Source: an optimization exercise on an open RTL-to-GDS flow (aim: small area). Production flows keep margins and buffers that such runs may drop. RTL that was checked went through simulation tests only; none was proved equivalent to the original. Not every run is shown, and edits may drop behaviour that the tests do not exercise. The RTL of runs 5 and 6 was laid out without a check of its function. In run 12 the design's own scripts or RTL, not TritonCTS, make the clock network. The clock port is modelled as an ideal driver, which makes a skipped or thinned clock tree look cheaper than it is; a real chip needs a root buffer or a tree.

Fig. 1: run 1, metal 1
Scale bar: 20 um.
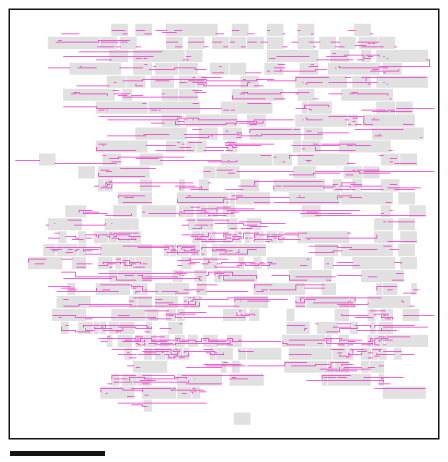
Fig. 2: run 1, zoomed window
Window x 20 to 70, y 2 to 52 um. Cells in gray, sequential cells in the stronger gray; small squares are vias.
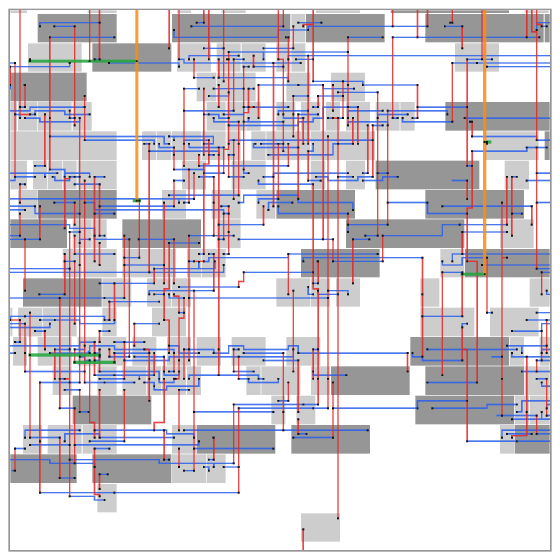
Fig. 3: run 1, wiring heat map
The die is cut into 18 by 18 equal tiles; dark blue is low, red is high, scaled to the fullest tile. Values are wire area over tile area, all layers added.
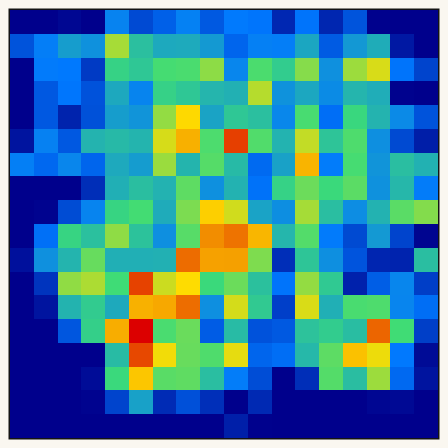
**flow/config.mk**
```make
export PLATFORM = sky130hd
export DESIGN_NAME = ir_encoder
export DESIGN_NICKNAME = ir_encoder
export VERILOG_FILES = /design/flow/design.v
export SDC_FILE = /design/flow/constraint.sdc
export NUM_CORES = 4
export LEC_CHECK = 0
export CAP_MARGIN = 20
export CORE_MARGIN = 2
export CORE_UTILIZATION = 40
export PLACE_DENSITY = 0.6
export SLEW_MARGIN = 20
```
**flow/constraint.sdc**
```tcl
create_clock -name core_clock -period 40.0 [get_ports {clk}]
set_input_delay 8.0000 -clock core_clock [delete_from_list [all_inputs] [get_ports {clk}]]
set_output_delay 8.0000 -clock core_clock [all_outputs]
set_load 0.01 [all_outputs]
```
**flow/run.sh**
```bash
#!/bin/bash
# synth_recipe.tcl (not shown) runs the flow's synth.tcl, then flattens the netlist and writes it again
# the make line also repeats each setting of config.mk as NAME=value (left out here)
make -C /OpenROAD-flow-scripts/flow DESIGN_CONFIG=/design/flow/config.mk WORK_HOME=/design/flow/orfs CLKGATE_MAP_FILE= SYNTH_SCRIPT=/design/flow/synth_recipe.tcl finish
```
**flow/design.v**
```verilog
module ir_encoder (
    input wire rst,         
    input wire clk,         
    input wire [31:0] cmd,  
    input wire valid,       
    output reg ready,       
    output reg ir_output    
);
reg [8:0] cc;
reg       car;
wire cc_end = cc[8] & cc[6] & cc[4] & cc[3] & cc[1];
always @(posedge clk or posedge rst) begin
    if (rst) begin
        cc  <= 9'd0;
        car <= 1'b0;
    end else begin
        cc <= cc_end ? 9'd0 : cc + 9'd1;
        if (cc_end) car <= ~car;
    end
end
reg [16:0] m;
reg        mod, st, gap;
reg [32:0] r;
wire last  = ~|r[32:1];
wire bitv  = r[0] & ~last;
wire jdone = ~r[3] & r[2];       
wire t_start = m[16] & m[15] & m[13] & m[12] & m[10] & m[9] & m[8] & m[6] & m[5] & m[4] & m[2];  
wire t_short = m[13] & m[12] & m[10] & m[9] & m[5] & m[4] & m[3] & m[2] & m[1] & m[0];           
wire t_long  = m[15] & m[13] & m[9] & m[7] & m[5] & m[4] & m[3] & m[2] & m[1] & m[0];            
wire t_gap   = m[16] & m[13] & m[12] & m[8] & m[5] & m[3] & m[2];                                 
wire t  = st ? t_start : gap ? t_gap : (mod | ~bitv) ? t_short : t_long;
wire sh = t & ~mod & ~st;        
always @(posedge clk or posedge rst) begin
    if (rst) begin
        ready     <= 1'b1;
        ir_output <= 1'b0;
    end else begin
        ready     <= ready ? ~valid : (gap & t & jdone);
        ir_output <= mod & car;
    end
end
always @(posedge clk) begin
    m   <= (ready | t) ? 17'd0 : m + 17'd1;
    mod <= ready ? valid : (t ? (~mod & ~gap & (st | ~last)) : mod);
    st  <= ready | (st & ~(t & ~mod));
    gap <= ~ready & (gap | (t & ~st & ~mod & last));
    if (ready)
        r <= {1'b1, cmd};
    else if (sh)
        r <= {gap & ~r[0], r[32:1]};
end
endmodule
```
==> results.cfg, run 1 <==
[cells_and_area]
clk_share_pct = 5.45
nNetsFinal = 325
multi_input_area_share_pct = 33.3
diodes = 0
nonClkBufAreaFrac_pct = 10.2
drive_gt1_share_pct = 18.8
clockBufferCount = 11
design.seq.count = 65
inverters = 6
multi_input_area_um2 = 1200
n_all_buffers = 37
areaGrowthSynthToFinish_pct = 22.2
seq_share_pct = 47.0

[yosys]
yosys.area_share.simple_pct = 18.1
ys.flop_type = edfxtp_1
synth_compound_area_share_pct = 2.97
synth_top_family_by_area = simple AND/OR/NAND/NOR gates
ys_warn_count = 1
ys_top_cells_by_area = edfxtp_1, dfxtp_1, mux2_2
ys_ff_latch = 65
synth_cells = 247
synth_xor_area_share_pct = 6.53
avgSynthCellArea_um2 = 11.9
synth_edf_count = 33
synth_top_area_share_pct = 33.6
ys_seq_area_share_pct = 57.4
yosys.area.top_type = edfxtp_1
muxShareOfSynthArea_pct = 12.2
synth_area_um2 = 2950
synthArstFlopShare_pct = 18.5
synth.distinct_cells = 40

[die]
die_h_um = 89.9
io_pins = 37
die-area_um2 = 8080
rows = 31
taps = 99
dieWidth_um = 89.9
core_area_um2 = 7210

[worst_setup_path]
critPathMaxFanout = 41
worstSetupEndpoint = ready
setup.worst_path.start = ready
cp_slowest_cell = dfstp_2
crit_buf_inv = 1
crit_path_cell_trace = clkdlybuf4s50_1
critPathTopFamily = flip-flops
r2r_end = r[29]
critPathKind = flop to output port
r2r_setup_slack_ns = 37.45
cp.required_ns = 32.00

[run]
maxCapViolCount = 0

[global_route]
grt_pass1_vias = 1974
grt_pass1_wl_um = 9310
grt_antenna_before_repair = 0
overflow = 0

[clock_tree]
cts_max_level = 3
cts_tree = done
insertion_delay_ns = 0.33
cts_buffers = 9
cts_resized = 0
clk_path_buf_depth = 2
cts_sinks = 65
clock-root-buffer = clkbuf_8
cts_setup_buffers = 0
clk_pin_slew_ns = 0.07

[place]
place_ws_ns = 30.22
port_buffers = 36
dpl.hpwl_um = 3730
dp.cells = 376

[timing]
tightest_slew_ns = 0.836
finalWorstSetupSlack_ns = 29.90
grt_setup_unrepaired = no
min_period_ns = 10.11
maxSlewHeadroom_pct = 44.3
skew_ns = 0.00631
hold_violations = 0
slew_viol_final = 0
finalSetupViolations = 0
max_freq_mhz = 99.0

[route]
ant_nets = 0
route.detailed.drc = 0
drtPass1Iterations = 4
viasPerCell = 5.10

[status]
status = no timing/DRC/antenna violations
Notes on Fig. 1 above:
longest straight run: 27.6 um
share of all routed wire: 50%
wire length on this layer: 2760 um
final WL: 5540 um
grt met1 use: 20.0%
via count: 1999

Notes on Fig. 2 above:
[green] metal 3
[red] metal 2
[blue] metal 1
[orange] metal 4
cells with their middle in the window: 131
netlist names of flops here include: `m` (13), `cc` (4), `r` (4)
most frequent: nor3_1 (16), dfxtp_1 (16), nor2_1 (12)
sequential cells in the window: 26

Notes on Fig. 3 above:
fullest tile: 0.33
tiles over half the peak: 24%
densest ninth of the die: middle
nearly empty tiles: 19%
mean over tiles: 0.11
GRT Total Usage: 14.4%
Routed WL per cell: 14.1 um

run 1: how the worst min path moves through the flow:
| stage | slack (ns) | endpoint | depth (start not counted) | start |
|---|---|---|---|---|
| after global routing | 0.48 | car | 1 | car |
| after floorplan | 0.43 | car | 1 | car |
| after CTS | 0.47 | car | 1 | car |
| after global placement | 0.45 | car | 1 | car |
| final | 0.46 | car | 1 | car |
| after detailed placement | 0.45 | car | 1 | car |
run 1: stage by stage:
stage               hold WS, ns  util, %  cell area (um2)
finish                    0.461     50.0             3600
global route              0.482     50.0             3600
CTS                       0.466     50.0             3600
detailed placement        0.453     47.2             3410
global placement          0.451     47.2             3400
floorplan                 0.434        -             2950
run 1: registers in the layout (all words and copies together), names as in the netlist:
name,cells
m,17
cc,9
car,1
gap,1
st,1
r,33
ready,1
ir_output,1
mod,1
run 1: cell families (layout without fill, tap and decap cells):
kind of cell | Yosys count | count (layout)
AOI/OAI and AO/OA | 14 | 14
xor gates and xnor gates | 22 | 22
adders and majority gates | 2 | 2
buffers and inverters | 13 | 59
DFF | 65 | 65
muxes | 32 | 32
and+or+nand+nor | 99 | 99
run 1: cells in the final DEF (no fill, tap or decap), types with 10 or more instances in the layout:
cell and count:
mux2_2 31, dfxtp_1 20, xor2_1 11, clkdlybuf4s50_1 36, nand2_1 14, dfrtp_1 11, edfxtp_1 33, nor3_1 19
nor4_1 14, xnor2_1 11, nand4_1 11, clkbuf_8 10, nor2_1 19
run 1: worst register-to-register path, stage by stage (launching register included):
cell,delay (ns)
edfxtp_1,0.39
nor4_1,0.37
nand4_1,0.26
o21ai_0,0.41
mux2i_1,0.27
nand2b_1,0.13
buf_4,0.38
run 1: layer usage:
metal / vias to the layer above / GRT usage (%) / share of wire, %
met5: - / 0 / 0
met4: 0 / 6.15 / 1.6
met3: 9 / 4.02 / 2.8
met2: 26 / 21.4 / 46
met1: 965 / 20.0 / 50
li1: 999 / - / -
Fig. 4: run 1, clock wiring as the flow saved it
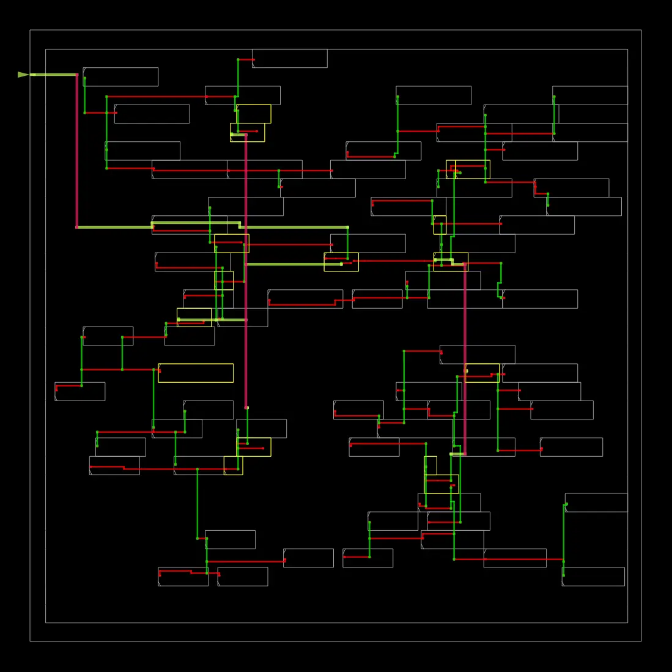

==> run 2, diff against run 1 <==
==> flow/flow/run.sh (new file) <==
#!/bin/bash
set -euo pipefail
export BUFFER_PORTS_ARGS="-buffer_cell sky130_fd_sc_hd__buf_1"
export CTS_ARGS="-sink_clustering_enable -repair_clock_nets -dont_use_dummy_load -buf_list {sky130_fd_sc_hd__clkbuf_2 sky130_fd_sc_hd__clkbuf_4} -root_buf sky130_fd_sc_hd__clkbuf_4"
bash standard.sh > standard.log 2>&1
==> flow/standard.sh (new file) <==
#!/bin/bash
# synth_recipe.tcl (not shown) runs the flow's synth.tcl, then flattens the netlist and writes it again
# the make line also repeats each setting of config.mk as NAME=value (left out here)
make -C /OpenROAD-flow-scripts/flow DESIGN_CONFIG=/design/flow/config.mk WORK_HOME=/design/flow/orfs CLKGATE_MAP_FILE= SYNTH_SCRIPT=/design/flow/synth_recipe.tcl "${@:-finish}"
removed: flow/run.sh
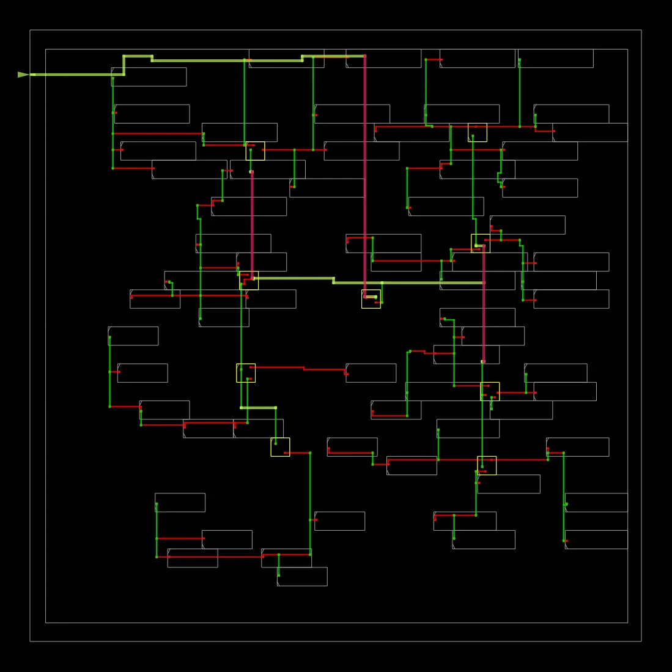
Fig. 5. Clock wiring as the flow saved it (run 2).
worst skew pair latency: 0.38 ns
FFs & Latches: 65
Layout clock buffers: 9
Final Skew: 0.0250 ns

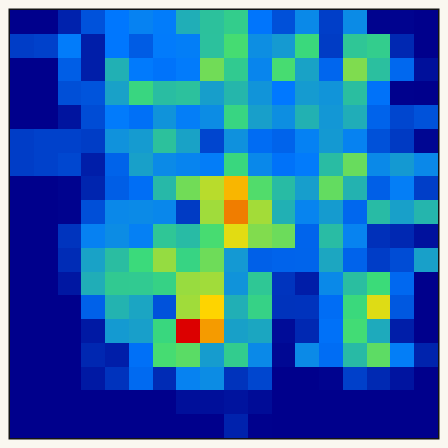
Fig. 6. Wiring heat map (run 2).
The die is cut into 18 by 18 equal tiles; dark blue is low, red is high, scaled to the fullest tile. Values are wire area over tile area, all layers added.
nearly empty tiles: 24%
tiles over half the peak: 9.3%
emptiest ninth of the die: bottom left
mean over tiles: 0.10
fullest tile: 0.44

==> run 2 against run 1 <==
  * Count of clock-buffer cells in the layout decreased by 2
  * Hold slack improved by 0.0035 ns
  * Die area unchanged
  * Sequential share of layout area increased by 5.1 points
  * Flip-flop and latch count unchanged
  * Via count decreased by 1.0%
  * Wire length decreased by 4.3%
  * First-iteration DRC count decreased by 12%
==> results.cfg, run 2 <==
[yosys]
ys_seq_area_share_pct = 57.4
yosys.area.top_type = edfxtp_1
synth.most_common_cell = edfxtp_1
synthTopCellsByCount = edfxtp_1, mux2_2, dfxtp_1
ys_ff_latch = 65
synth_xor_area_share_pct = 6.53
synth_edf_count = 33
synth_top_family_by_area = simple AND/OR/NAND/NOR gates
synth_area_um2 = 2950
avgSynthCellArea_um2 = 11.9
synthAdderAreaFrac_pct = 0.849
synth_cells = 247
muxShareOfSynthArea_pct = 12.2
ys_top_cells_by_area = edfxtp_1, dfxtp_1, mux2_2
yosys.area_share.simple_pct = 18.1
ys_warn_count = 1
synthArstFlopShare_pct = 18.5
synth_compound_area_share_pct = 2.97
synth.distinct_cells = 40
synth_top_area_share_pct = 33.6
ys.flop_type = edfxtp_1

[timing]
slew_viol_final = 0
grt_setup_unrepaired = no
tightest_slew_ns = 0.847
max_freq_mhz = 103
finalSetupViolations = 0
maxSlewHeadroom_pct = 43.5
hold_ws_ns = 0.465
post-route-period-util_pct = 24.2
min_period_ns = 9.67
hold_violations = 0
tns_ns = 0

[worst_hold_path]
hold_class = flop to flop

[clock_tree]
cts_tree = done
cts_max_level = 3
cts_resized = 0
clk_path_buf_depth = 2
cts_setup_buffers = 0
cts_sinks = 65
clock-root-buffer = clkbuf_4
clk_pin_slew_ns = 0.08
cts_hold_buf = 0
cts_buffers = 9

[cells_and_area]
drive_gt1_share_pct = 17.1
largest_reg_flops = 33
final_cells = 386
nNetsFinal = 326
layout_common_cells = buf_1, edfxtp_1, mux2_2, dfxtp_1
layout_commonest_cell = buf_1
areaGrowthSynthToFinish_pct = 10.4
top_register = r
regArea_um2 = 1690
multi_input_area_um2 = 1200
reg_top3 = r (33), m (17), cc (9)
diodes = 0
fillerInstances = 717

[worst_setup_path]
cp.required_ns = 32.00
critPathMaxFanout = 41
crit_buf_inv = 1
cp.arrival_ns = 1.67
crit_path_cell_trace = buf_1
critPathTopFamily = flip-flops
critPathCaptureType = output port
cp_slowest_cell = dfstp_2
critPathKind = flop to output port
start_kind = flop
cp_slowest_stage_delay_ns = 1.10

[route]
route.detailed.drc = 0
viasPerCell = 5.13
routed_wl_um = 5300
ant_nets = 0
post_drt_wl_per_cell_um = 13.7
drtPass1Iterations = 4
drtIter0Drc = 99

[place]
dpl.hpwl_um = 3640
dp.cells = 377
place.gp.congestion = 0.787

[die]
start_util_pct = 40.9
die-area_um2 = 8080
core_area_um2 = 7210
rows = 31
io_pins = 37

[global_route]
grt_max_degree = 42
overflow = 0
grt_pass1_vias = 1865
grt_antenna_before_repair = 0
grt_pass1_wl_um = 8670

[status]
status = no timing/DRC/antenna violations

[run]
maxCapViolCount = 0
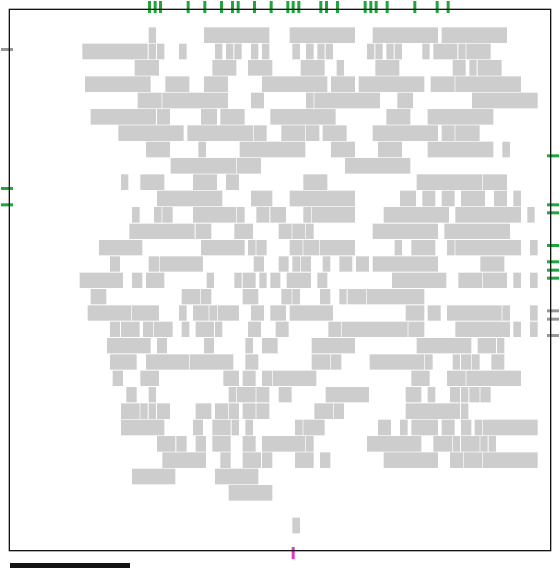
Fig. 7. Pin placement (run 2).
Scale bar: 20 um. Pins as bars across the die edge, other pins in gray.
[green] `cmd` | pins: 32 | direction: input | edge: 23 top, 7 right, 2 left
[magenta] `valid` | pins: 1 | direction: input | edge: bottom
all pins by edge: 23 top, 10 right, 3 left, 1 bottom
I/O Buffers: 36
die width: 89.9 um

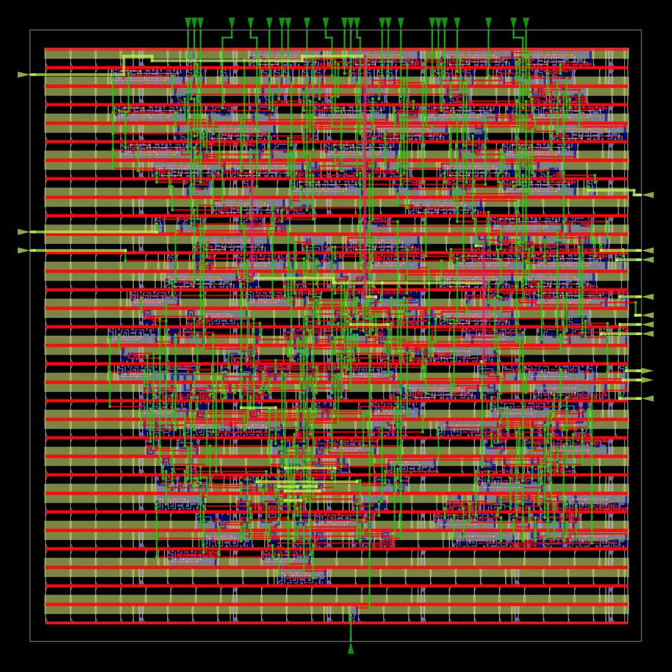
Fig. 8. Wires after detailed routing (run 2).
M1 wire length: 2600 um
via count: 1979
met3 WL post-DR: 204 um
GRT Total Usage: 13.5%

-- run 2: cell counts after synthesis --
Identical to the previous run, type by type.
-- run 2: logic make-up (layout without fill, tap and decap cells) --
| kind of cell | Yosys count | after routing |
|---|---|---|
| AND/OR/NAND/NOR | 99 | 99 |
| flip-flops | 65 | 65 |
| multiplexers | 32 | 32 |
| XOR/XNOR | 22 | 22 |
| AO/OA/AOI/OAI | 14 | 14 |
| buffers and inverters | 13 | 53 |
| adder cells (fa/ha/maj) | 2 | 2 |
-- run 2: path summary, 6_finish.rpt --
check	from	end	slack, ns	depth (start not counted)
max	ready	ready	30.33	1
min	car	car	0.47	1
max reg2reg	r[15]	r[31]	37.48	6
min reg2reg	car	car	0.47	1
max in group asynchronous	rst	ready	32.06	2
min in group asynchronous	rst	cc[5]	7.58	2
-- run 2: metal layers --
layer  GRT usage (%)  wire [um]
met5               0          0
met4            6.92         68
met3            3.69        204
met2            19.8       2430
met1            18.5       2600
-- run 2: layout make-up --
| class | instances | share of cell area (%) |
|---|---|---|
| Timing Repair Buffer | 38 | 4.61 |
| Tap cell | 99 | 3.81 |
| Multi-Input combinational cell | 169 | 36.8 |
| Sequential cell | 65 | 52.0 |
| Inverter | 6 | 0.692 |
| Clock buffer | 9 | 2.08 |
-- run 2: per-stage QoR --
step / utilization (%) / area, um2 / worst slack [ns]
global route: 45.1 / 3250 / 30.21
floorplan: - / 2950 / 31.45
global placement: 44.1 / 3180 / 30.68
finish: 45.1 / 3250 / 30.33
detailed placement: 44.2 / 3190 / 30.69
CTS: 45.1 / 3250 / 30.26
==> run 3, diff against run 2 <==
==> flow/flow/run.sh (replaced) <==
#!/bin/bash
set -euo pipefail
export BUFFER_PORTS_ARGS="-buffer_cell sky130_fd_sc_hd__buf_1"
export CTS_ARGS="-repair_clock_nets -dont_use_dummy_load -buf_list {sky130_fd_sc_hd__clkbuf_4 sky130_fd_sc_hd__clkbuf_8} -root_buf sky130_fd_sc_hd__clkbuf_4"
bash standard.sh > standard.log 2>&1
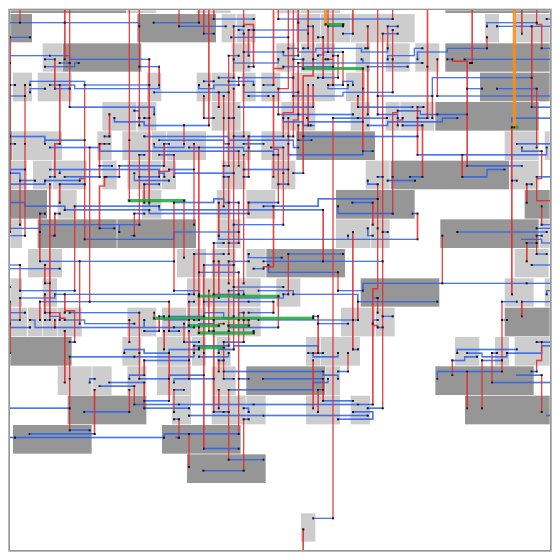
Fig. 9. Zoomed window (run 3).
Window x 20 to 70, y 2 to 52 um. Cells in gray, sequential cells in the stronger gray; small squares are vias.
[blue] metal 1
[red] metal 2
[green] metal 3
[orange] metal 4
cells with their middle in the window: 123
most frequent: nor3_1 (16), dfxtp_1 (14), xnor2_1 (11)
netlist names of flops here include: `m` (12), `cc` (3), `r` (2)
sequential cells in the window: 21

==> run 3 against run 2 <==
  * Still clean
  * First-iteration DRC count stayed put
  * Synthesized area unchanged
  * Die area unchanged
  * Wire length unchanged
  * Final area unchanged
  * Critical path depth unchanged
  * Hold slack unchanged
  * Cell count unchanged
  * Register-to-register slack about the same
  * Synthesized cell count did not move
  * Critical endpoint unchanged
==> results.cfg, run 3 <==
[worst_setup_path]
start_kind = flop
r2r_end = r[31]
worstSetupEndpoint = ready
cp_slowest_stage_delay_ns = 1.10
cp.required_ns = 32.00
crit_path_cell_trace = buf_1
critPathCaptureType = output port
crit_buf_inv = 1
critPathKind = flop to output port
r2r_setup_slack_ns = 37.48
cp.arrival_ns = 1.67
cp_slowest_cell = dfstp_2
critPathMaxFanout = 41
r2r_cells = 6
critPathTopFamily = flip-flops
path_depth = 1

[cells_and_area]
drive_gt1_share_pct = 17.1
areaGrowthSynthToFinish_pct = 10.4
largest_reg_flops = 33
regArea_um2 = 1690
layout_common_cells = buf_1, edfxtp_1, mux2_2, dfxtp_1
multi_input_area_um2 = 1200
reg_top3 = r (33), m (17), cc (9)
postLayoutCoreUtil_pct = 45.1
nNetsFinal = 326
top_register = r
fillerInstances = 717

[global_route]
track_usage_pct = 13.5
grt.busiest_layer = met2
grt_use_met3_pct = 3.69
grt_pass1_wl_um = 8670
overflow = 0
grtUsageMet2_pct = 19.8
grt_max_degree = 42
grt_pass1_vias = 1865
gr-usage-met1_pct = 18.5

[die]
dieWidth_um = 89.9
die-area_um2 = 8080
core_area_um2 = 7210
start_util_pct = 40.9
rows = 31
die_h_um = 89.9

[route]
routed_wl_um = 5300
num_vias = 1979
post_drt_wl_per_cell_um = 13.7
ant_nets = 0
drtIter0Drc = 99
drtPass1Iterations = 4
route.detailed.drc = 0
viasPerCell = 5.13

[yosys]
synthArstFlopShare_pct = 18.5
synth_xor_area_share_pct = 6.53
synth.distinct_cells = 40
synth_edf_count = 33
synthAdderAreaFrac_pct = 0.849
ys_seq_area_share_pct = 57.4
synth_top_family_by_area = simple AND/OR/NAND/NOR gates
synth_compound_area_share_pct = 2.97
yosys.area_share.simple_pct = 18.1
ys_ff_latch = 65
synth_top_area_share_pct = 33.6
ys.flop_type = edfxtp_1
synthTopCellsByCount = edfxtp_1, mux2_2, dfxtp_1
ys_top_cells_by_area = edfxtp_1, dfxtp_1, mux2_2
synth.most_common_cell = edfxtp_1
synth_area_um2 = 2950

[timing]
tightest_slew_ns = 0.847
post-route-period-util_pct = 24.2
finalSetupViolations = 0
grt_setup_unrepaired = no
tns_ns = 0
hold_violations = 0
maxSlewHeadroom_pct = 43.5
max_freq_mhz = 103
min_period_ns = 9.67

[clock_tree]
cts_tree = done
clock-root-buffer = clkbuf_4
cts_buffers = 9
cts_hold_buf = 0
cts_setup_buffers = 0
insertion_delay_ns = 0.38

[place]
place.gp.congestion = 0.787
dpl.hpwl_um = 3640
port_buffers = 36

[run]
maxCapViolCount = 0

[status]
status = no timing/DRC/antenna violations
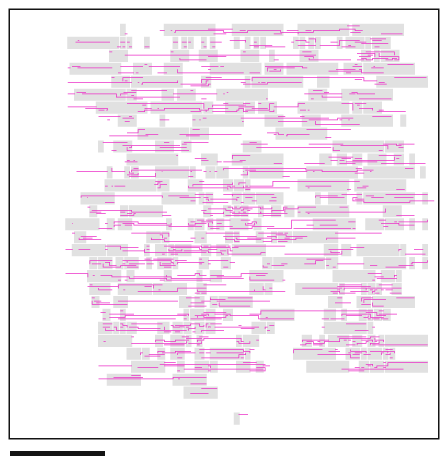
Fig. 10. Metal 1 (run 3).
Scale bar: 20 um.
longest straight run: 40.0 um
share of all routed wire: 49%
wire length on this layer: 2600 um
main direction: horizontal
nets with wire on the layer: 299

[run 3: worst min-delay path by stage]
stage | startpoint | slack (ns) | cells after the start | end
CTS | car | 0.47 | 1 | car
floorplan | car | 0.43 | 1 | car
detailed placement | car | 0.46 | 1 | car
global route | car | 0.49 | 1 | car
finish | car | 0.47 | 1 | car
global placement | car | 0.45 | 1 | car
[run 3: per-stage QoR]
step | instance area (um2) | instances | hold WS, ns | setup slack, ns
3_3_place_gp | 3180 | 376 | 0.449 | 30.68
3_5_place_dp | 3190 | 377 | 0.457 | 30.69
5_1_grt | 3250 | 386 | 0.487 | 30.21
4_1_cts | 3250 | 386 | 0.472 | 30.26
6_report | 3250 | 386 | 0.465 | 30.33
2_1_floorplan | 2950 | 247 | 0.434 | 31.45
[run 3: area by class of cell]
cell class / count / area share (%)
sequential: 65 / 52.0
multi-input combinational: 169 / 36.8
timing repair buffer: 38 / 4.61
tap: 99 / 3.81
clock buffer: 9 / 2.08
inverter: 6 / 0.692
[run 3: routing by layer]
metal  wire length, um  vias to the layer above
met2              2430                       34
li1                  -                     1003
met1              2600                      935
met5                 0                        -
met4                68                        0
met3               204                        7
[run 3: cell families (layout without fill, tap and decap cells)]
logic type,after synthesis,in the layout
AND/OR/NAND/NOR,99,99
flip-flops,65,65
buffers and inverters,13,53
AO/OA/AOI/OAI,14,14
multiplexers,32,32
XOR/XNOR,22,22
adder cells (fa/ha/maj),2,2
==> run 4, diff against run 3 <==
==> flow/flow/run.sh (replaced) <==
#!/bin/bash
set -euo pipefail
export BUFFER_PORTS_ARGS="-buffer_cell sky130_fd_sc_hd__buf_1"
export CTS_ARGS="-sink_clustering_enable -sink_clustering_size 30 -sink_clustering_max_diameter 300 -repair_clock_nets -dont_use_dummy_load -buf_list {sky130_fd_sc_hd__clkbuf_4 sky130_fd_sc_hd__clkbuf_8} -root_buf sky130_fd_sc_hd__clkbuf_4"
bash standard.sh > standard.log 2>&1
==> run 4 against run 3 <==
  * Still clean
  * Setup slack stayed put
  * Count of clock-buffer cells in the layout stayed put
  * Synthesized cell count stayed put
  * Utilization stayed put
  * Largest cell class unchanged
  * Highest routed layer unchanged
==> results.cfg, run 4 <==
[route]
num_vias = 1979
drtIter0Drc = 99
post_drt_wl_per_cell_um = 13.7
route.detailed.drc = 0
drtPass1Iterations = 4
ant_nets = 0
viasPerCell = 5.13
routed_wl_um = 5300

[yosys]
ys_seq_area_share_pct = 57.4
synth_edf_count = 33
avgSynthCellArea_um2 = 11.9
synth_compound_area_share_pct = 2.97
synthTopCellsByCount = edfxtp_1, mux2_2, dfxtp_1
synth_top_family_by_area = simple AND/OR/NAND/NOR gates
synth_top_area_share_pct = 33.6
ys_ff_latch = 65
synth_cells = 247
ys_warn_count = 1
synthArstFlopShare_pct = 18.5
synth_xor_area_share_pct = 6.53
synth.distinct_cells = 40
yosys.area.top_type = edfxtp_1
muxShareOfSynthArea_pct = 12.2
yosys.area_share.simple_pct = 18.1
ys_top_cells_by_area = edfxtp_1, dfxtp_1, mux2_2
synth_area_um2 = 2950
synth.most_common_cell = edfxtp_1

[worst_setup_path]
critPathTopFamily = flip-flops
cp_slowest_stage_delay_ns = 1.10
start_kind = flop
critPathCaptureType = output port
cp.arrival_ns = 1.67
critPathMaxFanout = 41
cp_slowest_cell = dfstp_2
critPathKind = flop to output port
crit_path_cell_trace = buf_1

[run]
maxCapViolCount = 0

[die]
core_area_um2 = 7210
dieWidth_um = 89.9
io_pins = 37
die-area_um2 = 8080
rows = 31
die_h_um = 89.9

[clock_tree]
cts_sinks = 65
cts_setup_buffers = 0
cts_resized = 0
clk_path_buf_depth = 2
clock-root-buffer = clkbuf_4
clk_pin_slew_ns = 0.08
cts_buffers = 9
cts_tree = done
insertion_delay_ns = 0.38
cts_max_level = 3
cts_hold_buf = 0

[global_route]
track_usage_pct = 13.5
grt_max_degree = 42
overflow = 0
grt_antenna_before_repair = 0
grt_pass1_vias = 1865
grt_pass1_wl_um = 8670

[cells_and_area]
top_register = r
postLayoutCoreUtil_pct = 45.1
final_cells = 386
nNetsFinal = 326
diodes = 0
largest_reg_flops = 33
reg_top3 = r (33), m (17), cc (9)
layout_common_cells = buf_1, edfxtp_1, mux2_2, dfxtp_1
final_area_um2 = 3250
areaGrowthSynthToFinish_pct = 10.4
drive_gt1_share_pct = 17.1

[place]
dpl.hpwl_um = 3640
port_buffers = 36
place.gp.congestion = 0.787
placed_cell_area_um2 = 3190
dp.cells = 377

[worst_hold_path]
hold_class = flop to flop

[status]
status = no timing/DRC/antenna violations

[timing]
slew_viol_final = 0
max_freq_mhz = 103
min_period_ns = 9.67
grt_setup_unrepaired = no
finalSetupViolations = 0
hold_violations = 0
tns_ns = 0
maxSlewHeadroom_pct = 43.5
tightest_slew_ns = 0.847
post-route-period-util_pct = 24.2
run 4: cell counts after synthesis:
No cell type changed its count.
run 4: logic make-up (layout without fill, tap and decap cells):
group	Yosys count	count (layout)
mux	32	32
flops	65	65
simple gates	99	99
buf+inv	13	53
compound gates	14	14
xor+xnor	22	22
fa+ha+maj	2	2
run 4: final timing paths:
path / startpoint / endpoint / slack [ns] / cells after the start
min: car / car / 0.47 / 1
max reg2reg: r[15] / r[31] / 37.48 / 6
min in group asynchronous: rst / cc[5] / 7.58 / 2
min reg2reg: car / car / 0.47 / 1
max: ready / ready / 30.33 / 1
max in group asynchronous: rst / ready / 32.06 / 2
run 4: through the flow:
stage,hold slack [ns],setup WS [ns]
finish,0.465,30.33
CTS,0.472,30.26
global placement,0.449,30.68
floorplan,0.434,31.45
global route,0.487,30.21
detailed placement,0.457,30.69
run 4: area by class of cell:
class	instances	area, um2
fill	717	3960
sequential	65	1690
multi-input combinational	169	1200
timing repair buffer	38	150
tap	99	124
clock buffer	9	67.6
inverter	6	22.5
run 4: layer usage:
metal,GRT usage (%),routed length [um],vias up
met1,18.5,2600,935
li1,-,-,1003
met4,6.92,68,0
met3,3.69,204,7
met5,0,0,-
met2,19.8,2430,34
==> run 5, diff against run 4 <==
==> flow/design.v (replaced) <==
module ir_encoder (
    input wire rst,         
    input wire clk,         
    input wire [31:0] cmd,  
    input wire valid,       
    output reg ready,       
    output reg ir_output    
);
localparam [8:0] CC_P = 9'h155;    
localparam [8:0] CC_E = 9'h1d9;    
localparam [8:0] CC_K = 9'h1db;    
reg  [8:0] ccq;
reg        car;
wire [8:0] cc     = ccq ^ CC_P;
wire       cc_end = ((cc ^ CC_E) & CC_K) == 9'd0;
always @(posedge clk or posedge rst) begin
    if (rst) begin
        ccq <= 9'd0;
        car <= 1'b0;
    end else begin
        ccq <= cc_end ? 9'd0 : ({cc[7:0], cc[8] ^ cc[4]} ^ CC_P);
        if (cc_end) car <= ~car;
    end
end
localparam [16:0] M_P  = 17'h15555;   
localparam [16:0] M_S0 = 17'd69568;
localparam [16:0] E_START = 17'd92158, K_START = 17'h1bfff;  
localparam [16:0] E_SHORT = 17'd5462,  K_SHORT = 17'h1db1e;  
localparam [16:0] E_LONG  = 17'd99312, K_LONG  = 17'h1dbbf;  
localparam [16:0] E_GAP   = 17'd50310, K_GAP   = 17'h1ddef;  
reg  [16:0] mq;
wire [16:0] m = mq ^ M_P;
reg        mod, st, gap;
reg [32:0] r;
wire last  = ~|r[32:1];
wire bitv  = r[0] & ~last;
wire jdone = ~r[3] & r[2];       
wire t_start = ((m ^ E_START) & K_START) == 17'd0;
wire t_short = ((m ^ E_SHORT) & K_SHORT) == 17'd0;
wire t_long  = ((m ^ E_LONG)  & K_LONG)  == 17'd0;
wire t_gap   = ((m ^ E_GAP)   & K_GAP)   == 17'd0;
wire t  = st ? t_start : gap ? t_gap : (mod | ~bitv) ? t_short : t_long;
wire sh = t & ~mod & ~st;        
always @(posedge clk or posedge rst) begin
    if (rst) begin
        ready     <= 1'b1;
        ir_output <= 1'b0;
    end else begin
        ready     <= ready ? ~valid : (gap & t & jdone);
        ir_output <= mod & car;
    end
end
always @(posedge clk) begin
    mq  <= ((ready | t) ? M_S0 : {m[15:0], m[16] ^ m[2]}) ^ M_P;
    mod <= ready ? valid : (t ? (~mod & ~gap & (st | ~last)) : mod);
    st  <= ready | (st & ~(t & ~mod));
    gap <= ~ready & (gap | (t & ~st & ~mod & last));
    if (ready)
        r <= {1'b1, cmd};
    else if (sh)
        r <= {gap & ~r[0], r[32:1]};
end
endmodule
==> flow/run.sh (new file) <==
#!/bin/bash
# synth_recipe.tcl (not shown) runs the flow's synth.tcl, then flattens the netlist and writes it again
# the make line also repeats each setting of config.mk as NAME=value (left out here)
make -C /OpenROAD-flow-scripts/flow DESIGN_CONFIG=/design/flow/config.mk WORK_HOME=/design/flow/orfs CLKGATE_MAP_FILE= SYNTH_SCRIPT=/design/flow/synth_recipe.tcl finish
removed: flow/flow/run.sh
removed: flow/standard.sh
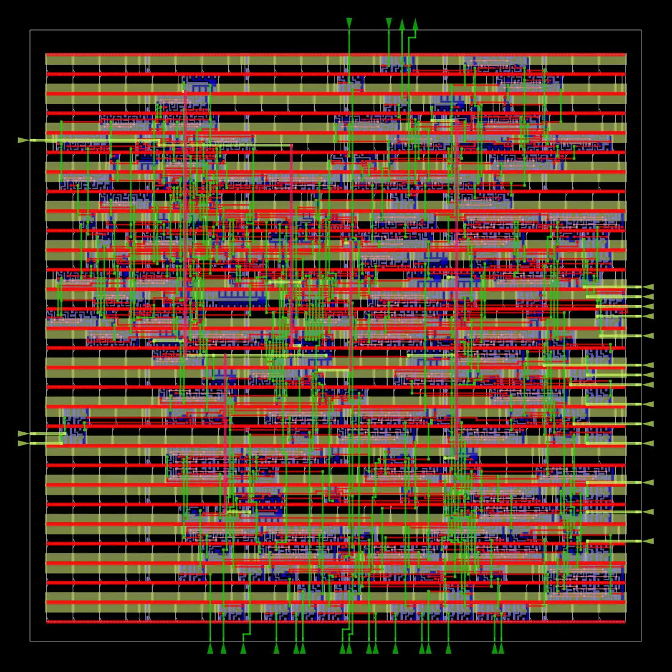
Fig. 11. Wires after detailed routing (run 5).
met2 routed WL: 2030 um
DR top layer: met4

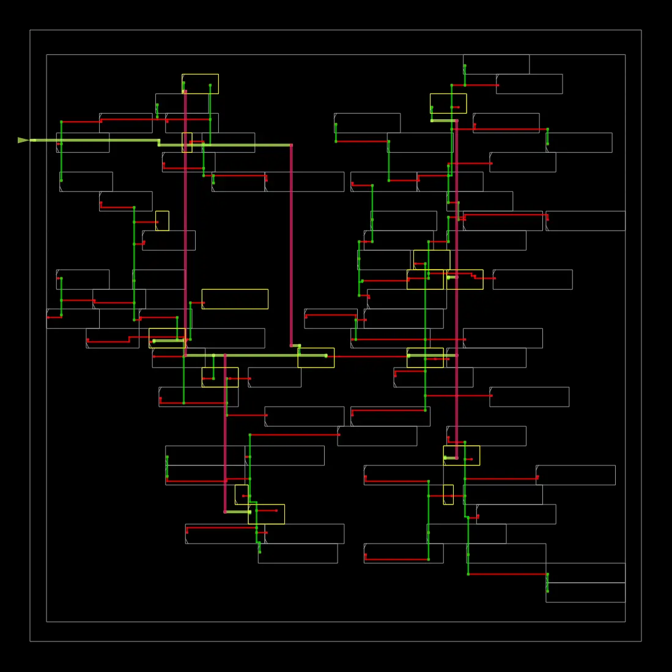
Fig. 12. Clock wiring as the flow saved it (run 5).
Final Skew: 0.00940 ns
Layout clock buffers: 14
CTS buffer count: 9
worst skew pair latency: 0.34 ns

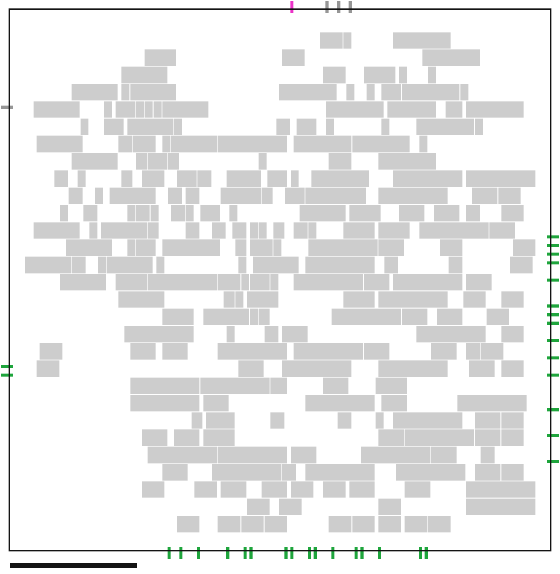
Fig. 13. Pin placement (run 5).
Scale bar: 20 um. Pins as bars across the die edge, other pins in gray.
[green] `cmd` | pins: 32 | direction: input | edge: 16 bottom, 14 right, 2 left
[magenta] `valid` | pins: 1 | direction: input | edge: top

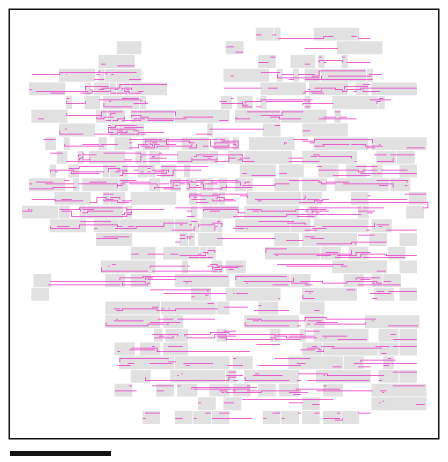
Fig. 14. Metal 1 (run 5).
Scale bar: 20 um.
share of all routed wire: 49%
wire length on this layer: 2320 um

==> run 5 against run 4 <==
  * Still clean
  * Non-clock buffer count fell by 1
  * Cell count is 17% lower
  * Clock skew is 0.016 ns lower
  * Hold slack got worse by 0.072 ns
  * Flip-flop and latch count unchanged
  * Critical endpoint unchanged
  * Highest routed layer unchanged
==> results.cfg, run 5 <==
[status]
status = no timing/DRC/antenna violations

[route]
route.detailed.drc = 0
ant_nets = 0
post_drt_wl_per_cell_um = 14.7
routed_wl_um = 4700
viasPerCell = 4.96
drtIter0Drc = 95
num_vias = 1583
drtPass1Iterations = 4

[clock_tree]
cts_resized = 0
clk_pin_slew_ns = 0.07
cts_setup_buffers = 0
cts_tree = done
cts_hold_buf = 0
cts_max_level = 3
clk_path_buf_depth = 2
cts_sinks = 65
clock-root-buffer = clkbuf_8

[global_route]
track_usage_pct = 13.9
overflow = 0
grt_pass1_vias = 1610
grt_pass1_wl_um = 7530
grt_antenna_before_repair = 0
grt_max_degree = 43

[timing]
slew_viol_final = 0
max_freq_mhz = 98.2
post-route-period-util_pct = 25.5
grt_setup_unrepaired = no
hold_violations = 0
min_period_ns = 10.18
finalSetupViolations = 0
tightest_slew_ns = 0.902
tns_ns = 0
maxSlewHeadroom_pct = 39.9

[place]
dpl.hpwl_um = 3230
place.gp.congestion = 0.755
port_buffers = 36

[yosys]
ys_warn_count = 1
ys_ff_latch = 65
synth_top_area_share_pct = 37.7
ys_top_cells_by_area = edfxtp_1, dfxtp_1, mux2_2
yosys.area.top_type = edfxtp_1
synthArstFlopShare_pct = 18.5
synth.most_common_cell = edfxtp_1
avgSynthCellArea_um2 = 13.5
synthTopCellsByCount = edfxtp_1, mux2_2, dfxtp_1, nor2_1, nand2_1
synth_cells = 195
synth_edf_count = 33
synth.distinct_cells = 38
ys_seq_area_share_pct = 64.5
synth_area_um2 = 2630
ys.flop_type = edfxtp_1

[die]
die-area_um2 = 7230
io_pins = 37
core_area_um2 = 6350
start_util_pct = 41.4
dieWidth_um = 85.0
die_h_um = 85.0
rows = 29

[cells_and_area]
largest_reg_flops = 33
nNetsFinal = 272
layout_common_cells = clkdlybuf4s50_1, edfxtp_1, mux2_2, nor2_1, dfxtp_1
diodes = 0
reg_top3 = r (33), mq (17), ccq (9)
fillerInstances = 543
drive_gt1_share_pct = 22.3
postLayoutCoreUtil_pct = 51.4
regArea_um2 = 1690
top_register = r
multi_input_area_um2 = 880
layout_commonest_cell = clkdlybuf4s50_1
areaGrowthSynthToFinish_pct = 24.2

[worst_setup_path]
cp_slowest_stage_delay_ns = 1.13
crit_path_cell_trace = clkdlybuf4s50_1
critPathMaxFanout = 42
r2r_setup_slack_ns = 37.41
cp.required_ns = 32.00
critPathTopFamily = flip-flops
cp.arrival_ns = 2.18
cp_slowest_cell = dfstp_2
start_kind = flop
critPathKind = flop to output port
crit_buf_inv = 1
critPathCaptureType = output port

[run]
maxCapViolCount = 0

[worst_hold_path]
hold_class = flop to flop
-- run 5: cell count changes after synthesis, moves of 5 or more --
cell / previous run / this run
xor2_1: 11 / 3
nand3_1: 6 / 0
o21ai_0: 7 / 2
nor3_1: 19 / 5
xnor2_1: 11 / 0
nand4_1: 11 / 5
nor4_1: 14 / 7
-- run 5: area by class of cell --
class,count,area share [%]
Sequential cell,65,51.9
Clock inverter,2,0.307
Inverter,7,0.959
Multi-Input combinational cell,117,27.0
Timing Repair Buffer,37,11.3
Clock buffer,14,5.64
Tap cell,77,2.95
-- run 5: worst paths after layout --
kind / to / cells past startpoint / start
max: ready / 1 / ready
max in group asynchronous: ready / 2 / rst
max reg2reg: r[25] / 7 / r[18]
min in group asynchronous: ccq[6] / 2 / rst
min: ccq[4] / 1 / ccq[3]
min reg2reg: ccq[4] / 1 / ccq[3]
-- run 5: logic make-up after synthesis --
family / Yosys count / share of synthesized area [%]
buffers and inverters: 13 / 2.05
multiplexers: 34 / 14.7
flip-flops: 65 / 64.5
AO/OA/AOI/OAI: 14 / 4.24
AND/OR/NAND/NOR: 66 / 13.6
XOR/XNOR: 3 / 1.00
-- run 5: per-stage QoR --
step | instance area, um2 | instances | setup slack, ns | hold slack (ns)
detailed placement | 3070 | 303 | 30.18 | 0.377
CTS | 3260 | 319 | 29.80 | 0.391
global placement | 3070 | 303 | 30.18 | 0.379
floorplan | 2630 | 195 | 31.47 | 0.358
global route | 3260 | 319 | 29.72 | 0.403
finish | 3260 | 319 | 29.82 | 0.393
-- run 5: routing by layer --
metal | part of all wire (%) | global-route usage, %
met1 | 49 | 17.8
met2 | 43 | 20.3
met3 | 4.3 | 3.89
met4 | 3.2 | 9.52
met5 | 0 | 0
Fig. 15: run 5, wiring heat map
The die is cut into 17 by 17 equal tiles; dark blue is low, red is high, scaled to the fullest tile. Values are wire area over tile area, all layers added.
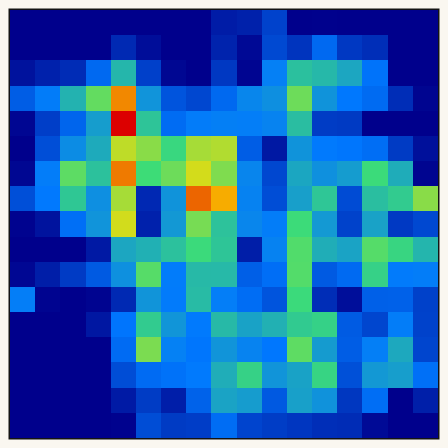

==> run 6, diff against run 5 <==
--- a/flow/design.v
+++ b/flow/design.v
@@ -32,8 +32,8 @@
 wire [16:0] m = mq ^ M_P;
 reg        mod, st, gap;
-reg [32:0] r;
-wire last  = ~|r[32:1];
-wire bitv  = r[0] & ~last;
-wire jdone = ~r[3] & r[2];       
+reg [32:0] q;                    
+wire last  = &q[32:1];           
+wire bitv  = ~q[0] & ~last;
+wire jdone = q[3] & ~q[2];       
 wire t_start = ((m ^ E_START) & K_START) == 17'd0;
 wire t_short = ((m ^ E_SHORT) & K_SHORT) == 17'd0;
@@ -42,4 +42,8 @@
 wire t  = st ? t_start : gap ? t_gap : (mod | ~bitv) ? t_short : t_long;
 wire sh = t & ~mod & ~st;        
+wire        sa     = ~ready & sh;
+wire        ho     = ~ready & ~sh;
+wire [32:0] q_sh   = {~(gap & q[0]), q[32:1]};
+wire [32:0] q_keep = ~(({33{sa}} & q_sh) | ({33{ho}} & q));
 always @(posedge clk or posedge rst) begin
     if (rst) begin
@@ -56,8 +60,5 @@
     st  <= ready | (st & ~(t & ~mod));
     gap <= ~ready & (gap | (t & ~st & ~mod & last));
-    if (ready)
-        r <= {1'b1, cmd};
-    else if (sh)
-        r <= {gap & ~r[0], r[32:1]};
+    q   <= ~(({33{~ready}} | {1'b1, cmd}) & q_keep);
 end
 endmodule
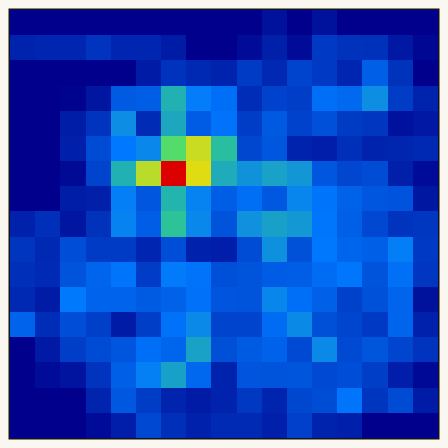
Fig. 16. Wiring heat map (run 6).
The die is cut into 17 by 17 equal tiles; dark blue is low, red is high, scaled to the fullest tile. Values are wire area over tile area, all layers added.
densest ninth of the die: middle
nearly empty tiles: 17%
mean over tiles: 0.11
fullest tile: 0.77
emptiest ninth of the die: top left

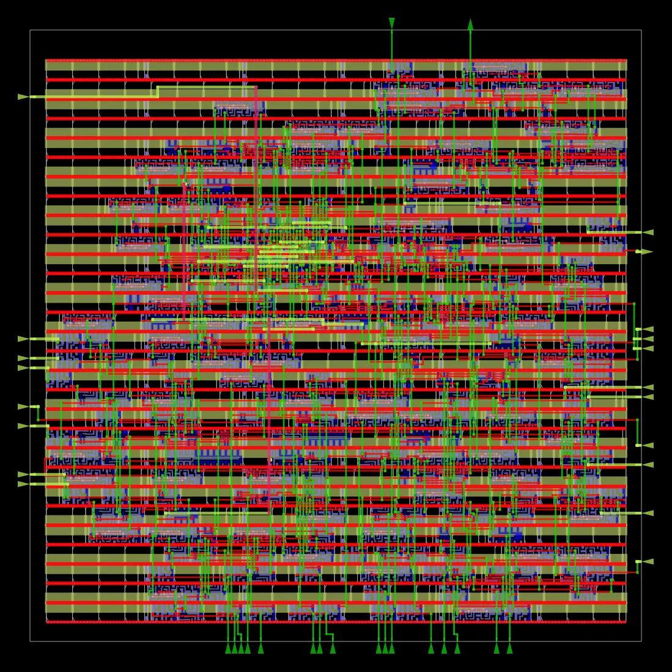
Fig. 17. Wires after detailed routing (run 6).
final WL: 5100 um
M1 wire length: 2430 um
met2 routed WL: 2320 um
Routed WL per cell: 14.2 um
via count: 1894

==> run 6 against run 5 <==
  * Critical path depth stayed put
  * Final area is 1.1% higher
  * Maximum frequency is 6.9% higher
  * Global-route usage is 2.0 points higher
  * Utilization hardly changed
  * Largest cell class unchanged
==> results.cfg, run 6 <==
[status]
status = no timing/DRC/antenna violations

[yosys]
synthArstFlopShare_pct = 18.5
avgSynthCellArea_um2 = 11.3
synth.most_common_cell = mux2i_1
synth_edf_count = 1
ys_ff_latch = 65
synth_area_um2 = 2680
synth_top_area_share_pct = 38.8
synth.distinct_cells = 45
synthTopCellsByCount = mux2i_1, dfxtp_1, nor2_1
ys.flop_type = dfxtp_1
ys_warn_count = 1
synth_cells = 238
ys_top_cells_by_area = dfxtp_1, mux2i_1, dfrtp_1
ys_seq_area_share_pct = 51.2
yosys.area.top_type = dfxtp_1

[place]
port_buffers = 36
place_ws_ns = 30.82
dpl.hpwl_um = 3510
place.gp.congestion = 0.804
dp.cells = 342
placed_cell_area_um2 = 3070

[worst_setup_path]
crit_buf_inv = 1
start_kind = flop
rr_startpoint = q[17]
setup.worst_path.start = ready
critPathCaptureType = output port
cp.required_ns = 32.00
critPathKind = flop to output port
critPathMaxFanout = 9
cp_slowest_stage_delay_ns = 0.63
crit_path_cell_trace = clkdlybuf4s50_1
cp.arrival_ns = 1.53
critPathTopFamily = flip-flops
cp_slowest_cell = dfstp_2

[timing]
maxSlewHeadroom_pct = 30.6
hold_violations = 0
finalSetupViolations = 0
tns_ns = 0
tightest_slew_ns = 1.04
post-route-period-util_pct = 23.8
slew_viol_final = 0
min_period_ns = 9.53
finalWorstSetupSlack_ns = 30.47
max_freq_mhz = 105
grt_setup_unrepaired = no

[global_route]
grt_max_degree = 36
track_usage_pct = 15.8
grt_pass1_wl_um = 9050
overflow = 0
grt_pass1_vias = 1905
grt_antenna_before_repair = 0

[clock_tree]
cts_max_level = 3
cts_buffers = 9
cts_resized = 0
clk_pin_slew_ns = 0.07
clock-root-buffer = clkbuf_8
insertion_delay_ns = 0.34
cts_tree = done
cts_setup_buffers = 0
clk_path_buf_depth = 2
cts_hold_buf = 0

[cells_and_area]
reg_top3 = q (33), mq (17), ccq (9)
diodes = 0
regArea_um2 = 1370
final_area_um2 = 3300
final_cells = 358
layout_commonest_cell = mux2i_1
nNetsFinal = 311
fillerInstances = 610
postLayoutCoreUtil_pct = 51.3
multi_input_area_um2 = 1210
drive_gt1_share_pct = 8.90
areaGrowthSynthToFinish_pct = 22.9
layout_common_cells = mux2i_1, dfxtp_1, clkdlybuf4s50_1, nor2_1, nand2_1
largest_reg_flops = 33
top_register = q

[die]
rows = 29
dieWidth_um = 85.9
start_util_pct = 41.8
core_area_um2 = 6420
die-area_um2 = 7380
die_h_um = 85.9
io_pins = 37

[route]
route.detailed.drc = 0
drtIter0Drc = 65
drtPass1Iterations = 23
ant_nets = 0
viasPerCell = 5.29

[worst_hold_path]
hp-start = mq[13]
hold_class = flop to flop

[run]
maxCapViolCount = 0
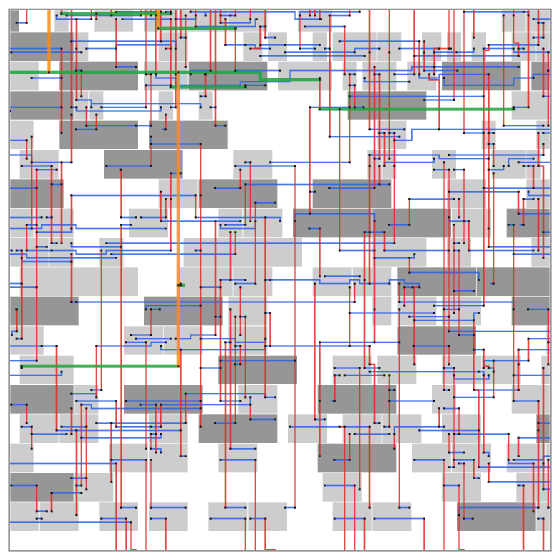
Fig. 18. Zoomed window (run 6).
Window x 18 to 68, y 1 to 51 um. Cells in gray, sequential cells in the stronger gray; small squares are vias.
[blue] metal 1
[red] metal 2
[green] metal 3
[orange] metal 4
netlist names of flops here include: `q` (21), `mq` (5)
sequential cells in the window: 28
most frequent: mux2i_1 (39), dfxtp_1 (28), clkdlybuf4s50_1 (15)
cells with their middle in the window: 133

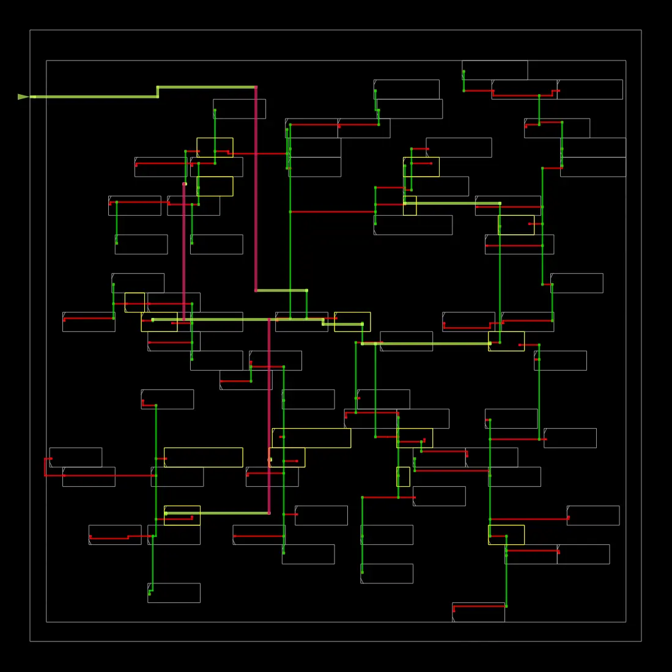
Fig. 19. Clock wiring as the flow saved it (run 6).
CTS Sinks: 65
Final Skew: 0.0117 ns
Layout clock buffers: 11

run 6: changes by cell type after synthesis, sizes merged, moves of 3 or more:
cell    change
mux2i      +61
dfxtp      +32
edfxtp     -32
mux2       -32
nand4       +7
nor4        -5
a31oi       -3
nor3        -3
run 6: cells by family (layout without fill, tap and decap cells):
| family | Yosys count | in the layout | synth area share (%) |
|---|---|---|---|
| simple gates | 78 | 78 | 17.2 |
| flops | 65 | 65 | 51.2 |
| mux | 63 | 63 | 23.6 |
| buf+inv | 15 | 58 | 3.59 |
| compound gates | 14 | 14 | 3.55 |
| xor+xnor | 3 | 3 | 0.980 |
run 6: path summary, 6_finish.rpt:
check | end | slack (ns) | cells past startpoint
worst max-delay path | ready | 30.47 | 1
worst min-delay path | mq[14] | 0.38 | 1
worst max register to register | q[29] | 37.28 | 6
worst min register to register | mq[14] | 0.38 | 1
max in group asynchronous | ready | 31.72 | 2
min in group asynchronous | ccq[4] | 7.95 | 2
run 6: stage by stage:
stage | hold slack [ns]
4_1_cts | 0.383
5_1_grt | 0.412
3_3_place_gp | 0.367
6_report | 0.380
2_1_floorplan | 0.353
3_5_place_dp | 0.371
run 6: layout make-up:
class                           count  share of cell area, %
Clock buffer                       11                   4.59
Clock inverter                      5                   2.35
Inverter                            6                  0.759
Multi-Input combinational cell    158                   36.8
Sequential cell                    65                   41.6
Tap cell                           77                   2.92
Timing Repair Buffer               36                   10.9
run 6: per-layer routing:
| layer | wire length, um | track usage, % | vias to the layer above |
|---|---|---|---|
| li1 | - | - | 941 |
| met1 | 2430 | 20.7 | 894 |
| met2 | 2320 | 23.9 | 52 |
| met3 | 273 | 5.00 | 7 |
| met4 | 74 | 7.36 | 0 |
| met5 | 0 | 0 | - |
Fig. 20: run 6, metal 1
Scale bar: 20 um.
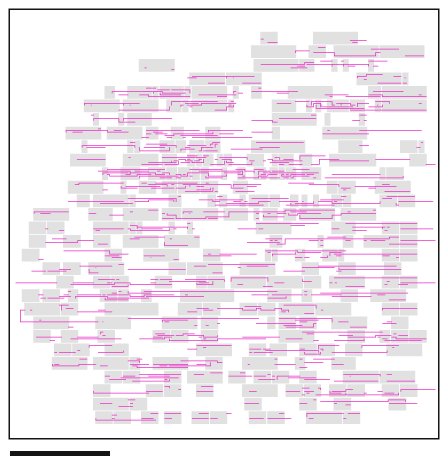

==> run 7, diff against run 6 <==
--- a/flow/design.v
+++ b/flow/design.v
@@ -45,5 +45,17 @@
 wire        ho     = ~ready & ~sh;
 wire [32:0] q_sh   = {~(gap & q[0]), q[32:1]};
-wire [32:0] q_keep = ~(({33{sa}} & q_sh) | ({33{ho}} & q));
+wire        nready = ~ready;
+wire [32:0] q_nx;
+genvar i;
+generate
+    for (i = 0; i < 33; i = i + 1) begin : g_r
+        ir_encoder_rbit u_rbit (
+            .nready(nready), .sa(sa), .ho(ho),
+            .ld(i == 32 ? 1'b1 : cmd[i % 32]),
+            .sh_in(q_sh[i]), .hold_in(q[i]),
+            .q_nx(q_nx[i])
+        );
+    end
+endgenerate
 always @(posedge clk or posedge rst) begin
     if (rst) begin
@@ -60,5 +72,16 @@
     st  <= ready | (st & ~(t & ~mod));
     gap <= ~ready & (gap | (t & ~st & ~mod & last));
-    q   <= ~(({33{~ready}} | {1'b1, cmd}) & q_keep);
+    q   <= q_nx;
 end
 endmodule
+module ir_encoder_rbit (
+    input  wire nready,
+    input  wire sa,
+    input  wire ho,
+    input  wire ld,
+    input  wire sh_in,
+    input  wire hold_in,
+    output wire q_nx
+);
+    assign q_nx = ~((nready | ld) & ~((sa & sh_in) | (ho & hold_in)));
+endmodule
--- a/flow/config.mk
+++ b/flow/config.mk
@@ -11,2 +11,3 @@
 export PLACE_DENSITY = 0.6
 export SLEW_MARGIN = 20
+export SYNTH_HIERARCHICAL = 1
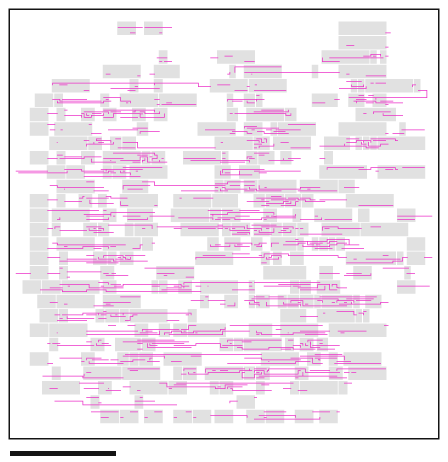
Fig. 21. Metal 1 (run 7).
Scale bar: 20 um.
nets with wire on the layer: 270
longest straight run: 27.6 um
wire length on this layer: 2280 um
main direction: horizontal
share of all routed wire: 49%

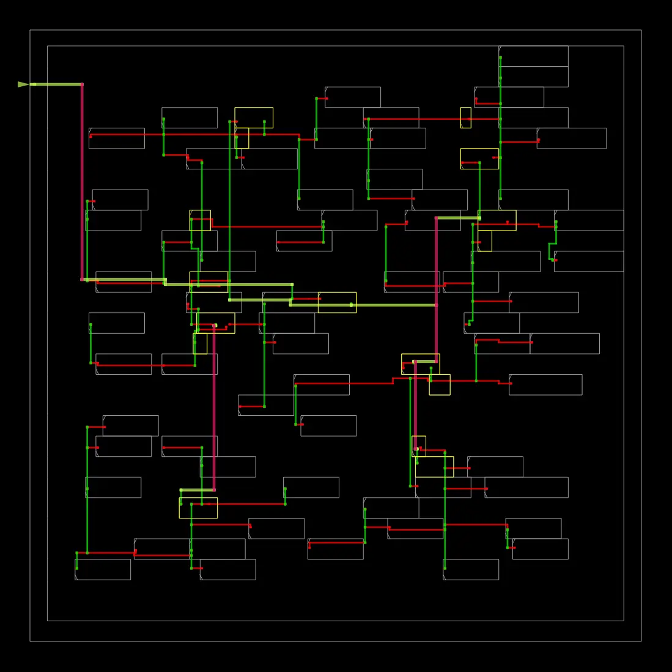
Fig. 22. Clock wiring as the flow saved it (run 7).
Final Skew: 0.00732 ns

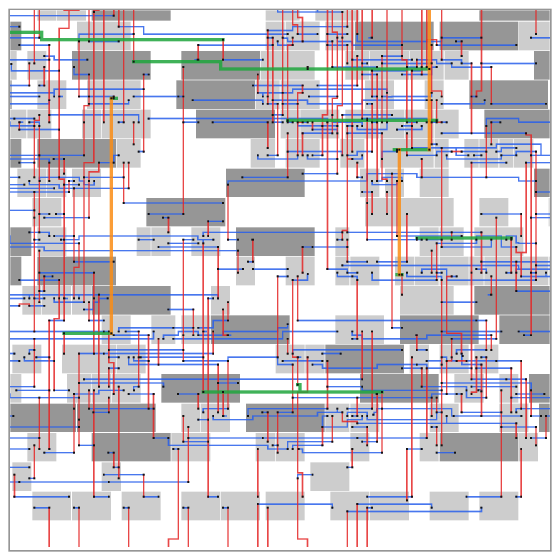
Fig. 23. Zoomed window (run 7).
Window x 15 to 65, y 0 to 50 um. Cells in gray, sequential cells in the stronger gray; small squares are vias.
[red] metal 2
[blue] metal 1
[green] metal 3
[orange] metal 4
cells with their middle in the window: 136
sequential cells in the window: 25
most frequent: dfxtp_1 (25), a22oi_1 (23), o21ai_1 (18)
netlist names of flops here include: `q` (16), `mq` (7)

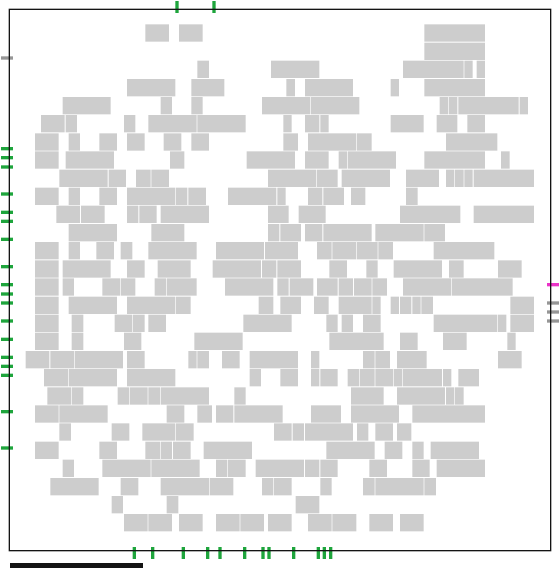
Fig. 24. Pin placement (run 7).
Scale bar: 20 um. Pins as bars across the die edge, other pins in gray.
[green] `cmd` | pins: 32 | direction: input | edge: 18 left, 12 bottom, 2 top
[magenta] `valid` | pins: 1 | direction: input | edge: right
all pins by edge: 19 left, 12 bottom, 4 right, 2 top
Die Y: 81.0 um
die width: 81.0 um

==> run 7 against run 6 <==
  * Non-clock buffer count grew 2
  * Cell count shrank 3.9%
  * Critical endpoint unchanged
  * Still clean
==> results.cfg, run 7 <==
[yosys]
synth_edf_count = 1
synth_top_area_share_pct = 43.9
synth.most_common_cell = dfxtp_1
ys_warn_count = 7
ys_seq_area_share_pct = 57.9
yosys.area_share.simple_pct = 17.2
synthTopCellsByCount = dfxtp_1, a22oi_1, o21ai_1
synth_top_family_by_area = compound AO/OA/AOI/OAI gates
synth_area_um2 = 2370
synth.distinct_cells = 41
ys_top_cells_by_area = dfxtp_1, dfrtp_1, a22oi_1
synthAdderAreaFrac_pct = 0
yosys.area.top_type = dfxtp_1
avgSynthCellArea_um2 = 10.9
synthArstFlopShare_pct = 18.5

[worst_setup_path]
start_kind = flop
r2r_cells = 9
critPathCaptureType = output port
cp_slowest_cell = dfstp_2
cp.required_ns = 32.00
crit_path_cell_trace = clkdlybuf4s50_1
critPathKind = flop to output port

[route]
viasPerCell = 5.31
post_drt_wl_per_cell_um = 13.5
drtPass1Iterations = 4
drtIter0Drc = 106
ant_nets = 0
routed_wl_um = 4640

[worst_hold_path]
min_delay_path_depth = 1

[cells_and_area]
largest_reg_flops = 33
diodes = 0
drive_gt1_share_pct = 14.1
layout_common_cells = dfxtp_1, clkdlybuf4s50_1, a22oi_1, o21ai_1, dfrtp_1

[global_route]
grt_max_degree = 36
grt_pass1_wl_um = 7810
overflow = 0
grt_pass1_vias = 1709

[die]
rows = 28
die-area_um2 = 6560
start_util_pct = 40.8

[place]
place.gp.congestion = 0.830
dpl.hpwl_um = 3280

[clock_tree]
cts_max_level = 3
clk_path_buf_depth = 2
cts_buffers = 9
clock-root-buffer = clkbuf_8
clk_pin_slew_ns = 0.07
cts_setup_buffers = 0
insertion_delay_ns = 0.33

[timing]
hold_ws_ns = 0.399
slew_viol_final = 0
maxSlewHeadroom_pct = 59.1
min_period_ns = 9.56
hold_violations = 0

[status]
status = no timing/DRC/antenna violations
[run 7: path summary, 6_finish.rpt]
| kind | slack (ns) | startpoint | endpoint |
|---|---|---|---|
| worst max-delay path | 30.44 | ready | ready |
| worst min-delay path | 0.40 | ccq[5] | ccq[6] |
| worst max register to register | 37.72 | q[17] | q[19] |
| worst min register to register | 0.40 | ccq[5] | ccq[6] |
| max in group asynchronous | 31.70 | rst | ready |
| min in group asynchronous | 7.97 | rst | ir_output |
[run 7: per-stage QoR]
step	instances	setup slack [ns]	cell area, um2	util [%]
2_1_floorplan	218	31.47	2370	-
3_5_place_dp	328	30.79	2820	48.5
3_3_place_gp	328	30.82	2820	48.5
5_1_grt	344	30.37	2980	51.3
4_1_cts	344	30.43	2980	51.3
6_report	344	30.44	2980	51.3
[run 7: Yosys stat by module, one instance, submodules excluded]
| module | flip-flops and latches | area, um2 |
|---|---|---|
| ir_encoder | 65 | 1960 |
| ir_encoder_rbit | 0 | 12.5 |
[run 7: cell type report]
cell class              count  area (um2)
well taps                  75        93.8
inverters                   5        18.8
repair buffers             38         375
fillers                   566        2830
clock inverters             6        35.0
clock buffers              10         128
flip-flops and latches     65        1370
multi-input cells         145         960
[run 7: cell families (layout without fill, tap and decap cells)]
| kind of cell | count (synthesis) | in the layout |
|---|---|---|
| buffers and inverters | 8 | 59 |
| DFF | 65 | 65 |
| AOI/OAI and AO/OA | 76 | 76 |
| muxes | 1 | 1 |
| and+or+nand+nor | 64 | 64 |
| xor gates and xnor gates | 3 | 3 |
| other | 1 | 1 |
[run 7: metal layers]
metal | track usage [%] | up-vias | wire length, um
met1 | 20.2 | 858 | 2280
met4 | 8.64 | 0 | 78
met2 | 24.0 | 41 | 2100
li1 | - | 920 | -
met3 | 4.00 | 9 | 182
met5 | 0 | - | 0
Fig. 25: run 7, wires after detailed routing
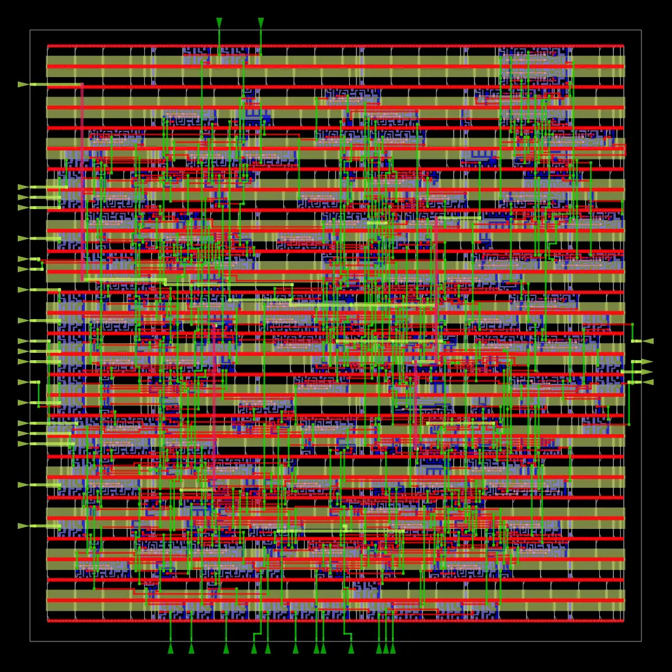

==> run 8, diff against run 7 <==
==> flow/flow/run.sh (new file) <==
#!/bin/bash
set -euo pipefail
export BUFFER_PORTS_ARGS="-buffer_cell sky130_fd_sc_hd__buf_1"
export CTS_ARGS="-sink_clustering_enable -repair_clock_nets -dont_use_dummy_load -buf_list {sky130_fd_sc_hd__clkbuf_2 sky130_fd_sc_hd__clkbuf_4} -root_buf sky130_fd_sc_hd__clkbuf_4"
bash standard.sh > standard.log 2>&1
==> flow/standard.sh (new file) <==
#!/bin/bash
# synth_recipe.tcl (not shown) runs the flow's synth.tcl, then flattens the netlist and writes it again
# the make line also repeats each setting of config.mk as NAME=value (left out here)
make -C /OpenROAD-flow-scripts/flow DESIGN_CONFIG=/design/flow/config.mk WORK_HOME=/design/flow/orfs CLKGATE_MAP_FILE= SYNTH_SCRIPT=/design/flow/synth_recipe.tcl "${@:-finish}"
removed: flow/run.sh
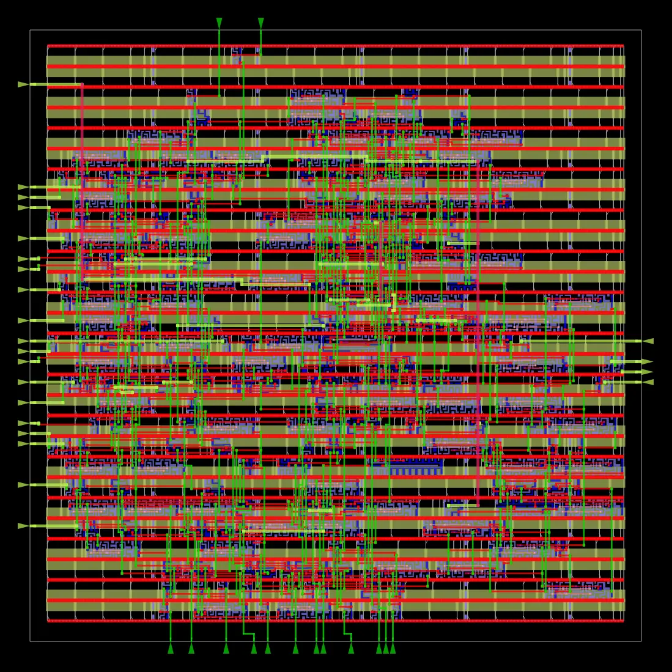
Fig. 26. Wires after detailed routing (run 8).
GRT Total Usage: 16.4%
M1 wire length: 2240 um
Routed WL per cell: 13.7 um

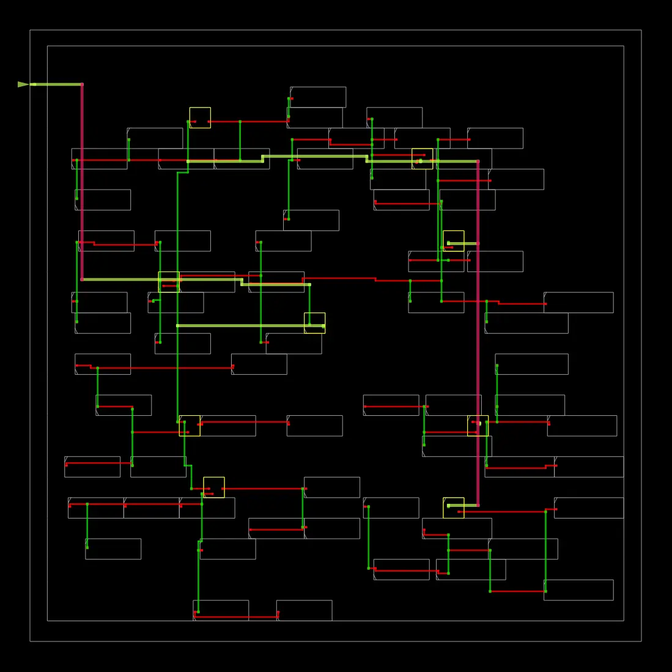
Fig. 27. Clock wiring as the flow saved it (run 8).
Layout clock buffers: 9
worst skew pair latency: 0.40 ns
Final Skew: 0.0235 ns

==> run 8 against run 7 <==
  * Count of clock-buffer cells in the layout fell by 1
  * Synthesized area stayed put
  * Cell count is 1.7% lower
  * Wire length about the same
  * Non-clock buffer count is 1 higher
  * Critical path depth is the same
  * Global-route usage grew 0.72 points
  * Synthesized cell count unchanged
==> results.cfg, run 8 <==
[yosys]
ys_top_cells_by_area = dfxtp_1, dfrtp_1, a22oi_1
synthArstFlopShare_pct = 18.5
yosys.area.top_type = dfxtp_1
synth.most_common_cell = dfxtp_1
ys_ff_latch = 65
ys_seq_area_share_pct = 57.9
ys_warn_count = 7
synth_edf_count = 1
synth_top_area_share_pct = 43.9
synth_cells = 218
synth.distinct_cells = 41

[timing]
post-route-period-util_pct = 23.0
hold_ws_ns = 0.395
finalWorstSetupSlack_ns = 30.80
max_freq_mhz = 109
grt_setup_unrepaired = no
hold_violations = 0

[cells_and_area]
final_cells = 338
largest_reg_flops = 33
layout_common_cells = dfxtp_1, buf_1, a22oi_1, o21ai_1, dfrtp_1
fillerInstances = 594
final_area_um2 = 2690
diodes = 0
postLayoutCoreUtil_pct = 46.3
areaGrowthSynthToFinish_pct = 13.5

[clock_tree]
cts_max_level = 3
cts_sinks = 65
clk_pin_slew_ns = 0.08
clock-root-buffer = clkbuf_4
cts_tree = done
cts_buffers = 9
cts_setup_buffers = 0
cts_hold_buf = 0

[die]
core_area_um2 = 5820
die_h_um = 81.0
rows = 28
start_util_pct = 40.8

[global_route]
grt_max_degree = 34
grt_antenna_before_repair = 0
grt_pass1_vias = 1714

[place]
placed_cell_area_um2 = 2620
dpl.hpwl_um = 3140

[route]
ant_nets = 0
route.detailed.drc = 0

[worst_setup_path]
critPathCaptureType = output port
critPathTopFamily = flip-flops
cp_slowest_cell = dfstp_2
critPathMaxFanout = 10
crit_path_cell_trace = buf_1
cp.required_ns = 32.00

[status]
status = no timing/DRC/antenna violations

[worst_hold_path]
hold_class = flop to flop
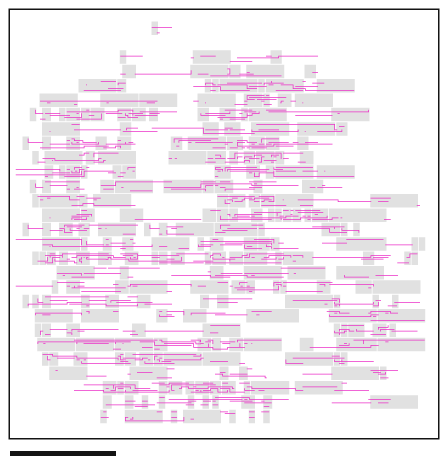
Fig. 28. Metal 1 (run 8).
Scale bar: 20 um.
nets with wire on the layer: 272
wire length on this layer: 2240 um
final WL: 4640 um
grt met1 use: 22.0%
via count: 1817

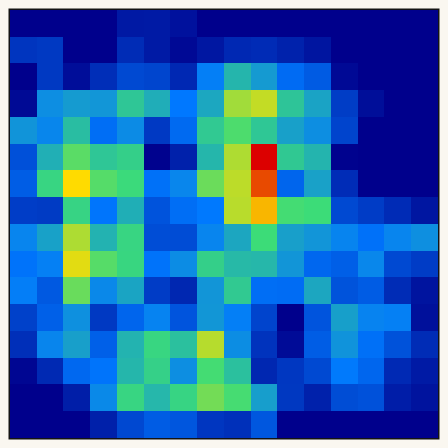
Fig. 29. Wiring heat map (run 8).
The die is cut into 16 by 16 equal tiles; dark blue is low, red is high, scaled to the fullest tile. Values are wire area over tile area, all layers added.
fullest tile: 0.50
tiles over half the peak: 8.6%
nearly empty tiles: 20%
mean over tiles: 0.11
emptiest ninth of the die: top right

## run 8: cell types whose count changed in the layout (fill, tap and decap cells not counted), moves of 2 or more
cell / change
buf_1: +36
clkdlybuf4s50_1: -36
clkbuf_8: -9
clkbuf_4: +9
clkinv_2: -4
clkinvlp_4: -2
## run 8: final timing paths
kind	start	endpoint	slack, ns	depth (start not counted)
setup / recovery	ready	ready	30.80	1
hold / removal	ccq[5]	ccq[6]	0.39	1
setup reg to reg	mq[2]	q[19]	37.71	9
hold reg to reg	ccq[5]	ccq[6]	0.39	1
max in group asynchronous	rst	ready	32.09	2
min in group asynchronous	rst	ir_output	7.58	2
## run 8: kinds of logic (layout without fill, tap and decap cells)
kind of cell	count (synthesis)	count (layout)	share of synthesized area, %
flops	65	65	57.9
simple gates	64	64	17.2
other cells	1	1	0.158
compound gates	76	76	20.7
buf+inv	8	53	2.01
xor+xnor	3	3	1.11
mux	1	1	0.950
## run 8: final cells by class
type                            instances  share of cell area (%)
Timing Repair Buffer                   39                    6.60
Clock buffer                            9                    2.51
Sequential cell                        65                    51.0
Multi-Input combinational cell        145                    35.7
Tap cell                               75                    3.49
Inverter                                5                   0.698
## run 8: routing by layer
layer	track usage, %	vias to the layer above	routed length (um)
met5	0	-	0
met4	9.83	0	81
met3	5.22	8	278
met2	23.0	57	2040
met1	22.0	835	2240
li1	-	917	-
## run 8: modules after synthesis (local to each module, per instance)
| module | copies in the design | cell area [um2] | flops+latches | cells inside |
|---|---|---|---|---|
| ir_encoder_rbit | 33 | 12.5 | 0 | 2 |
| ir_encoder | 1 | 1960 | 65 | 152 |
Fig. 30: run 8, pin placement
Scale bar: 20 um. Pins as bars across the die edge, other pins in gray.
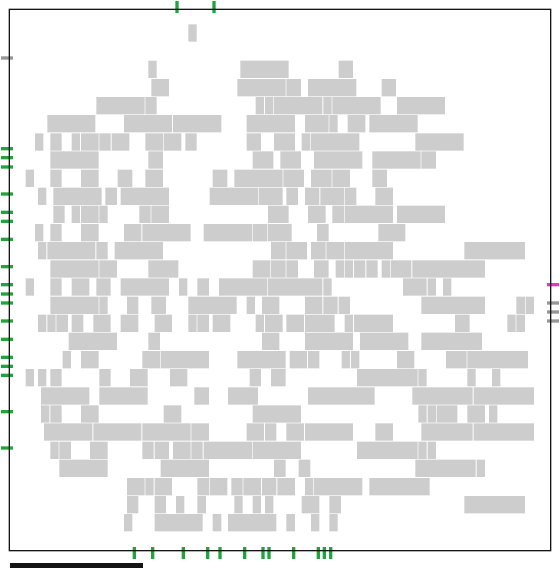

==> run 9, diff against run 8 <==
==> flow/flow/run.sh (replaced) <==
#!/bin/bash
set -euo pipefail
here=$(pwd)
export PRE_FLOORPLAN_TCL="$here/flow/downsize.tcl"
export REMOVE_ABC_BUFFERS=1
export BUFFER_PORTS_ARGS="-buffer_cell sky130_fd_sc_hd__buf_1"
export CTS_ARGS="-sink_clustering_enable -repair_clock_nets -dont_use_dummy_load -buf_list {sky130_fd_sc_hd__clkbuf_2 sky130_fd_sc_hd__clkbuf_4} -root_buf sky130_fd_sc_hd__clkbuf_4"
bash standard.sh > standard.log 2>&1
==> flow/flow/downsize.tcl (new file) <==
# PRE_FLOORPLAN hook: give every combinational cell from synthesis the
# smallest-area drive strength of its type; repair_design later sizes up
# whatever then needs it. Registers keep their cell types.
set db [ord::get_db]
set block [ord::get_db_block]
set nswap 0
foreach inst [$block getInsts] {
  set master [$inst getMaster]
  set name [$master getName]
  if {![regexp {^(sky130_fd_sc_hd__[a-z0-9]+)_([0-9]+)$} $name -> base drive]} { continue }
  if {[regexp {__(df|edf|sdf|sedf|dl|conb|tap|fill|decap|diode)} $name]} { continue }
  set best $master
  set best_area [expr {[$master getWidth] * [$master getHeight]}]
  foreach d {0 1 2 3 4 6 8 12 16} {
    set cand [$db findMaster "${base}_$d"]
    if {$cand eq "NULL" || $cand eq ""} { continue }
    if {[lsearch -exact $::env(DONT_USE_CELLS) [$cand getName]] >= 0} { continue }
    set a [expr {[$cand getWidth] * [$cand getHeight]}]
    if {$a < $best_area} {
      # same pin names
      set ok 1
      foreach mt [$master getMTerms] { if {[$cand findMTerm [$mt getName]] eq "NULL"} { set ok 0 } }
      if {$ok} { set best $cand; set best_area $a }
    }
  }
  if {$best ne $master} {
    $inst swapMaster $best
    incr nswap
  }
}
puts "downsize.tcl: swapped $nswap cells to smaller drive strengths"
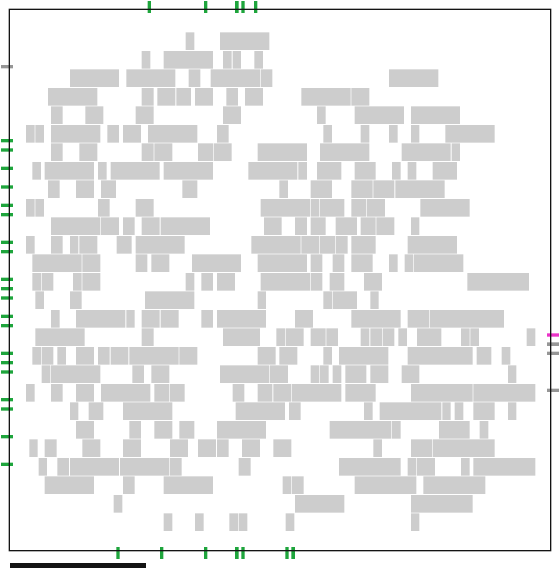
Fig. 31. Pin placement (run 9).
Scale bar: 20 um. Pins as bars across the die edge, other pins in gray.
[magenta] `valid` | pins: 1 | direction: input | edge: right
[green] `cmd` | pins: 32 | direction: input | edge: 20 left, 7 bottom, 5 top
all pins by edge: 21 left, 7 bottom, 5 top, 4 right

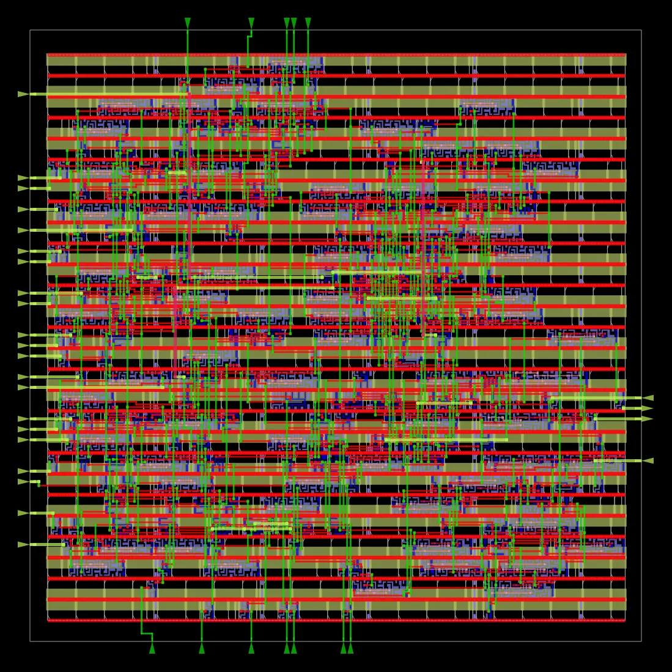
Fig. 32. Wires after detailed routing (run 9).
GRT Total Usage: 15.2%
final WL: 4500 um
Routed WL per cell: 13.4 um

==> run 9 against run 8 <==
  * Still clean on timing, DRC and antenna
  * Hold slack worse by 0.0072 ns
  * Register-to-register slack worse by 0.26 ns
  * Via count is 0.55% higher
  * Non-clock buffer count stayed put
  * Utilization is 0.96 points higher
  * Synthesized cell count stayed put
  * Largest cell class unchanged
==> results.cfg, run 9 <==
[status]
status = no timing/DRC/antenna violations

[die]
dieWidth_um = 79.4
rows = 27
die_h_um = 79.4
die-area_um2 = 6300
start_util_pct = 41.3
core_area_um2 = 5510
io_pins = 37

[cells_and_area]
largest_reg_flops = 33
nNetsFinal = 300
reg_top3 = q (33), mq (17), ccq (9)
drive_gt1_share_pct = 6.46
layout_common_cells = dfxtp_1, buf_1, a22oi_1, o21ai_1, nor2_1
top_register = q
layout_commonest_cell = dfxtp_1
diodes = 0
final_area_um2 = 2600

[route]
ant_nets = 0
num_vias = 1827
drtPass1Iterations = 4
route.detailed.drc = 0
drtIter0Drc = 90
viasPerCell = 5.45

[global_route]
grt_max_degree = 36
overflow = 0
grt_pass1_wl_um = 7400
grt_antenna_before_repair = 0
grt_pass1_vias = 1678

[run]
maxCapViolCount = 0

[clock_tree]
cts_resized = 0
cts_hold_buf = 0
cts_buffers = 9
clock-root-buffer = clkbuf_4
cts_sinks = 65
clk_pin_slew_ns = 0.10
cts_tree = done
cts_setup_buffers = 0
clk_path_buf_depth = 2
cts_max_level = 3

[timing]
tightest_slew_ns = 0.693
maxSlewHeadroom_pct = 53.4
tns_ns = 0
max_freq_mhz = 109
min_period_ns = 9.18
hold_ws_ns = 0.388
finalSetupViolations = 0
grt_setup_unrepaired = no
post-route-period-util_pct = 23.0
hold_violations = 0
slew_viol_final = 0

[worst_setup_path]
crit_buf_inv = 1
cp_slowest_cell = dfstp_2
critPathKind = flop to output port
cp_slowest_stage_delay_ns = 0.64
critPathMaxFanout = 10
critPathTopFamily = flip-flops
cp.required_ns = 32.00
critPathCaptureType = output port
cp.arrival_ns = 1.18
crit_path_cell_trace = buf_1
start_kind = flop

[place]
port_buffers = 36
dpl.hpwl_um = 3070
place.gp.congestion = 0.749
placed_cell_area_um2 = 2510

[yosys]
ys_warn_count = 7
synth_cells = 218

[worst_hold_path]
hold_class = flop to flop

[pwr]
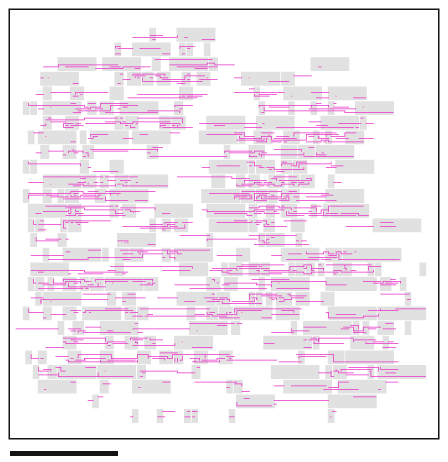
Fig. 33. Metal 1 (run 9).
Scale bar: 20 um.
share of all routed wire: 49%
wire length on this layer: 2210 um
nets with wire on the layer: 266
main direction: horizontal

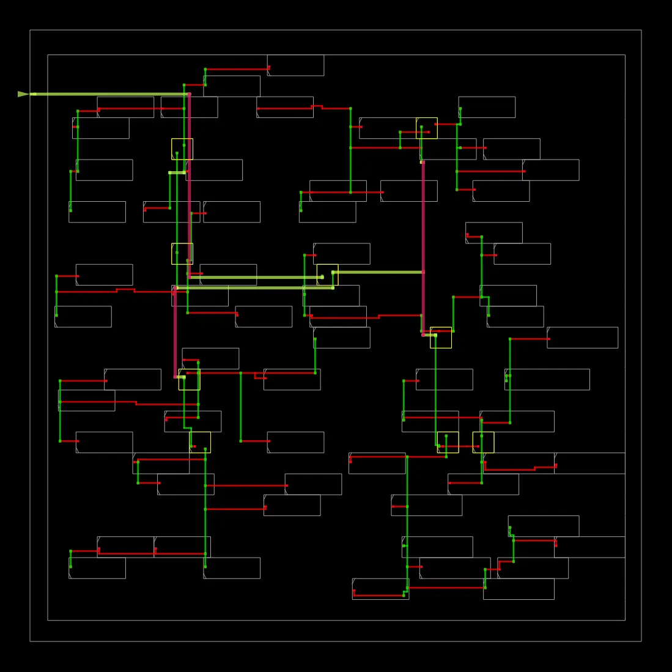
Fig. 34. Clock wiring as the flow saved it (run 9).
Final Skew: 0.0229 ns
worst skew pair latency: 0.38 ns

[run 9: layer usage]
layer / vias to the layer above / GRT usage, % / wire, um
met1: 857 / 19.4 / 2210
met5: - / 0 / 0
met3: 7 / 4.52 / 235
met2: 46 / 22.7 / 1990
li1: 917 / - / -
met4: 0 / 8.97 / 57
[run 9: layout make-up]
| cell class | count | area, um2 |
|---|---|---|
| Fill cell | 548 | 2910 |
| Sequential cell | 65 | 1370 |
| Multi-Input combinational cell | 145 | 886 |
| Timing Repair Buffer | 39 | 165 |
| Tap cell | 72 | 90.1 |
| Clock buffer | 9 | 67.6 |
| Inverter | 5 | 18.8 |
[run 9: path summary, 6_finish.rpt]
check | slack [ns] | cells after the start | endpoint | startpoint
max | 30.82 | 1 | ready | ready
min | 0.39 | 1 | mq[8] | mq[7]
max reg2reg | 37.45 | 9 | q[31] | q[3]
min reg2reg | 0.39 | 1 | mq[8] | mq[7]
max in group asynchronous | 32.07 | 2 | ready | rst
min in group asynchronous | 7.58 | 2 | ccq[2] | rst
[run 9: through the flow]
step / util (%) / std cells / setup WS [ns]
2_1_floorplan: - / 215 / 31.40
3_3_place_gp: 45.6 / 325 / 31.22
3_5_place_dp: 45.6 / 325 / 31.21
4_1_cts: 46.8 / 334 / 30.79
5_1_grt: 47.2 / 335 / 30.75
6_report: 47.2 / 335 / 30.82
Fig. 35: run 9, zoomed window
Window x 15 to 65, y 0 to 50 um. Cells in gray, sequential cells in the stronger gray; small squares are vias.
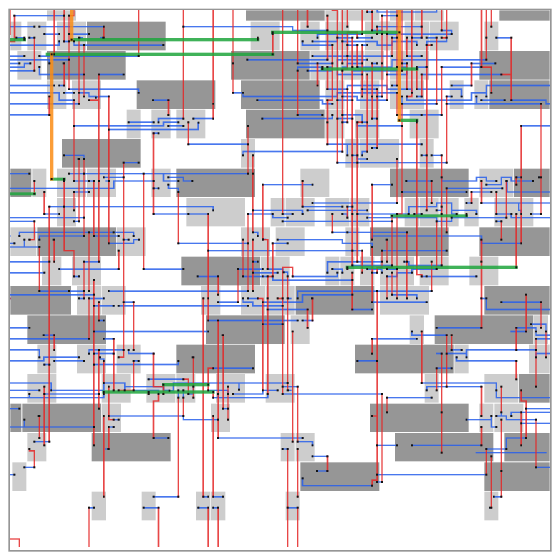

==> run 10, diff against run 9 <==
--- a/flow/design.v
+++ b/flow/design.v
@@ -7,18 +7,17 @@
     output reg ir_output    
 );
-localparam [8:0] CC_P = 9'h155;    
-localparam [8:0] CC_E = 9'h1d9;    
-localparam [8:0] CC_K = 9'h1db;    
-reg  [8:0] ccq;
+localparam [8:0] CC_X = 9'd37;
+localparam [8:0] CC_K = 9'h1f6;    
+localparam [8:0] CC_R = 9'd75;     
+reg  [8:0] cc;
 reg        car;
-wire [8:0] cc     = ccq ^ CC_P;
-wire       cc_end = ((cc ^ CC_E) & CC_K) == 9'd0;
+wire       cc_end = ((cc ^ CC_X) & CC_K) == 9'd0;
 always @(posedge clk or posedge rst) begin
     if (rst) begin
-        ccq <= 9'd0;
+        cc  <= CC_R;
         car <= 1'b0;
     end else begin
-        ccq <= cc_end ? 9'd0 : ({cc[7:0], cc[8] ^ cc[4]} ^ CC_P);
-        if (cc_end) car <= ~car;
+        cc  <= {cc[7:0], cc[8] ^ cc[3] ^ cc_end};
+        car <= car ^ cc_end;
     end
 end
@@ -49,8 +48,8 @@
 genvar i;
 generate
-    for (i = 0; i < 33; i = i + 1) begin : g_r
+    for (i = 0; i < 32; i = i + 1) begin : g_r
         ir_encoder_rbit u_rbit (
             .nready(nready), .sa(sa), .ho(ho),
-            .ld(i == 32 ? 1'b1 : cmd[i % 32]),
+            .ld(cmd[i]),
             .sh_in(q_sh[i]), .hold_in(q[i]),
             .q_nx(q_nx[i])
@@ -58,4 +57,5 @@
     end
 endgenerate
+assign q_nx[32] = (sa & q_sh[32]) | (ho & q[32]);
 always @(posedge clk or posedge rst) begin
     if (rst) begin
--- a/flow/config.mk
+++ b/flow/config.mk
@@ -6,8 +6,9 @@
 export NUM_CORES = 4
 export LEC_CHECK = 0
-export CAP_MARGIN = 20
+export CAP_MARGIN = 0
 export CORE_MARGIN = 2
 export CORE_UTILIZATION = 40
+export GPL_TIMING_DRIVEN = 0
 export PLACE_DENSITY = 0.6
-export SLEW_MARGIN = 20
+export SLEW_MARGIN = 0
 export SYNTH_HIERARCHICAL = 1
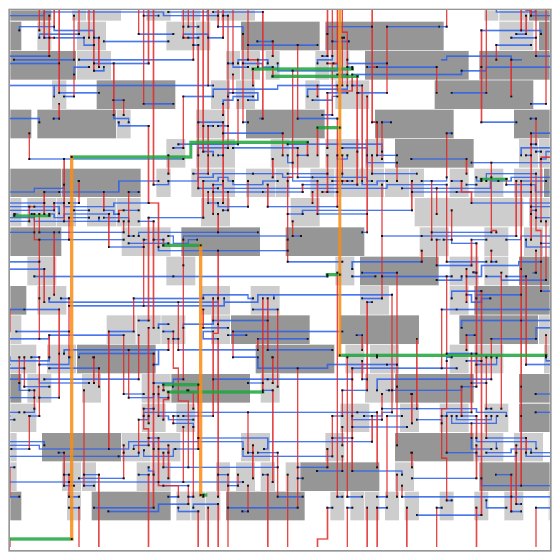
Fig. 36. Zoomed window (run 10).
Window x 15 to 65, y 0 to 50 um. Cells in gray, sequential cells in the stronger gray; small squares are vias.
[red] metal 2
[orange] metal 4
[green] metal 3
[blue] metal 1
sequential cells in the window: 31
cells with their middle in the window: 140
most frequent: dfxtp_1 (27), o21ai_1 (23), a22oi_1 (22)
netlist names of flops here include: `q` (21), `mq` (4)

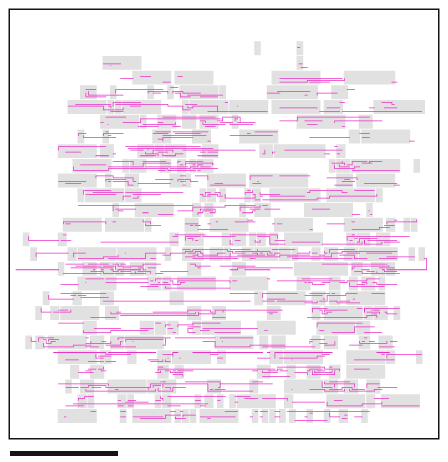
Fig. 37. Metal 1 (run 10).
Scale bar: 20 um.
longest straight run: 27.1 um
share of all routed wire: 50%
main direction: horizontal
nets with wire on the layer: 256

==> run 10 against run 9 <==
  * Via count grew 0.33%
  * First-iteration DRC count shrank 26%
  * Synthesized cell count shrank 3.2%
  * Highest routed layer unchanged
==> results.cfg, run 10 <==
[global_route]
grt_pass1_wl_um = 8150
grt_pass1_vias = 1680

[status]
status = no timing/DRC/antenna violations

[die]
start_util_pct = 41.3
core_area_um2 = 5470
rows = 27

[worst_setup_path]
start_kind = flop
critPathTopFamily = flip-flops
critPathMaxFanout = 8
crit_path_cell_trace = buf_1
cp_slowest_cell = dfstp_2
critPathKind = flop to output port
cp.required_ns = 32.00
cp.arrival_ns = 1.20
r2r_setup_slack_ns = 36.73

[route]
routed_wl_um = 4690
drtPass1Iterations = 4
drtIter0Drc = 67
viasPerCell = 5.57

[cells_and_area]
reg_top3 = q (33), mq (17), cc (9)
drive_gt1_share_pct = 8.17
fillerInstances = 540
layout_commonest_cell = dfxtp_1
largest_reg_flops = 33
multi_input_area_um2 = 867

[worst_hold_path]
hold_class = flop to flop

[timing]
post-route-period-util_pct = 23.0
finalSetupViolations = 0
hold_ws_ns = 0.363
tightest_slew_ns = 1.22
grt_setup_unrepaired = no
finalWorstSetupSlack_ns = 30.80
slew_viol_final = 0

[place]
port_buffers = 36
place_ws_ns = 31.22
placed_cell_area_um2 = 2530

[clock_tree]
cts_tree = done
cts_resized = 0
cts_sinks = 65
cts_setup_buffers = 0
cts_hold_buf = 0

[run]
maxCapViolCount = 0

[yosys]
ys_warn_count = 7
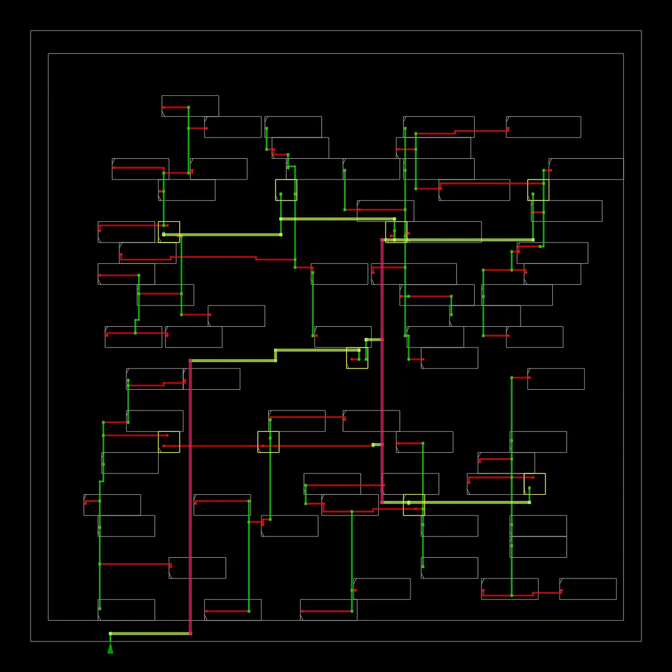
Fig. 38. Clock wiring as the flow saved it (run 10).
Final Skew: 0.0301 ns

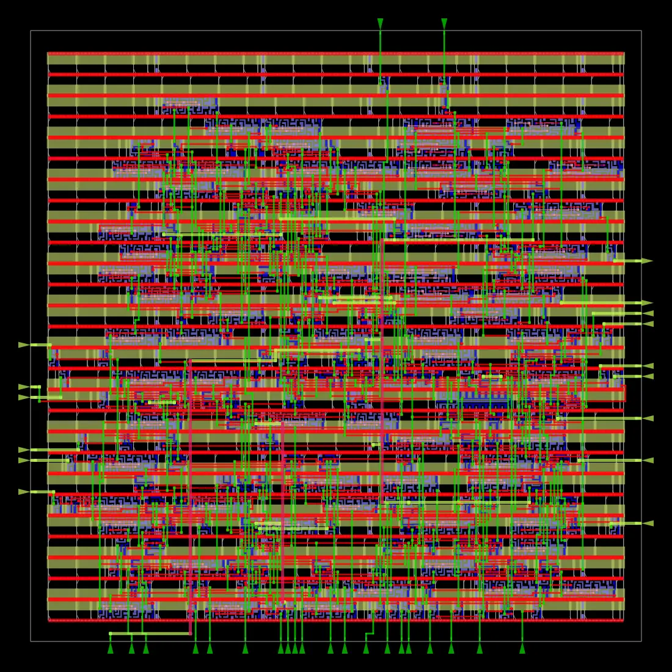
Fig. 39. Wires after detailed routing (run 10).
via count: 1833
Routed WL per cell: 14.2 um
M1 wire length: 2340 um

## run 10: worst paths after layout
| path | from | end | cells after the start |
|---|---|---|---|
| worst max register to register | gap | q[7] | 9 |
| worst max-delay path | ready | ready | 1 |
| worst min register to register | cc[0] | cc[1] | 0 |
| worst min-delay path | cc[0] | cc[1] | 0 |
| max in group asynchronous | rst | ready | 2 |
| min in group asynchronous | rst | cc[5] | 2 |
## run 10: area by class of cell
type                            count  share of cell area [%]
Clock buffer                        9                    2.60
Inverter                            3                   0.433
Multi-Input combinational cell    140                    33.4
Sequential cell                    65                    53.0
Tap cell                           72                    3.47
Timing Repair Buffer               40                    7.13
## run 10: metal layers
metal  wire, um  track usage (%)  vias to the layer above  part of all wire (%)
met5          0                0                        -                     0
met4         92             6.38                        0                   2.0
met1       2340             22.6                      881                    50
met2       2040             24.1                       41                    44
met3        214             7.39                        8                   4.6
li1           -                -                      903                     -
Fig. 40: run 10, pin placement
Scale bar: 20 um. Pins as bars across the die edge, other pins in gray.
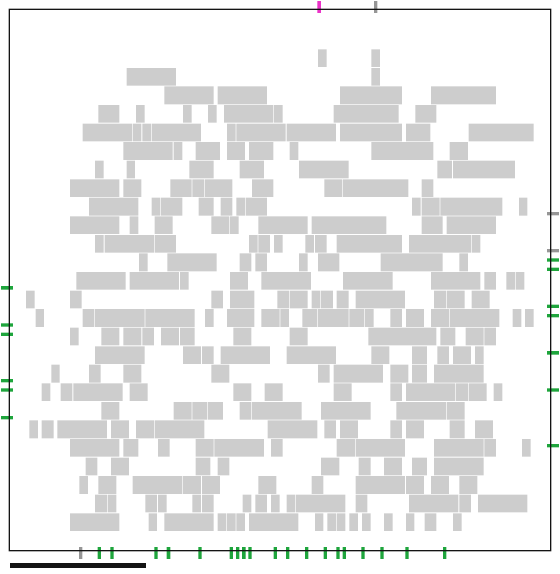

==> run 11, diff against run 10 <==
--- a/flow/config.mk
+++ b/flow/config.mk
@@ -6,9 +6,8 @@
 export NUM_CORES = 4
 export LEC_CHECK = 0
-export CAP_MARGIN = 0
+export CAP_MARGIN = 20
 export CORE_MARGIN = 2
 export CORE_UTILIZATION = 40
-export GPL_TIMING_DRIVEN = 0
 export PLACE_DENSITY = 0.6
-export SLEW_MARGIN = 0
+export SLEW_MARGIN = 20
 export SYNTH_HIERARCHICAL = 1
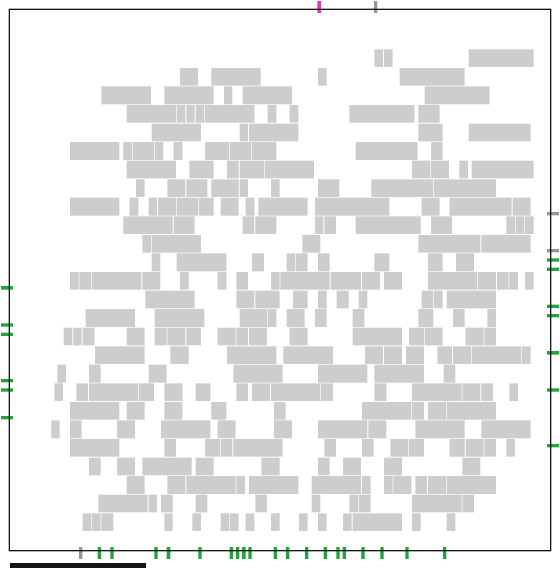
Fig. 41. Pin placement (run 11).
Scale bar: 20 um. Pins as bars across the die edge, other pins in gray.
[magenta] `valid` | pins: 1 | direction: input | edge: top
[green] `cmd` | pins: 32 | direction: input | edge: 19 bottom, 7 right, 6 left
die width: 79.1 um
Die Y: 79.1 um

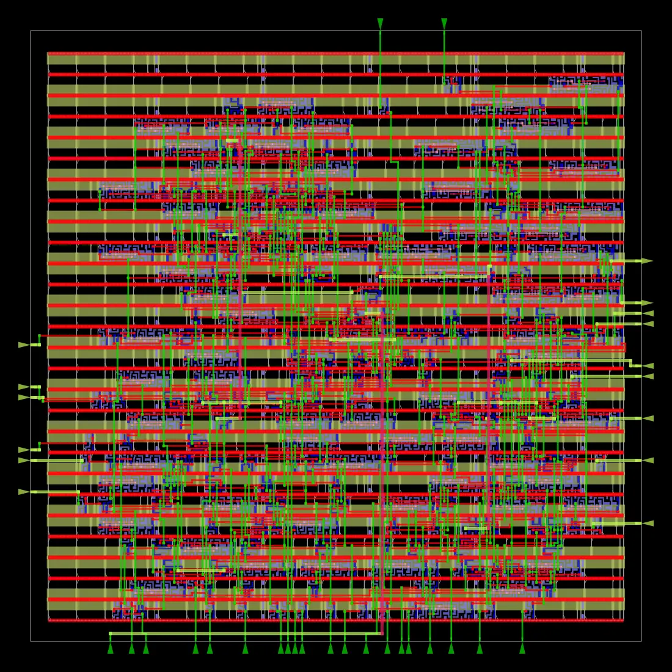
Fig. 42. Wires after detailed routing (run 11).
final WL: 4630 um
via count: 1783
met3 WL post-DR: 183 um

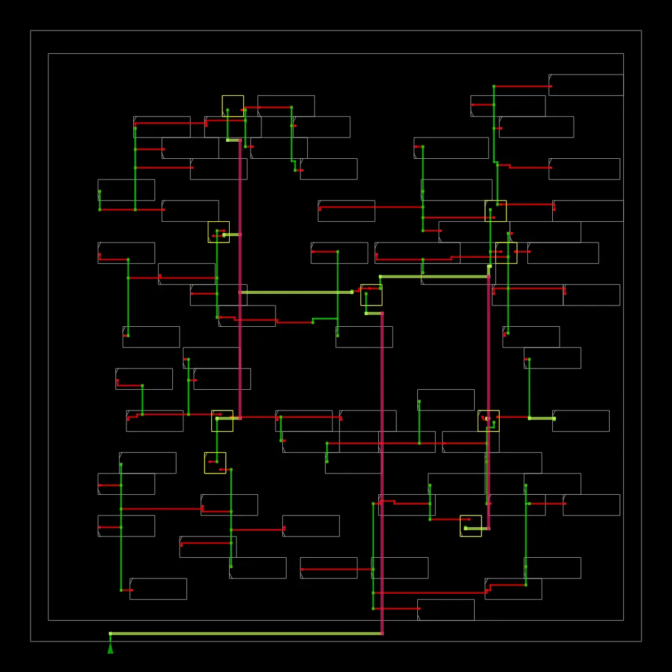
Fig. 43. Clock wiring as the flow saved it (run 11).
Final Skew: 0.0206 ns
worst skew pair latency: 0.39 ns

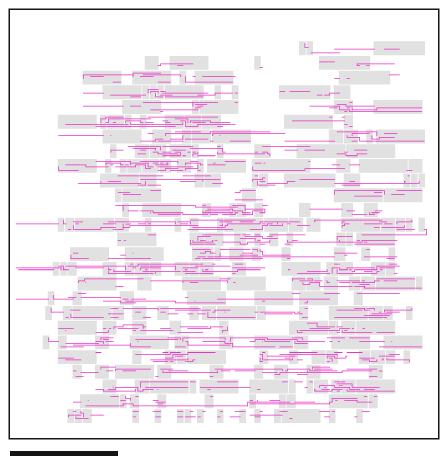
Fig. 44. Metal 1 (run 11).
Scale bar: 20 um.
longest straight run: 23.5 um
main direction: horizontal
wire length on this layer: 2260 um
grt met1 use: 21.7%

==> run 11 against run 10 <==
  * Non-clock buffer count is 1 lower
  * Clock skew is 0.0096 ns lower
  * Die area stayed put
  * Count of clock-buffer cells in the layout stayed put
  * Global-route usage is 0.51 points lower
  * Critical endpoint unchanged
==> results.cfg, run 11 <==
[clock_tree]
cts_max_level = 3
cts_tree = done
clk_path_buf_depth = 2
cts_hold_buf = 0
cts_resized = 0
clock-root-buffer = clkbuf_4
cts_buffers = 9
clk_pin_slew_ns = 0.10
cts_sinks = 65
cts_setup_buffers = 0

[cells_and_area]
nNetsFinal = 293
final_area_um2 = 2570
final_cells = 328
diodes = 0
largest_reg_flops = 33
regArea_um2 = 1380
drive_gt1_share_pct = 7.81
reg_top3 = q (33), mq (17), cc (9)
top_register = q
layout_commonest_cell = dfxtp_1
multi_input_area_um2 = 867
postLayoutCoreUtil_pct = 47.0
fillerInstances = 552
layout_common_cells = dfxtp_1, buf_1, o21ai_1, a22oi_1, nand2_1

[die]
die-area_um2 = 6260
start_util_pct = 41.3
core_area_um2 = 5470
rows = 27
io_pins = 37

[worst_setup_path]
cp.arrival_ns = 1.17
r2r_end = q[4]
path_depth = 1
cp_slowest_stage_delay_ns = 0.63
cp_slowest_cell = dfstp_2
r2r_setup_slack_ns = 37.01
setup.worst_path.start = ready
crit_buf_inv = 1
critPathCaptureType = output port
rr_startpoint = gap
start_kind = flop
r2r_cells = 9
critPathTopFamily = flip-flops
critPathMaxFanout = 8
cp.required_ns = 32.00
worstSetupEndpoint = ready
critPathKind = flop to output port
crit_path_cell_trace = buf_1

[yosys]
synth_cells = 211
ys_warn_count = 7

[global_route]
grt_max_degree = 39
grt_pass1_wl_um = 7930
track_usage_pct = 16.4
grt_pass1_vias = 1741
overflow = 0
grt_antenna_before_repair = 0

[timing]
finalSetupViolations = 0
hold_violations = 0
tns_ns = 0
finalWorstSetupSlack_ns = 30.83
maxSlewHeadroom_pct = 54.6
min_period_ns = 9.17
tightest_slew_ns = 0.680
post-route-period-util_pct = 22.9
hold_ws_ns = 0.359
slew_viol_final = 0
max_freq_mhz = 109
grt_setup_unrepaired = no

[route]
viasPerCell = 5.44
drtPass1Iterations = 4
post_drt_wl_per_cell_um = 14.1
drtIter0Drc = 111
ant_nets = 0
route.detailed.drc = 0

[status]
status = no timing/DRC/antenna violations

[run]
maxCapViolCount = 0

[place]
place.gp.congestion = 0.803
dp.cells = 319
dpl.hpwl_um = 3100
placed_cell_area_um2 = 2500
place_ws_ns = 31.22
port_buffers = 36

[worst_hold_path]
hold_class = flop to flop
## run 11: cell type report
cell class | instances | area share (%)
inverters | 3 | 0.438
flip-flops and latches | 65 | 53.6
well taps | 72 | 3.50
repair buffers | 39 | 6.13
multi-input cells | 140 | 33.7
clock buffers | 9 | 2.63
## run 11: layer usage
layer | global-route usage [%] | vias up | share of wire (%)
li1 | - | 905 | -
met2 | 24.8 | 37 | 45
met1 | 21.7 | 832 | 49
met4 | 9.31 | 0 | 2.4
met5 | 0 | - | 0
met3 | 3.52 | 9 | 4.0
## run 11: how the worst min path moves through the flow
| stage | from | endpoint | depth (start not counted) |
|---|---|---|---|
| 3_5_place_dp | cc[0] | cc[1] | 0 |
| 2_1_floorplan | cc[0] | cc[1] | 0 |
| 4_1_cts | cc[7] | cc[8] | 0 |
| 5_1_grt | cc[0] | cc[1] | 0 |
| 6_report | cc[7] | cc[8] | 0 |
| 3_3_place_gp | cc[0] | cc[1] | 0 |
Fig. 45: run 11, wiring heat map
The die is cut into 16 by 16 equal tiles; dark blue is low, red is high, scaled to the fullest tile. Values are wire area over tile area, all layers added.
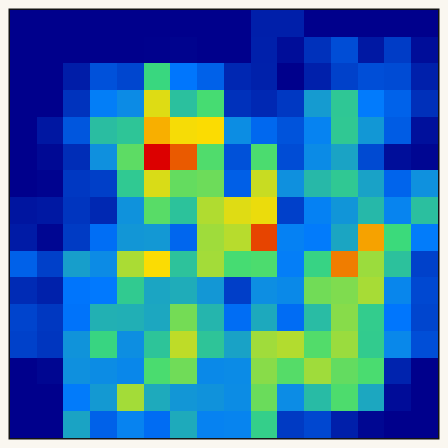

==> run 12, diff against run 11 <==
--- a/flow/flow/run.sh
+++ b/flow/flow/run.sh
@@ -3,4 +3,5 @@
 here=$(pwd)
 export PRE_FLOORPLAN_TCL="$here/flow/downsize.tcl"
+export POST_CTS_TCL="$here/flow/post_cts.tcl"
 export REMOVE_ABC_BUFFERS=1
 export BUFFER_PORTS_ARGS="-buffer_cell sky130_fd_sc_hd__buf_1"
==> flow/flow/mytree.tcl (new file) <==
proc mytree_split {g k} {
  if {$k <= 1} { return [list $g] }
  set pts {}
  set xmin 1e18; set xmax -1e18; set ymin 1e18; set ymax -1e18
  foreach it $g {
    set b [[$it getInst] getBBox]
    set x [expr {([$b xMin]+[$b xMax])/2}]; set y [expr {([$b yMin]+[$b yMax])/2}]
    lappend pts [list $it $x $y]
    set xmin [expr {min($xmin,$x)}]; set xmax [expr {max($xmax,$x)}]
    set ymin [expr {min($ymin,$y)}]; set ymax [expr {max($ymax,$y)}]
  }
  set idx [expr {($xmax-$xmin) >= ($ymax-$ymin) ? 1 : 2}]
  set pts [lsort -real -index $idx $pts]
  set k1 [expr {$k / 2}]
  set h [expr {int(round(double([llength $pts]) * $k1 / $k))}]
  set a {}; set c {}
  for {set i 0} {$i < [llength $pts]} {incr i} { if {$i < $h} { lappend a [lindex $pts $i 0] } else { lappend c [lindex $pts $i 0] } }
  return [concat [mytree_split $a $k1] [mytree_split $c [expr {$k - $k1}]]]
}
# Replace the clock tree with K leaf buffers driven straight from the clock port.
# Sinks are split into K groups by recursive median cuts of their locations.
proc mytree_build {K bufname rootbuf} {
  set db [ord::get_db]
  set block [ord::get_db_block]
  set port_net [$block findNet clk]
  # collect all register clock pins reachable through existing clock buffers
  set sinks {}
  set bufs {}
  set todo [list $port_net]
  while {[llength $todo]} {
    set net [lindex $todo 0]; set todo [lrange $todo 1 end]
    foreach it [$net getITerms] {
      set inst [$it getInst]
      set mname [[$inst getMaster] getName]
      if {[$it isInputSignal] || [$it getIoType] eq "INPUT"} {
        if {[string match "*clkbuf*" $mname] || [string match "*clkinv*" $mname] || [string match "sky130_fd_sc_hd__buf_*" $mname]} {
          if {[lsearch -exact $bufs $inst] < 0} {
            lappend bufs $inst
            set out [$inst findITerm X]
            if {$out ne "NULL" && $out ne ""} { set on [$out getNet]; if {$on ne "NULL"} { lappend todo $on } }
          }
        } else {
          lappend sinks $it
        }
      }
    }
  }
  # remove old buffers and their output nets
  foreach inst $bufs {
    set out [$inst findITerm X]
    set on [$out getNet]
    foreach it [$inst getITerms] { $it disconnect }
    odb::dbInst_destroy $inst
    if {$on ne "NULL" && $on ne $port_net} { odb::dbNet_destroy $on }
  }
  foreach it $sinks { $it disconnect }
  set groups [mytree_split $sinks $K]
  set m [$db findMaster $bufname]
  set drv_net $port_net
  if {$K > 4} {
    set rm [$db findMaster $rootbuf]
    set rnet [odb::dbNet_create $block "clknet_root"]
    $rnet setSigType CLOCK
    set rinst [odb::dbInst_create $block $rm "clkbuf_root"]
    [$rinst findITerm A] connect $port_net
    [$rinst findITerm X] connect $rnet
    set sx 0; set sy 0
    foreach it $sinks { set b [[$it getInst] getBBox]; set sx [expr {$sx + ([$b xMin]+[$b xMax])/2}]; set sy [expr {$sy + ([$b yMin]+[$b yMax])/2}] }
    $rinst setLocation [expr {int($sx/[llength $sinks])}] [expr {int($sy/[llength $sinks])}]
    $rinst setPlacementStatus PLACED
    set drv_net $rnet
  }
  set k 0
  foreach g $groups {
    set sx 0; set sy 0
    foreach it $g { set b [[$it getInst] getBBox]; set sx [expr {$sx + ([$b xMin]+[$b xMax])/2}]; set sy [expr {$sy + ([$b yMin]+[$b yMax])/2}] }
    set n [llength $g]
    set net [odb::dbNet_create $block "clknet_leaf_$k"]
    $net setSigType CLOCK
    set inst [odb::dbInst_create $block $m "clkbuf_leaf_$k"]
    [$inst findITerm A] connect $drv_net
    [$inst findITerm X] connect $net
    foreach it $g { $it connect $net }
    $inst setLocation [expr {int($sx/$n)}] [expr {int($sy/$n)}]
    $inst setPlacementStatus PLACED
    incr k
  }
  puts "mytree: [llength $bufs] old buffers removed, [llength $sinks] sinks in $K groups of $bufname"
}
==> flow/flow/post_cts.tcl (new file) <==
# POST_CTS hook: rebuild the clock tree as one root buffer and six leaf buffers,
# then legalize the new buffers.
source [file join [file dirname [info script]] mytree.tcl]
mytree_build 6 sky130_fd_sc_hd__clkbuf_4 sky130_fd_sc_hd__clkbuf_2
detailed_placement
check_placement -verbose
estimate_parasitics -placement
report_clock_skew
--- a/flow/config.mk
+++ b/flow/config.mk
@@ -8,6 +8,6 @@
 export CAP_MARGIN = 20
 export CORE_MARGIN = 2
-export CORE_UTILIZATION = 40
-export PLACE_DENSITY = 0.6
+export CORE_UTILIZATION = 60
+export PLACE_DENSITY = 0.8
 export SLEW_MARGIN = 20
 export SYNTH_HIERARCHICAL = 1
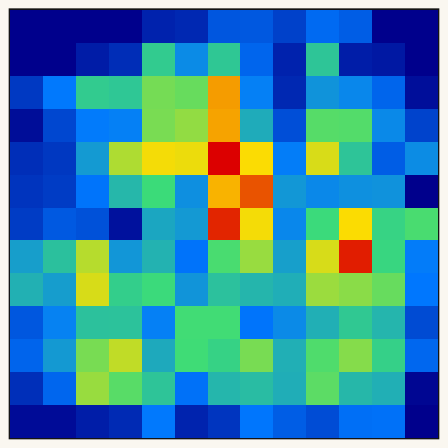
Fig. 46. Wiring heat map (run 12).
The die is cut into 13 by 13 equal tiles; dark blue is low, red is high, scaled to the fullest tile. Values are wire area over tile area, all layers added.
densest ninth of the die: middle
fullest tile: 0.48
nearly empty tiles: 7.1%

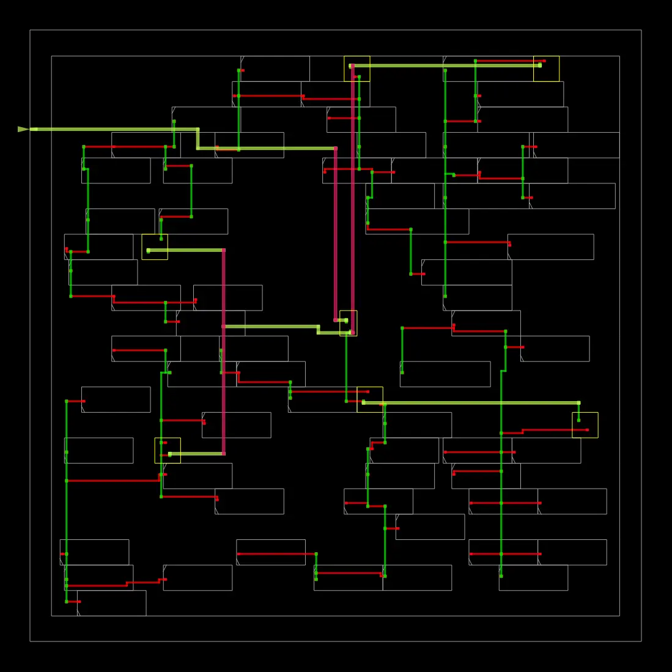
Fig. 47. Clock wiring as the flow saved it (run 12).
Final Skew: 0.0125 ns
worst skew pair latency: 0.43 ns

==> run 12 against run 11 <==
  * Wire length decreased by 6.1%
  * Clock skew decreased by 0.0081 ns
  * Utilization increased by 22 points
==> results.cfg, run 12 <==
[status]
status = no timing/DRC/antenna violations

[worst_setup_path]
crit_path_cell_trace = buf_1
start_kind = flop
critPathCaptureType = output port
rr_startpoint = gap
r2r_cells = 8
critPathMaxFanout = 8
critPathTopFamily = flip-flops
path_depth = 1
critPathKind = flop to output port
cp.required_ns = 32.00
cp.arrival_ns = 1.25

[clock_tree]
cts_sinks = 65

[worst_hold_path]
hold_class = flop to flop
min_delay_path_depth = 0

[timing]
hold_ws_ns = 0.364
max_freq_mhz = 108
grt_setup_unrepaired = no
tightest_slew_ns = 0.682
slew_viol_final = 0
maxSlewHeadroom_pct = 54.4
finalSetupViolations = 0
post-route-period-util_pct = 23.1
hold_violations = 0
tns_ns = 0

[global_route]
overflow = 0
grt_pass1_wl_um = 7450
track_usage_pct = 21.7
grt_antenna_before_repair = 0

[die]
rows = 22
start_util_pct = 62.2
core_area_um2 = 3630
die-area_um2 = 4270
io_pins = 37

[cells_and_area]
fillerInstances = 306
final_cells = 301
final_area_um2 = 2520
reg_top3 = q (33), mq (17), cc (9)
diodes = 0
layout_commonest_cell = dfxtp_1

[place]
dpl.hpwl_um = 2980
place.gp.congestion = 0.828

[route]
routed_wl_um = 4340
ant_nets = 0
num_vias = 1795
drtPass1Iterations = 4
post_drt_wl_per_cell_um = 14.4

[yosys]
ys_warn_count = 7
synth_cells = 211

[run]
maxCapViolCount = 0
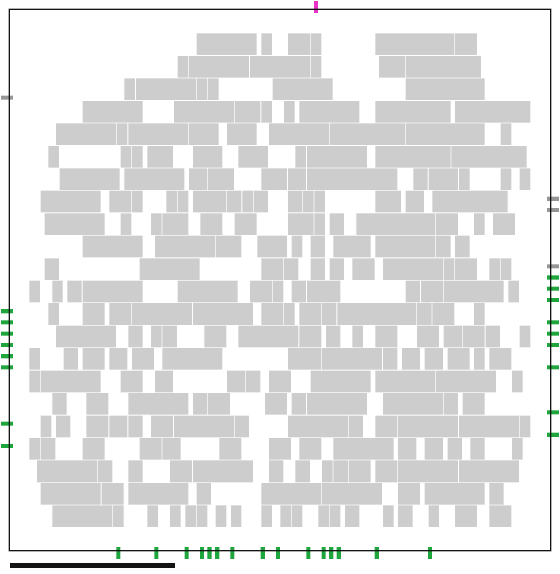
Fig. 48. Pin placement (run 12).
Scale bar: 20 um. Pins as bars across the die edge, other pins in gray.
[green] `cmd` | pins: 32 | direction: input | edge: 15 bottom, 9 right, 8 left
[magenta] `valid` | pins: 1 | direction: input | edge: top
all pins by edge: 15 bottom, 12 right, 9 left, 1 top
die width: 65.4 um
Die Y: 65.4 um

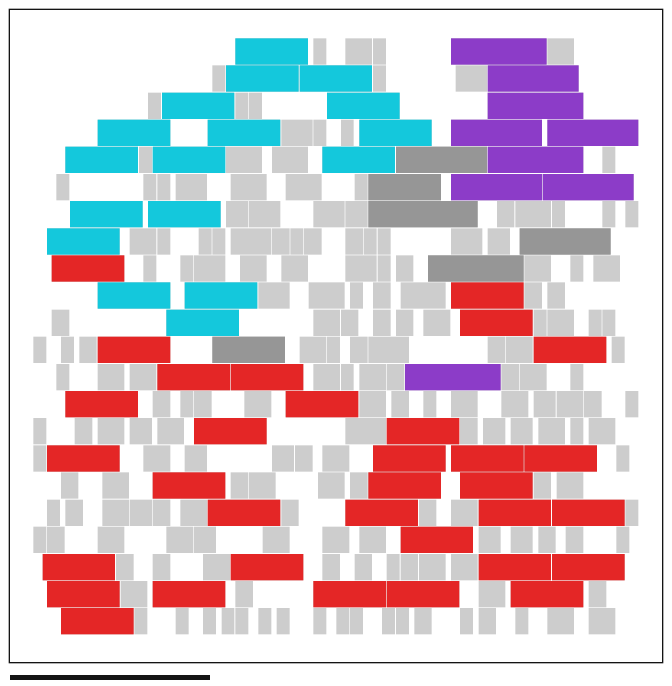
Fig. 49. Where the registers sit (run 12).
Scale bar: 20 um.
[purple] `cc` | sequential cells: 9 | where: top right
[red] `q` | sequential cells: 33
[cyan] `mq` | sequential cells: 17

==> run 12: path summary, 6_finish.rpt <==
path	to	slack (ns)
worst max-delay path	ready	30.75
worst min-delay path	cc[1]	0.36
worst max register to register	q[28]	36.97
worst min register to register	cc[1]	0.36
max in group asynchronous	cc[1]	32.14
min in group asynchronous	car	7.53
==> run 12: routing by layer <==
metal	global-route usage, %	up-vias	share of wire, %
met2	35.6	41	47
met4	4.69	0	1.6
li1	-	898	-
met1	30.1	849	46
met3	4.28	7	5.3
met5	0	-	0
==> run 12: layout make-up <==
cell class | count | area (um2) | area share, %
Timing Repair Buffer | 38 | 150 | 5.96
Buffer | 7 | 50.0 | 1.99
Sequential cell | 65 | 1380 | 54.6
Tap cell | 48 | 60.1 | 2.38
Multi-Input combinational cell | 140 | 872 | 34.6
Inverter | 3 | 11.3 | 0.447

## separate check: timing with driven ports
How much do the figures lean on ideal ports? The routed layouts below were timed once more, with nothing changed but the port constraints.
Step 1: set_driving_cell puts a clkbuf_16 on clk and a buf_2 on each other input, an assumption about the parent block.
Step 2 also shifts input and output timing later by t, the mid clock arrival at the registers, as if the neighbouring blocks saw the same clock.
Three values: no drivers, after step 1, after step 2; two values: the first two.
run	shift t [ns]	slack for setup (ns)	clock arrival spread, ns
run 1	0.359	29.895 / 29.866 / 30.225	0.006 / 0.006
run 2	0.397	30.325 / 30.296 / 30.694	0.025 / 0.025
run 3	0.397	30.325 / 30.296 / 30.694	0.025 / 0.025
run 4	0.397	30.325 / 30.296 / 30.694	0.025 / 0.025
run 5	0.365	29.816 / 29.787 / 30.152	0.009 / 0.009
run 6	0.362	30.471 / 30.442 / 30.804	0.012 / 0.012
run 7	0.354	30.443 / 30.416 / 30.770	0.007 / 0.008
run 8	0.409	30.803 / 30.778 / 31.187	0.023 / 0.023
run 9	0.390	30.819 / 30.794 / 31.183	0.023 / 0.023
run 10	0.406	30.805 / 30.778 / 31.185	0.030 / 0.031
run 11	0.403	30.834 / 30.806 / 31.210	0.020 / 0.021
run 12	0.452	30.754 / 30.731 / 31.183	0.013 / 0.012
After both steps every run listed still meets setup and hold.
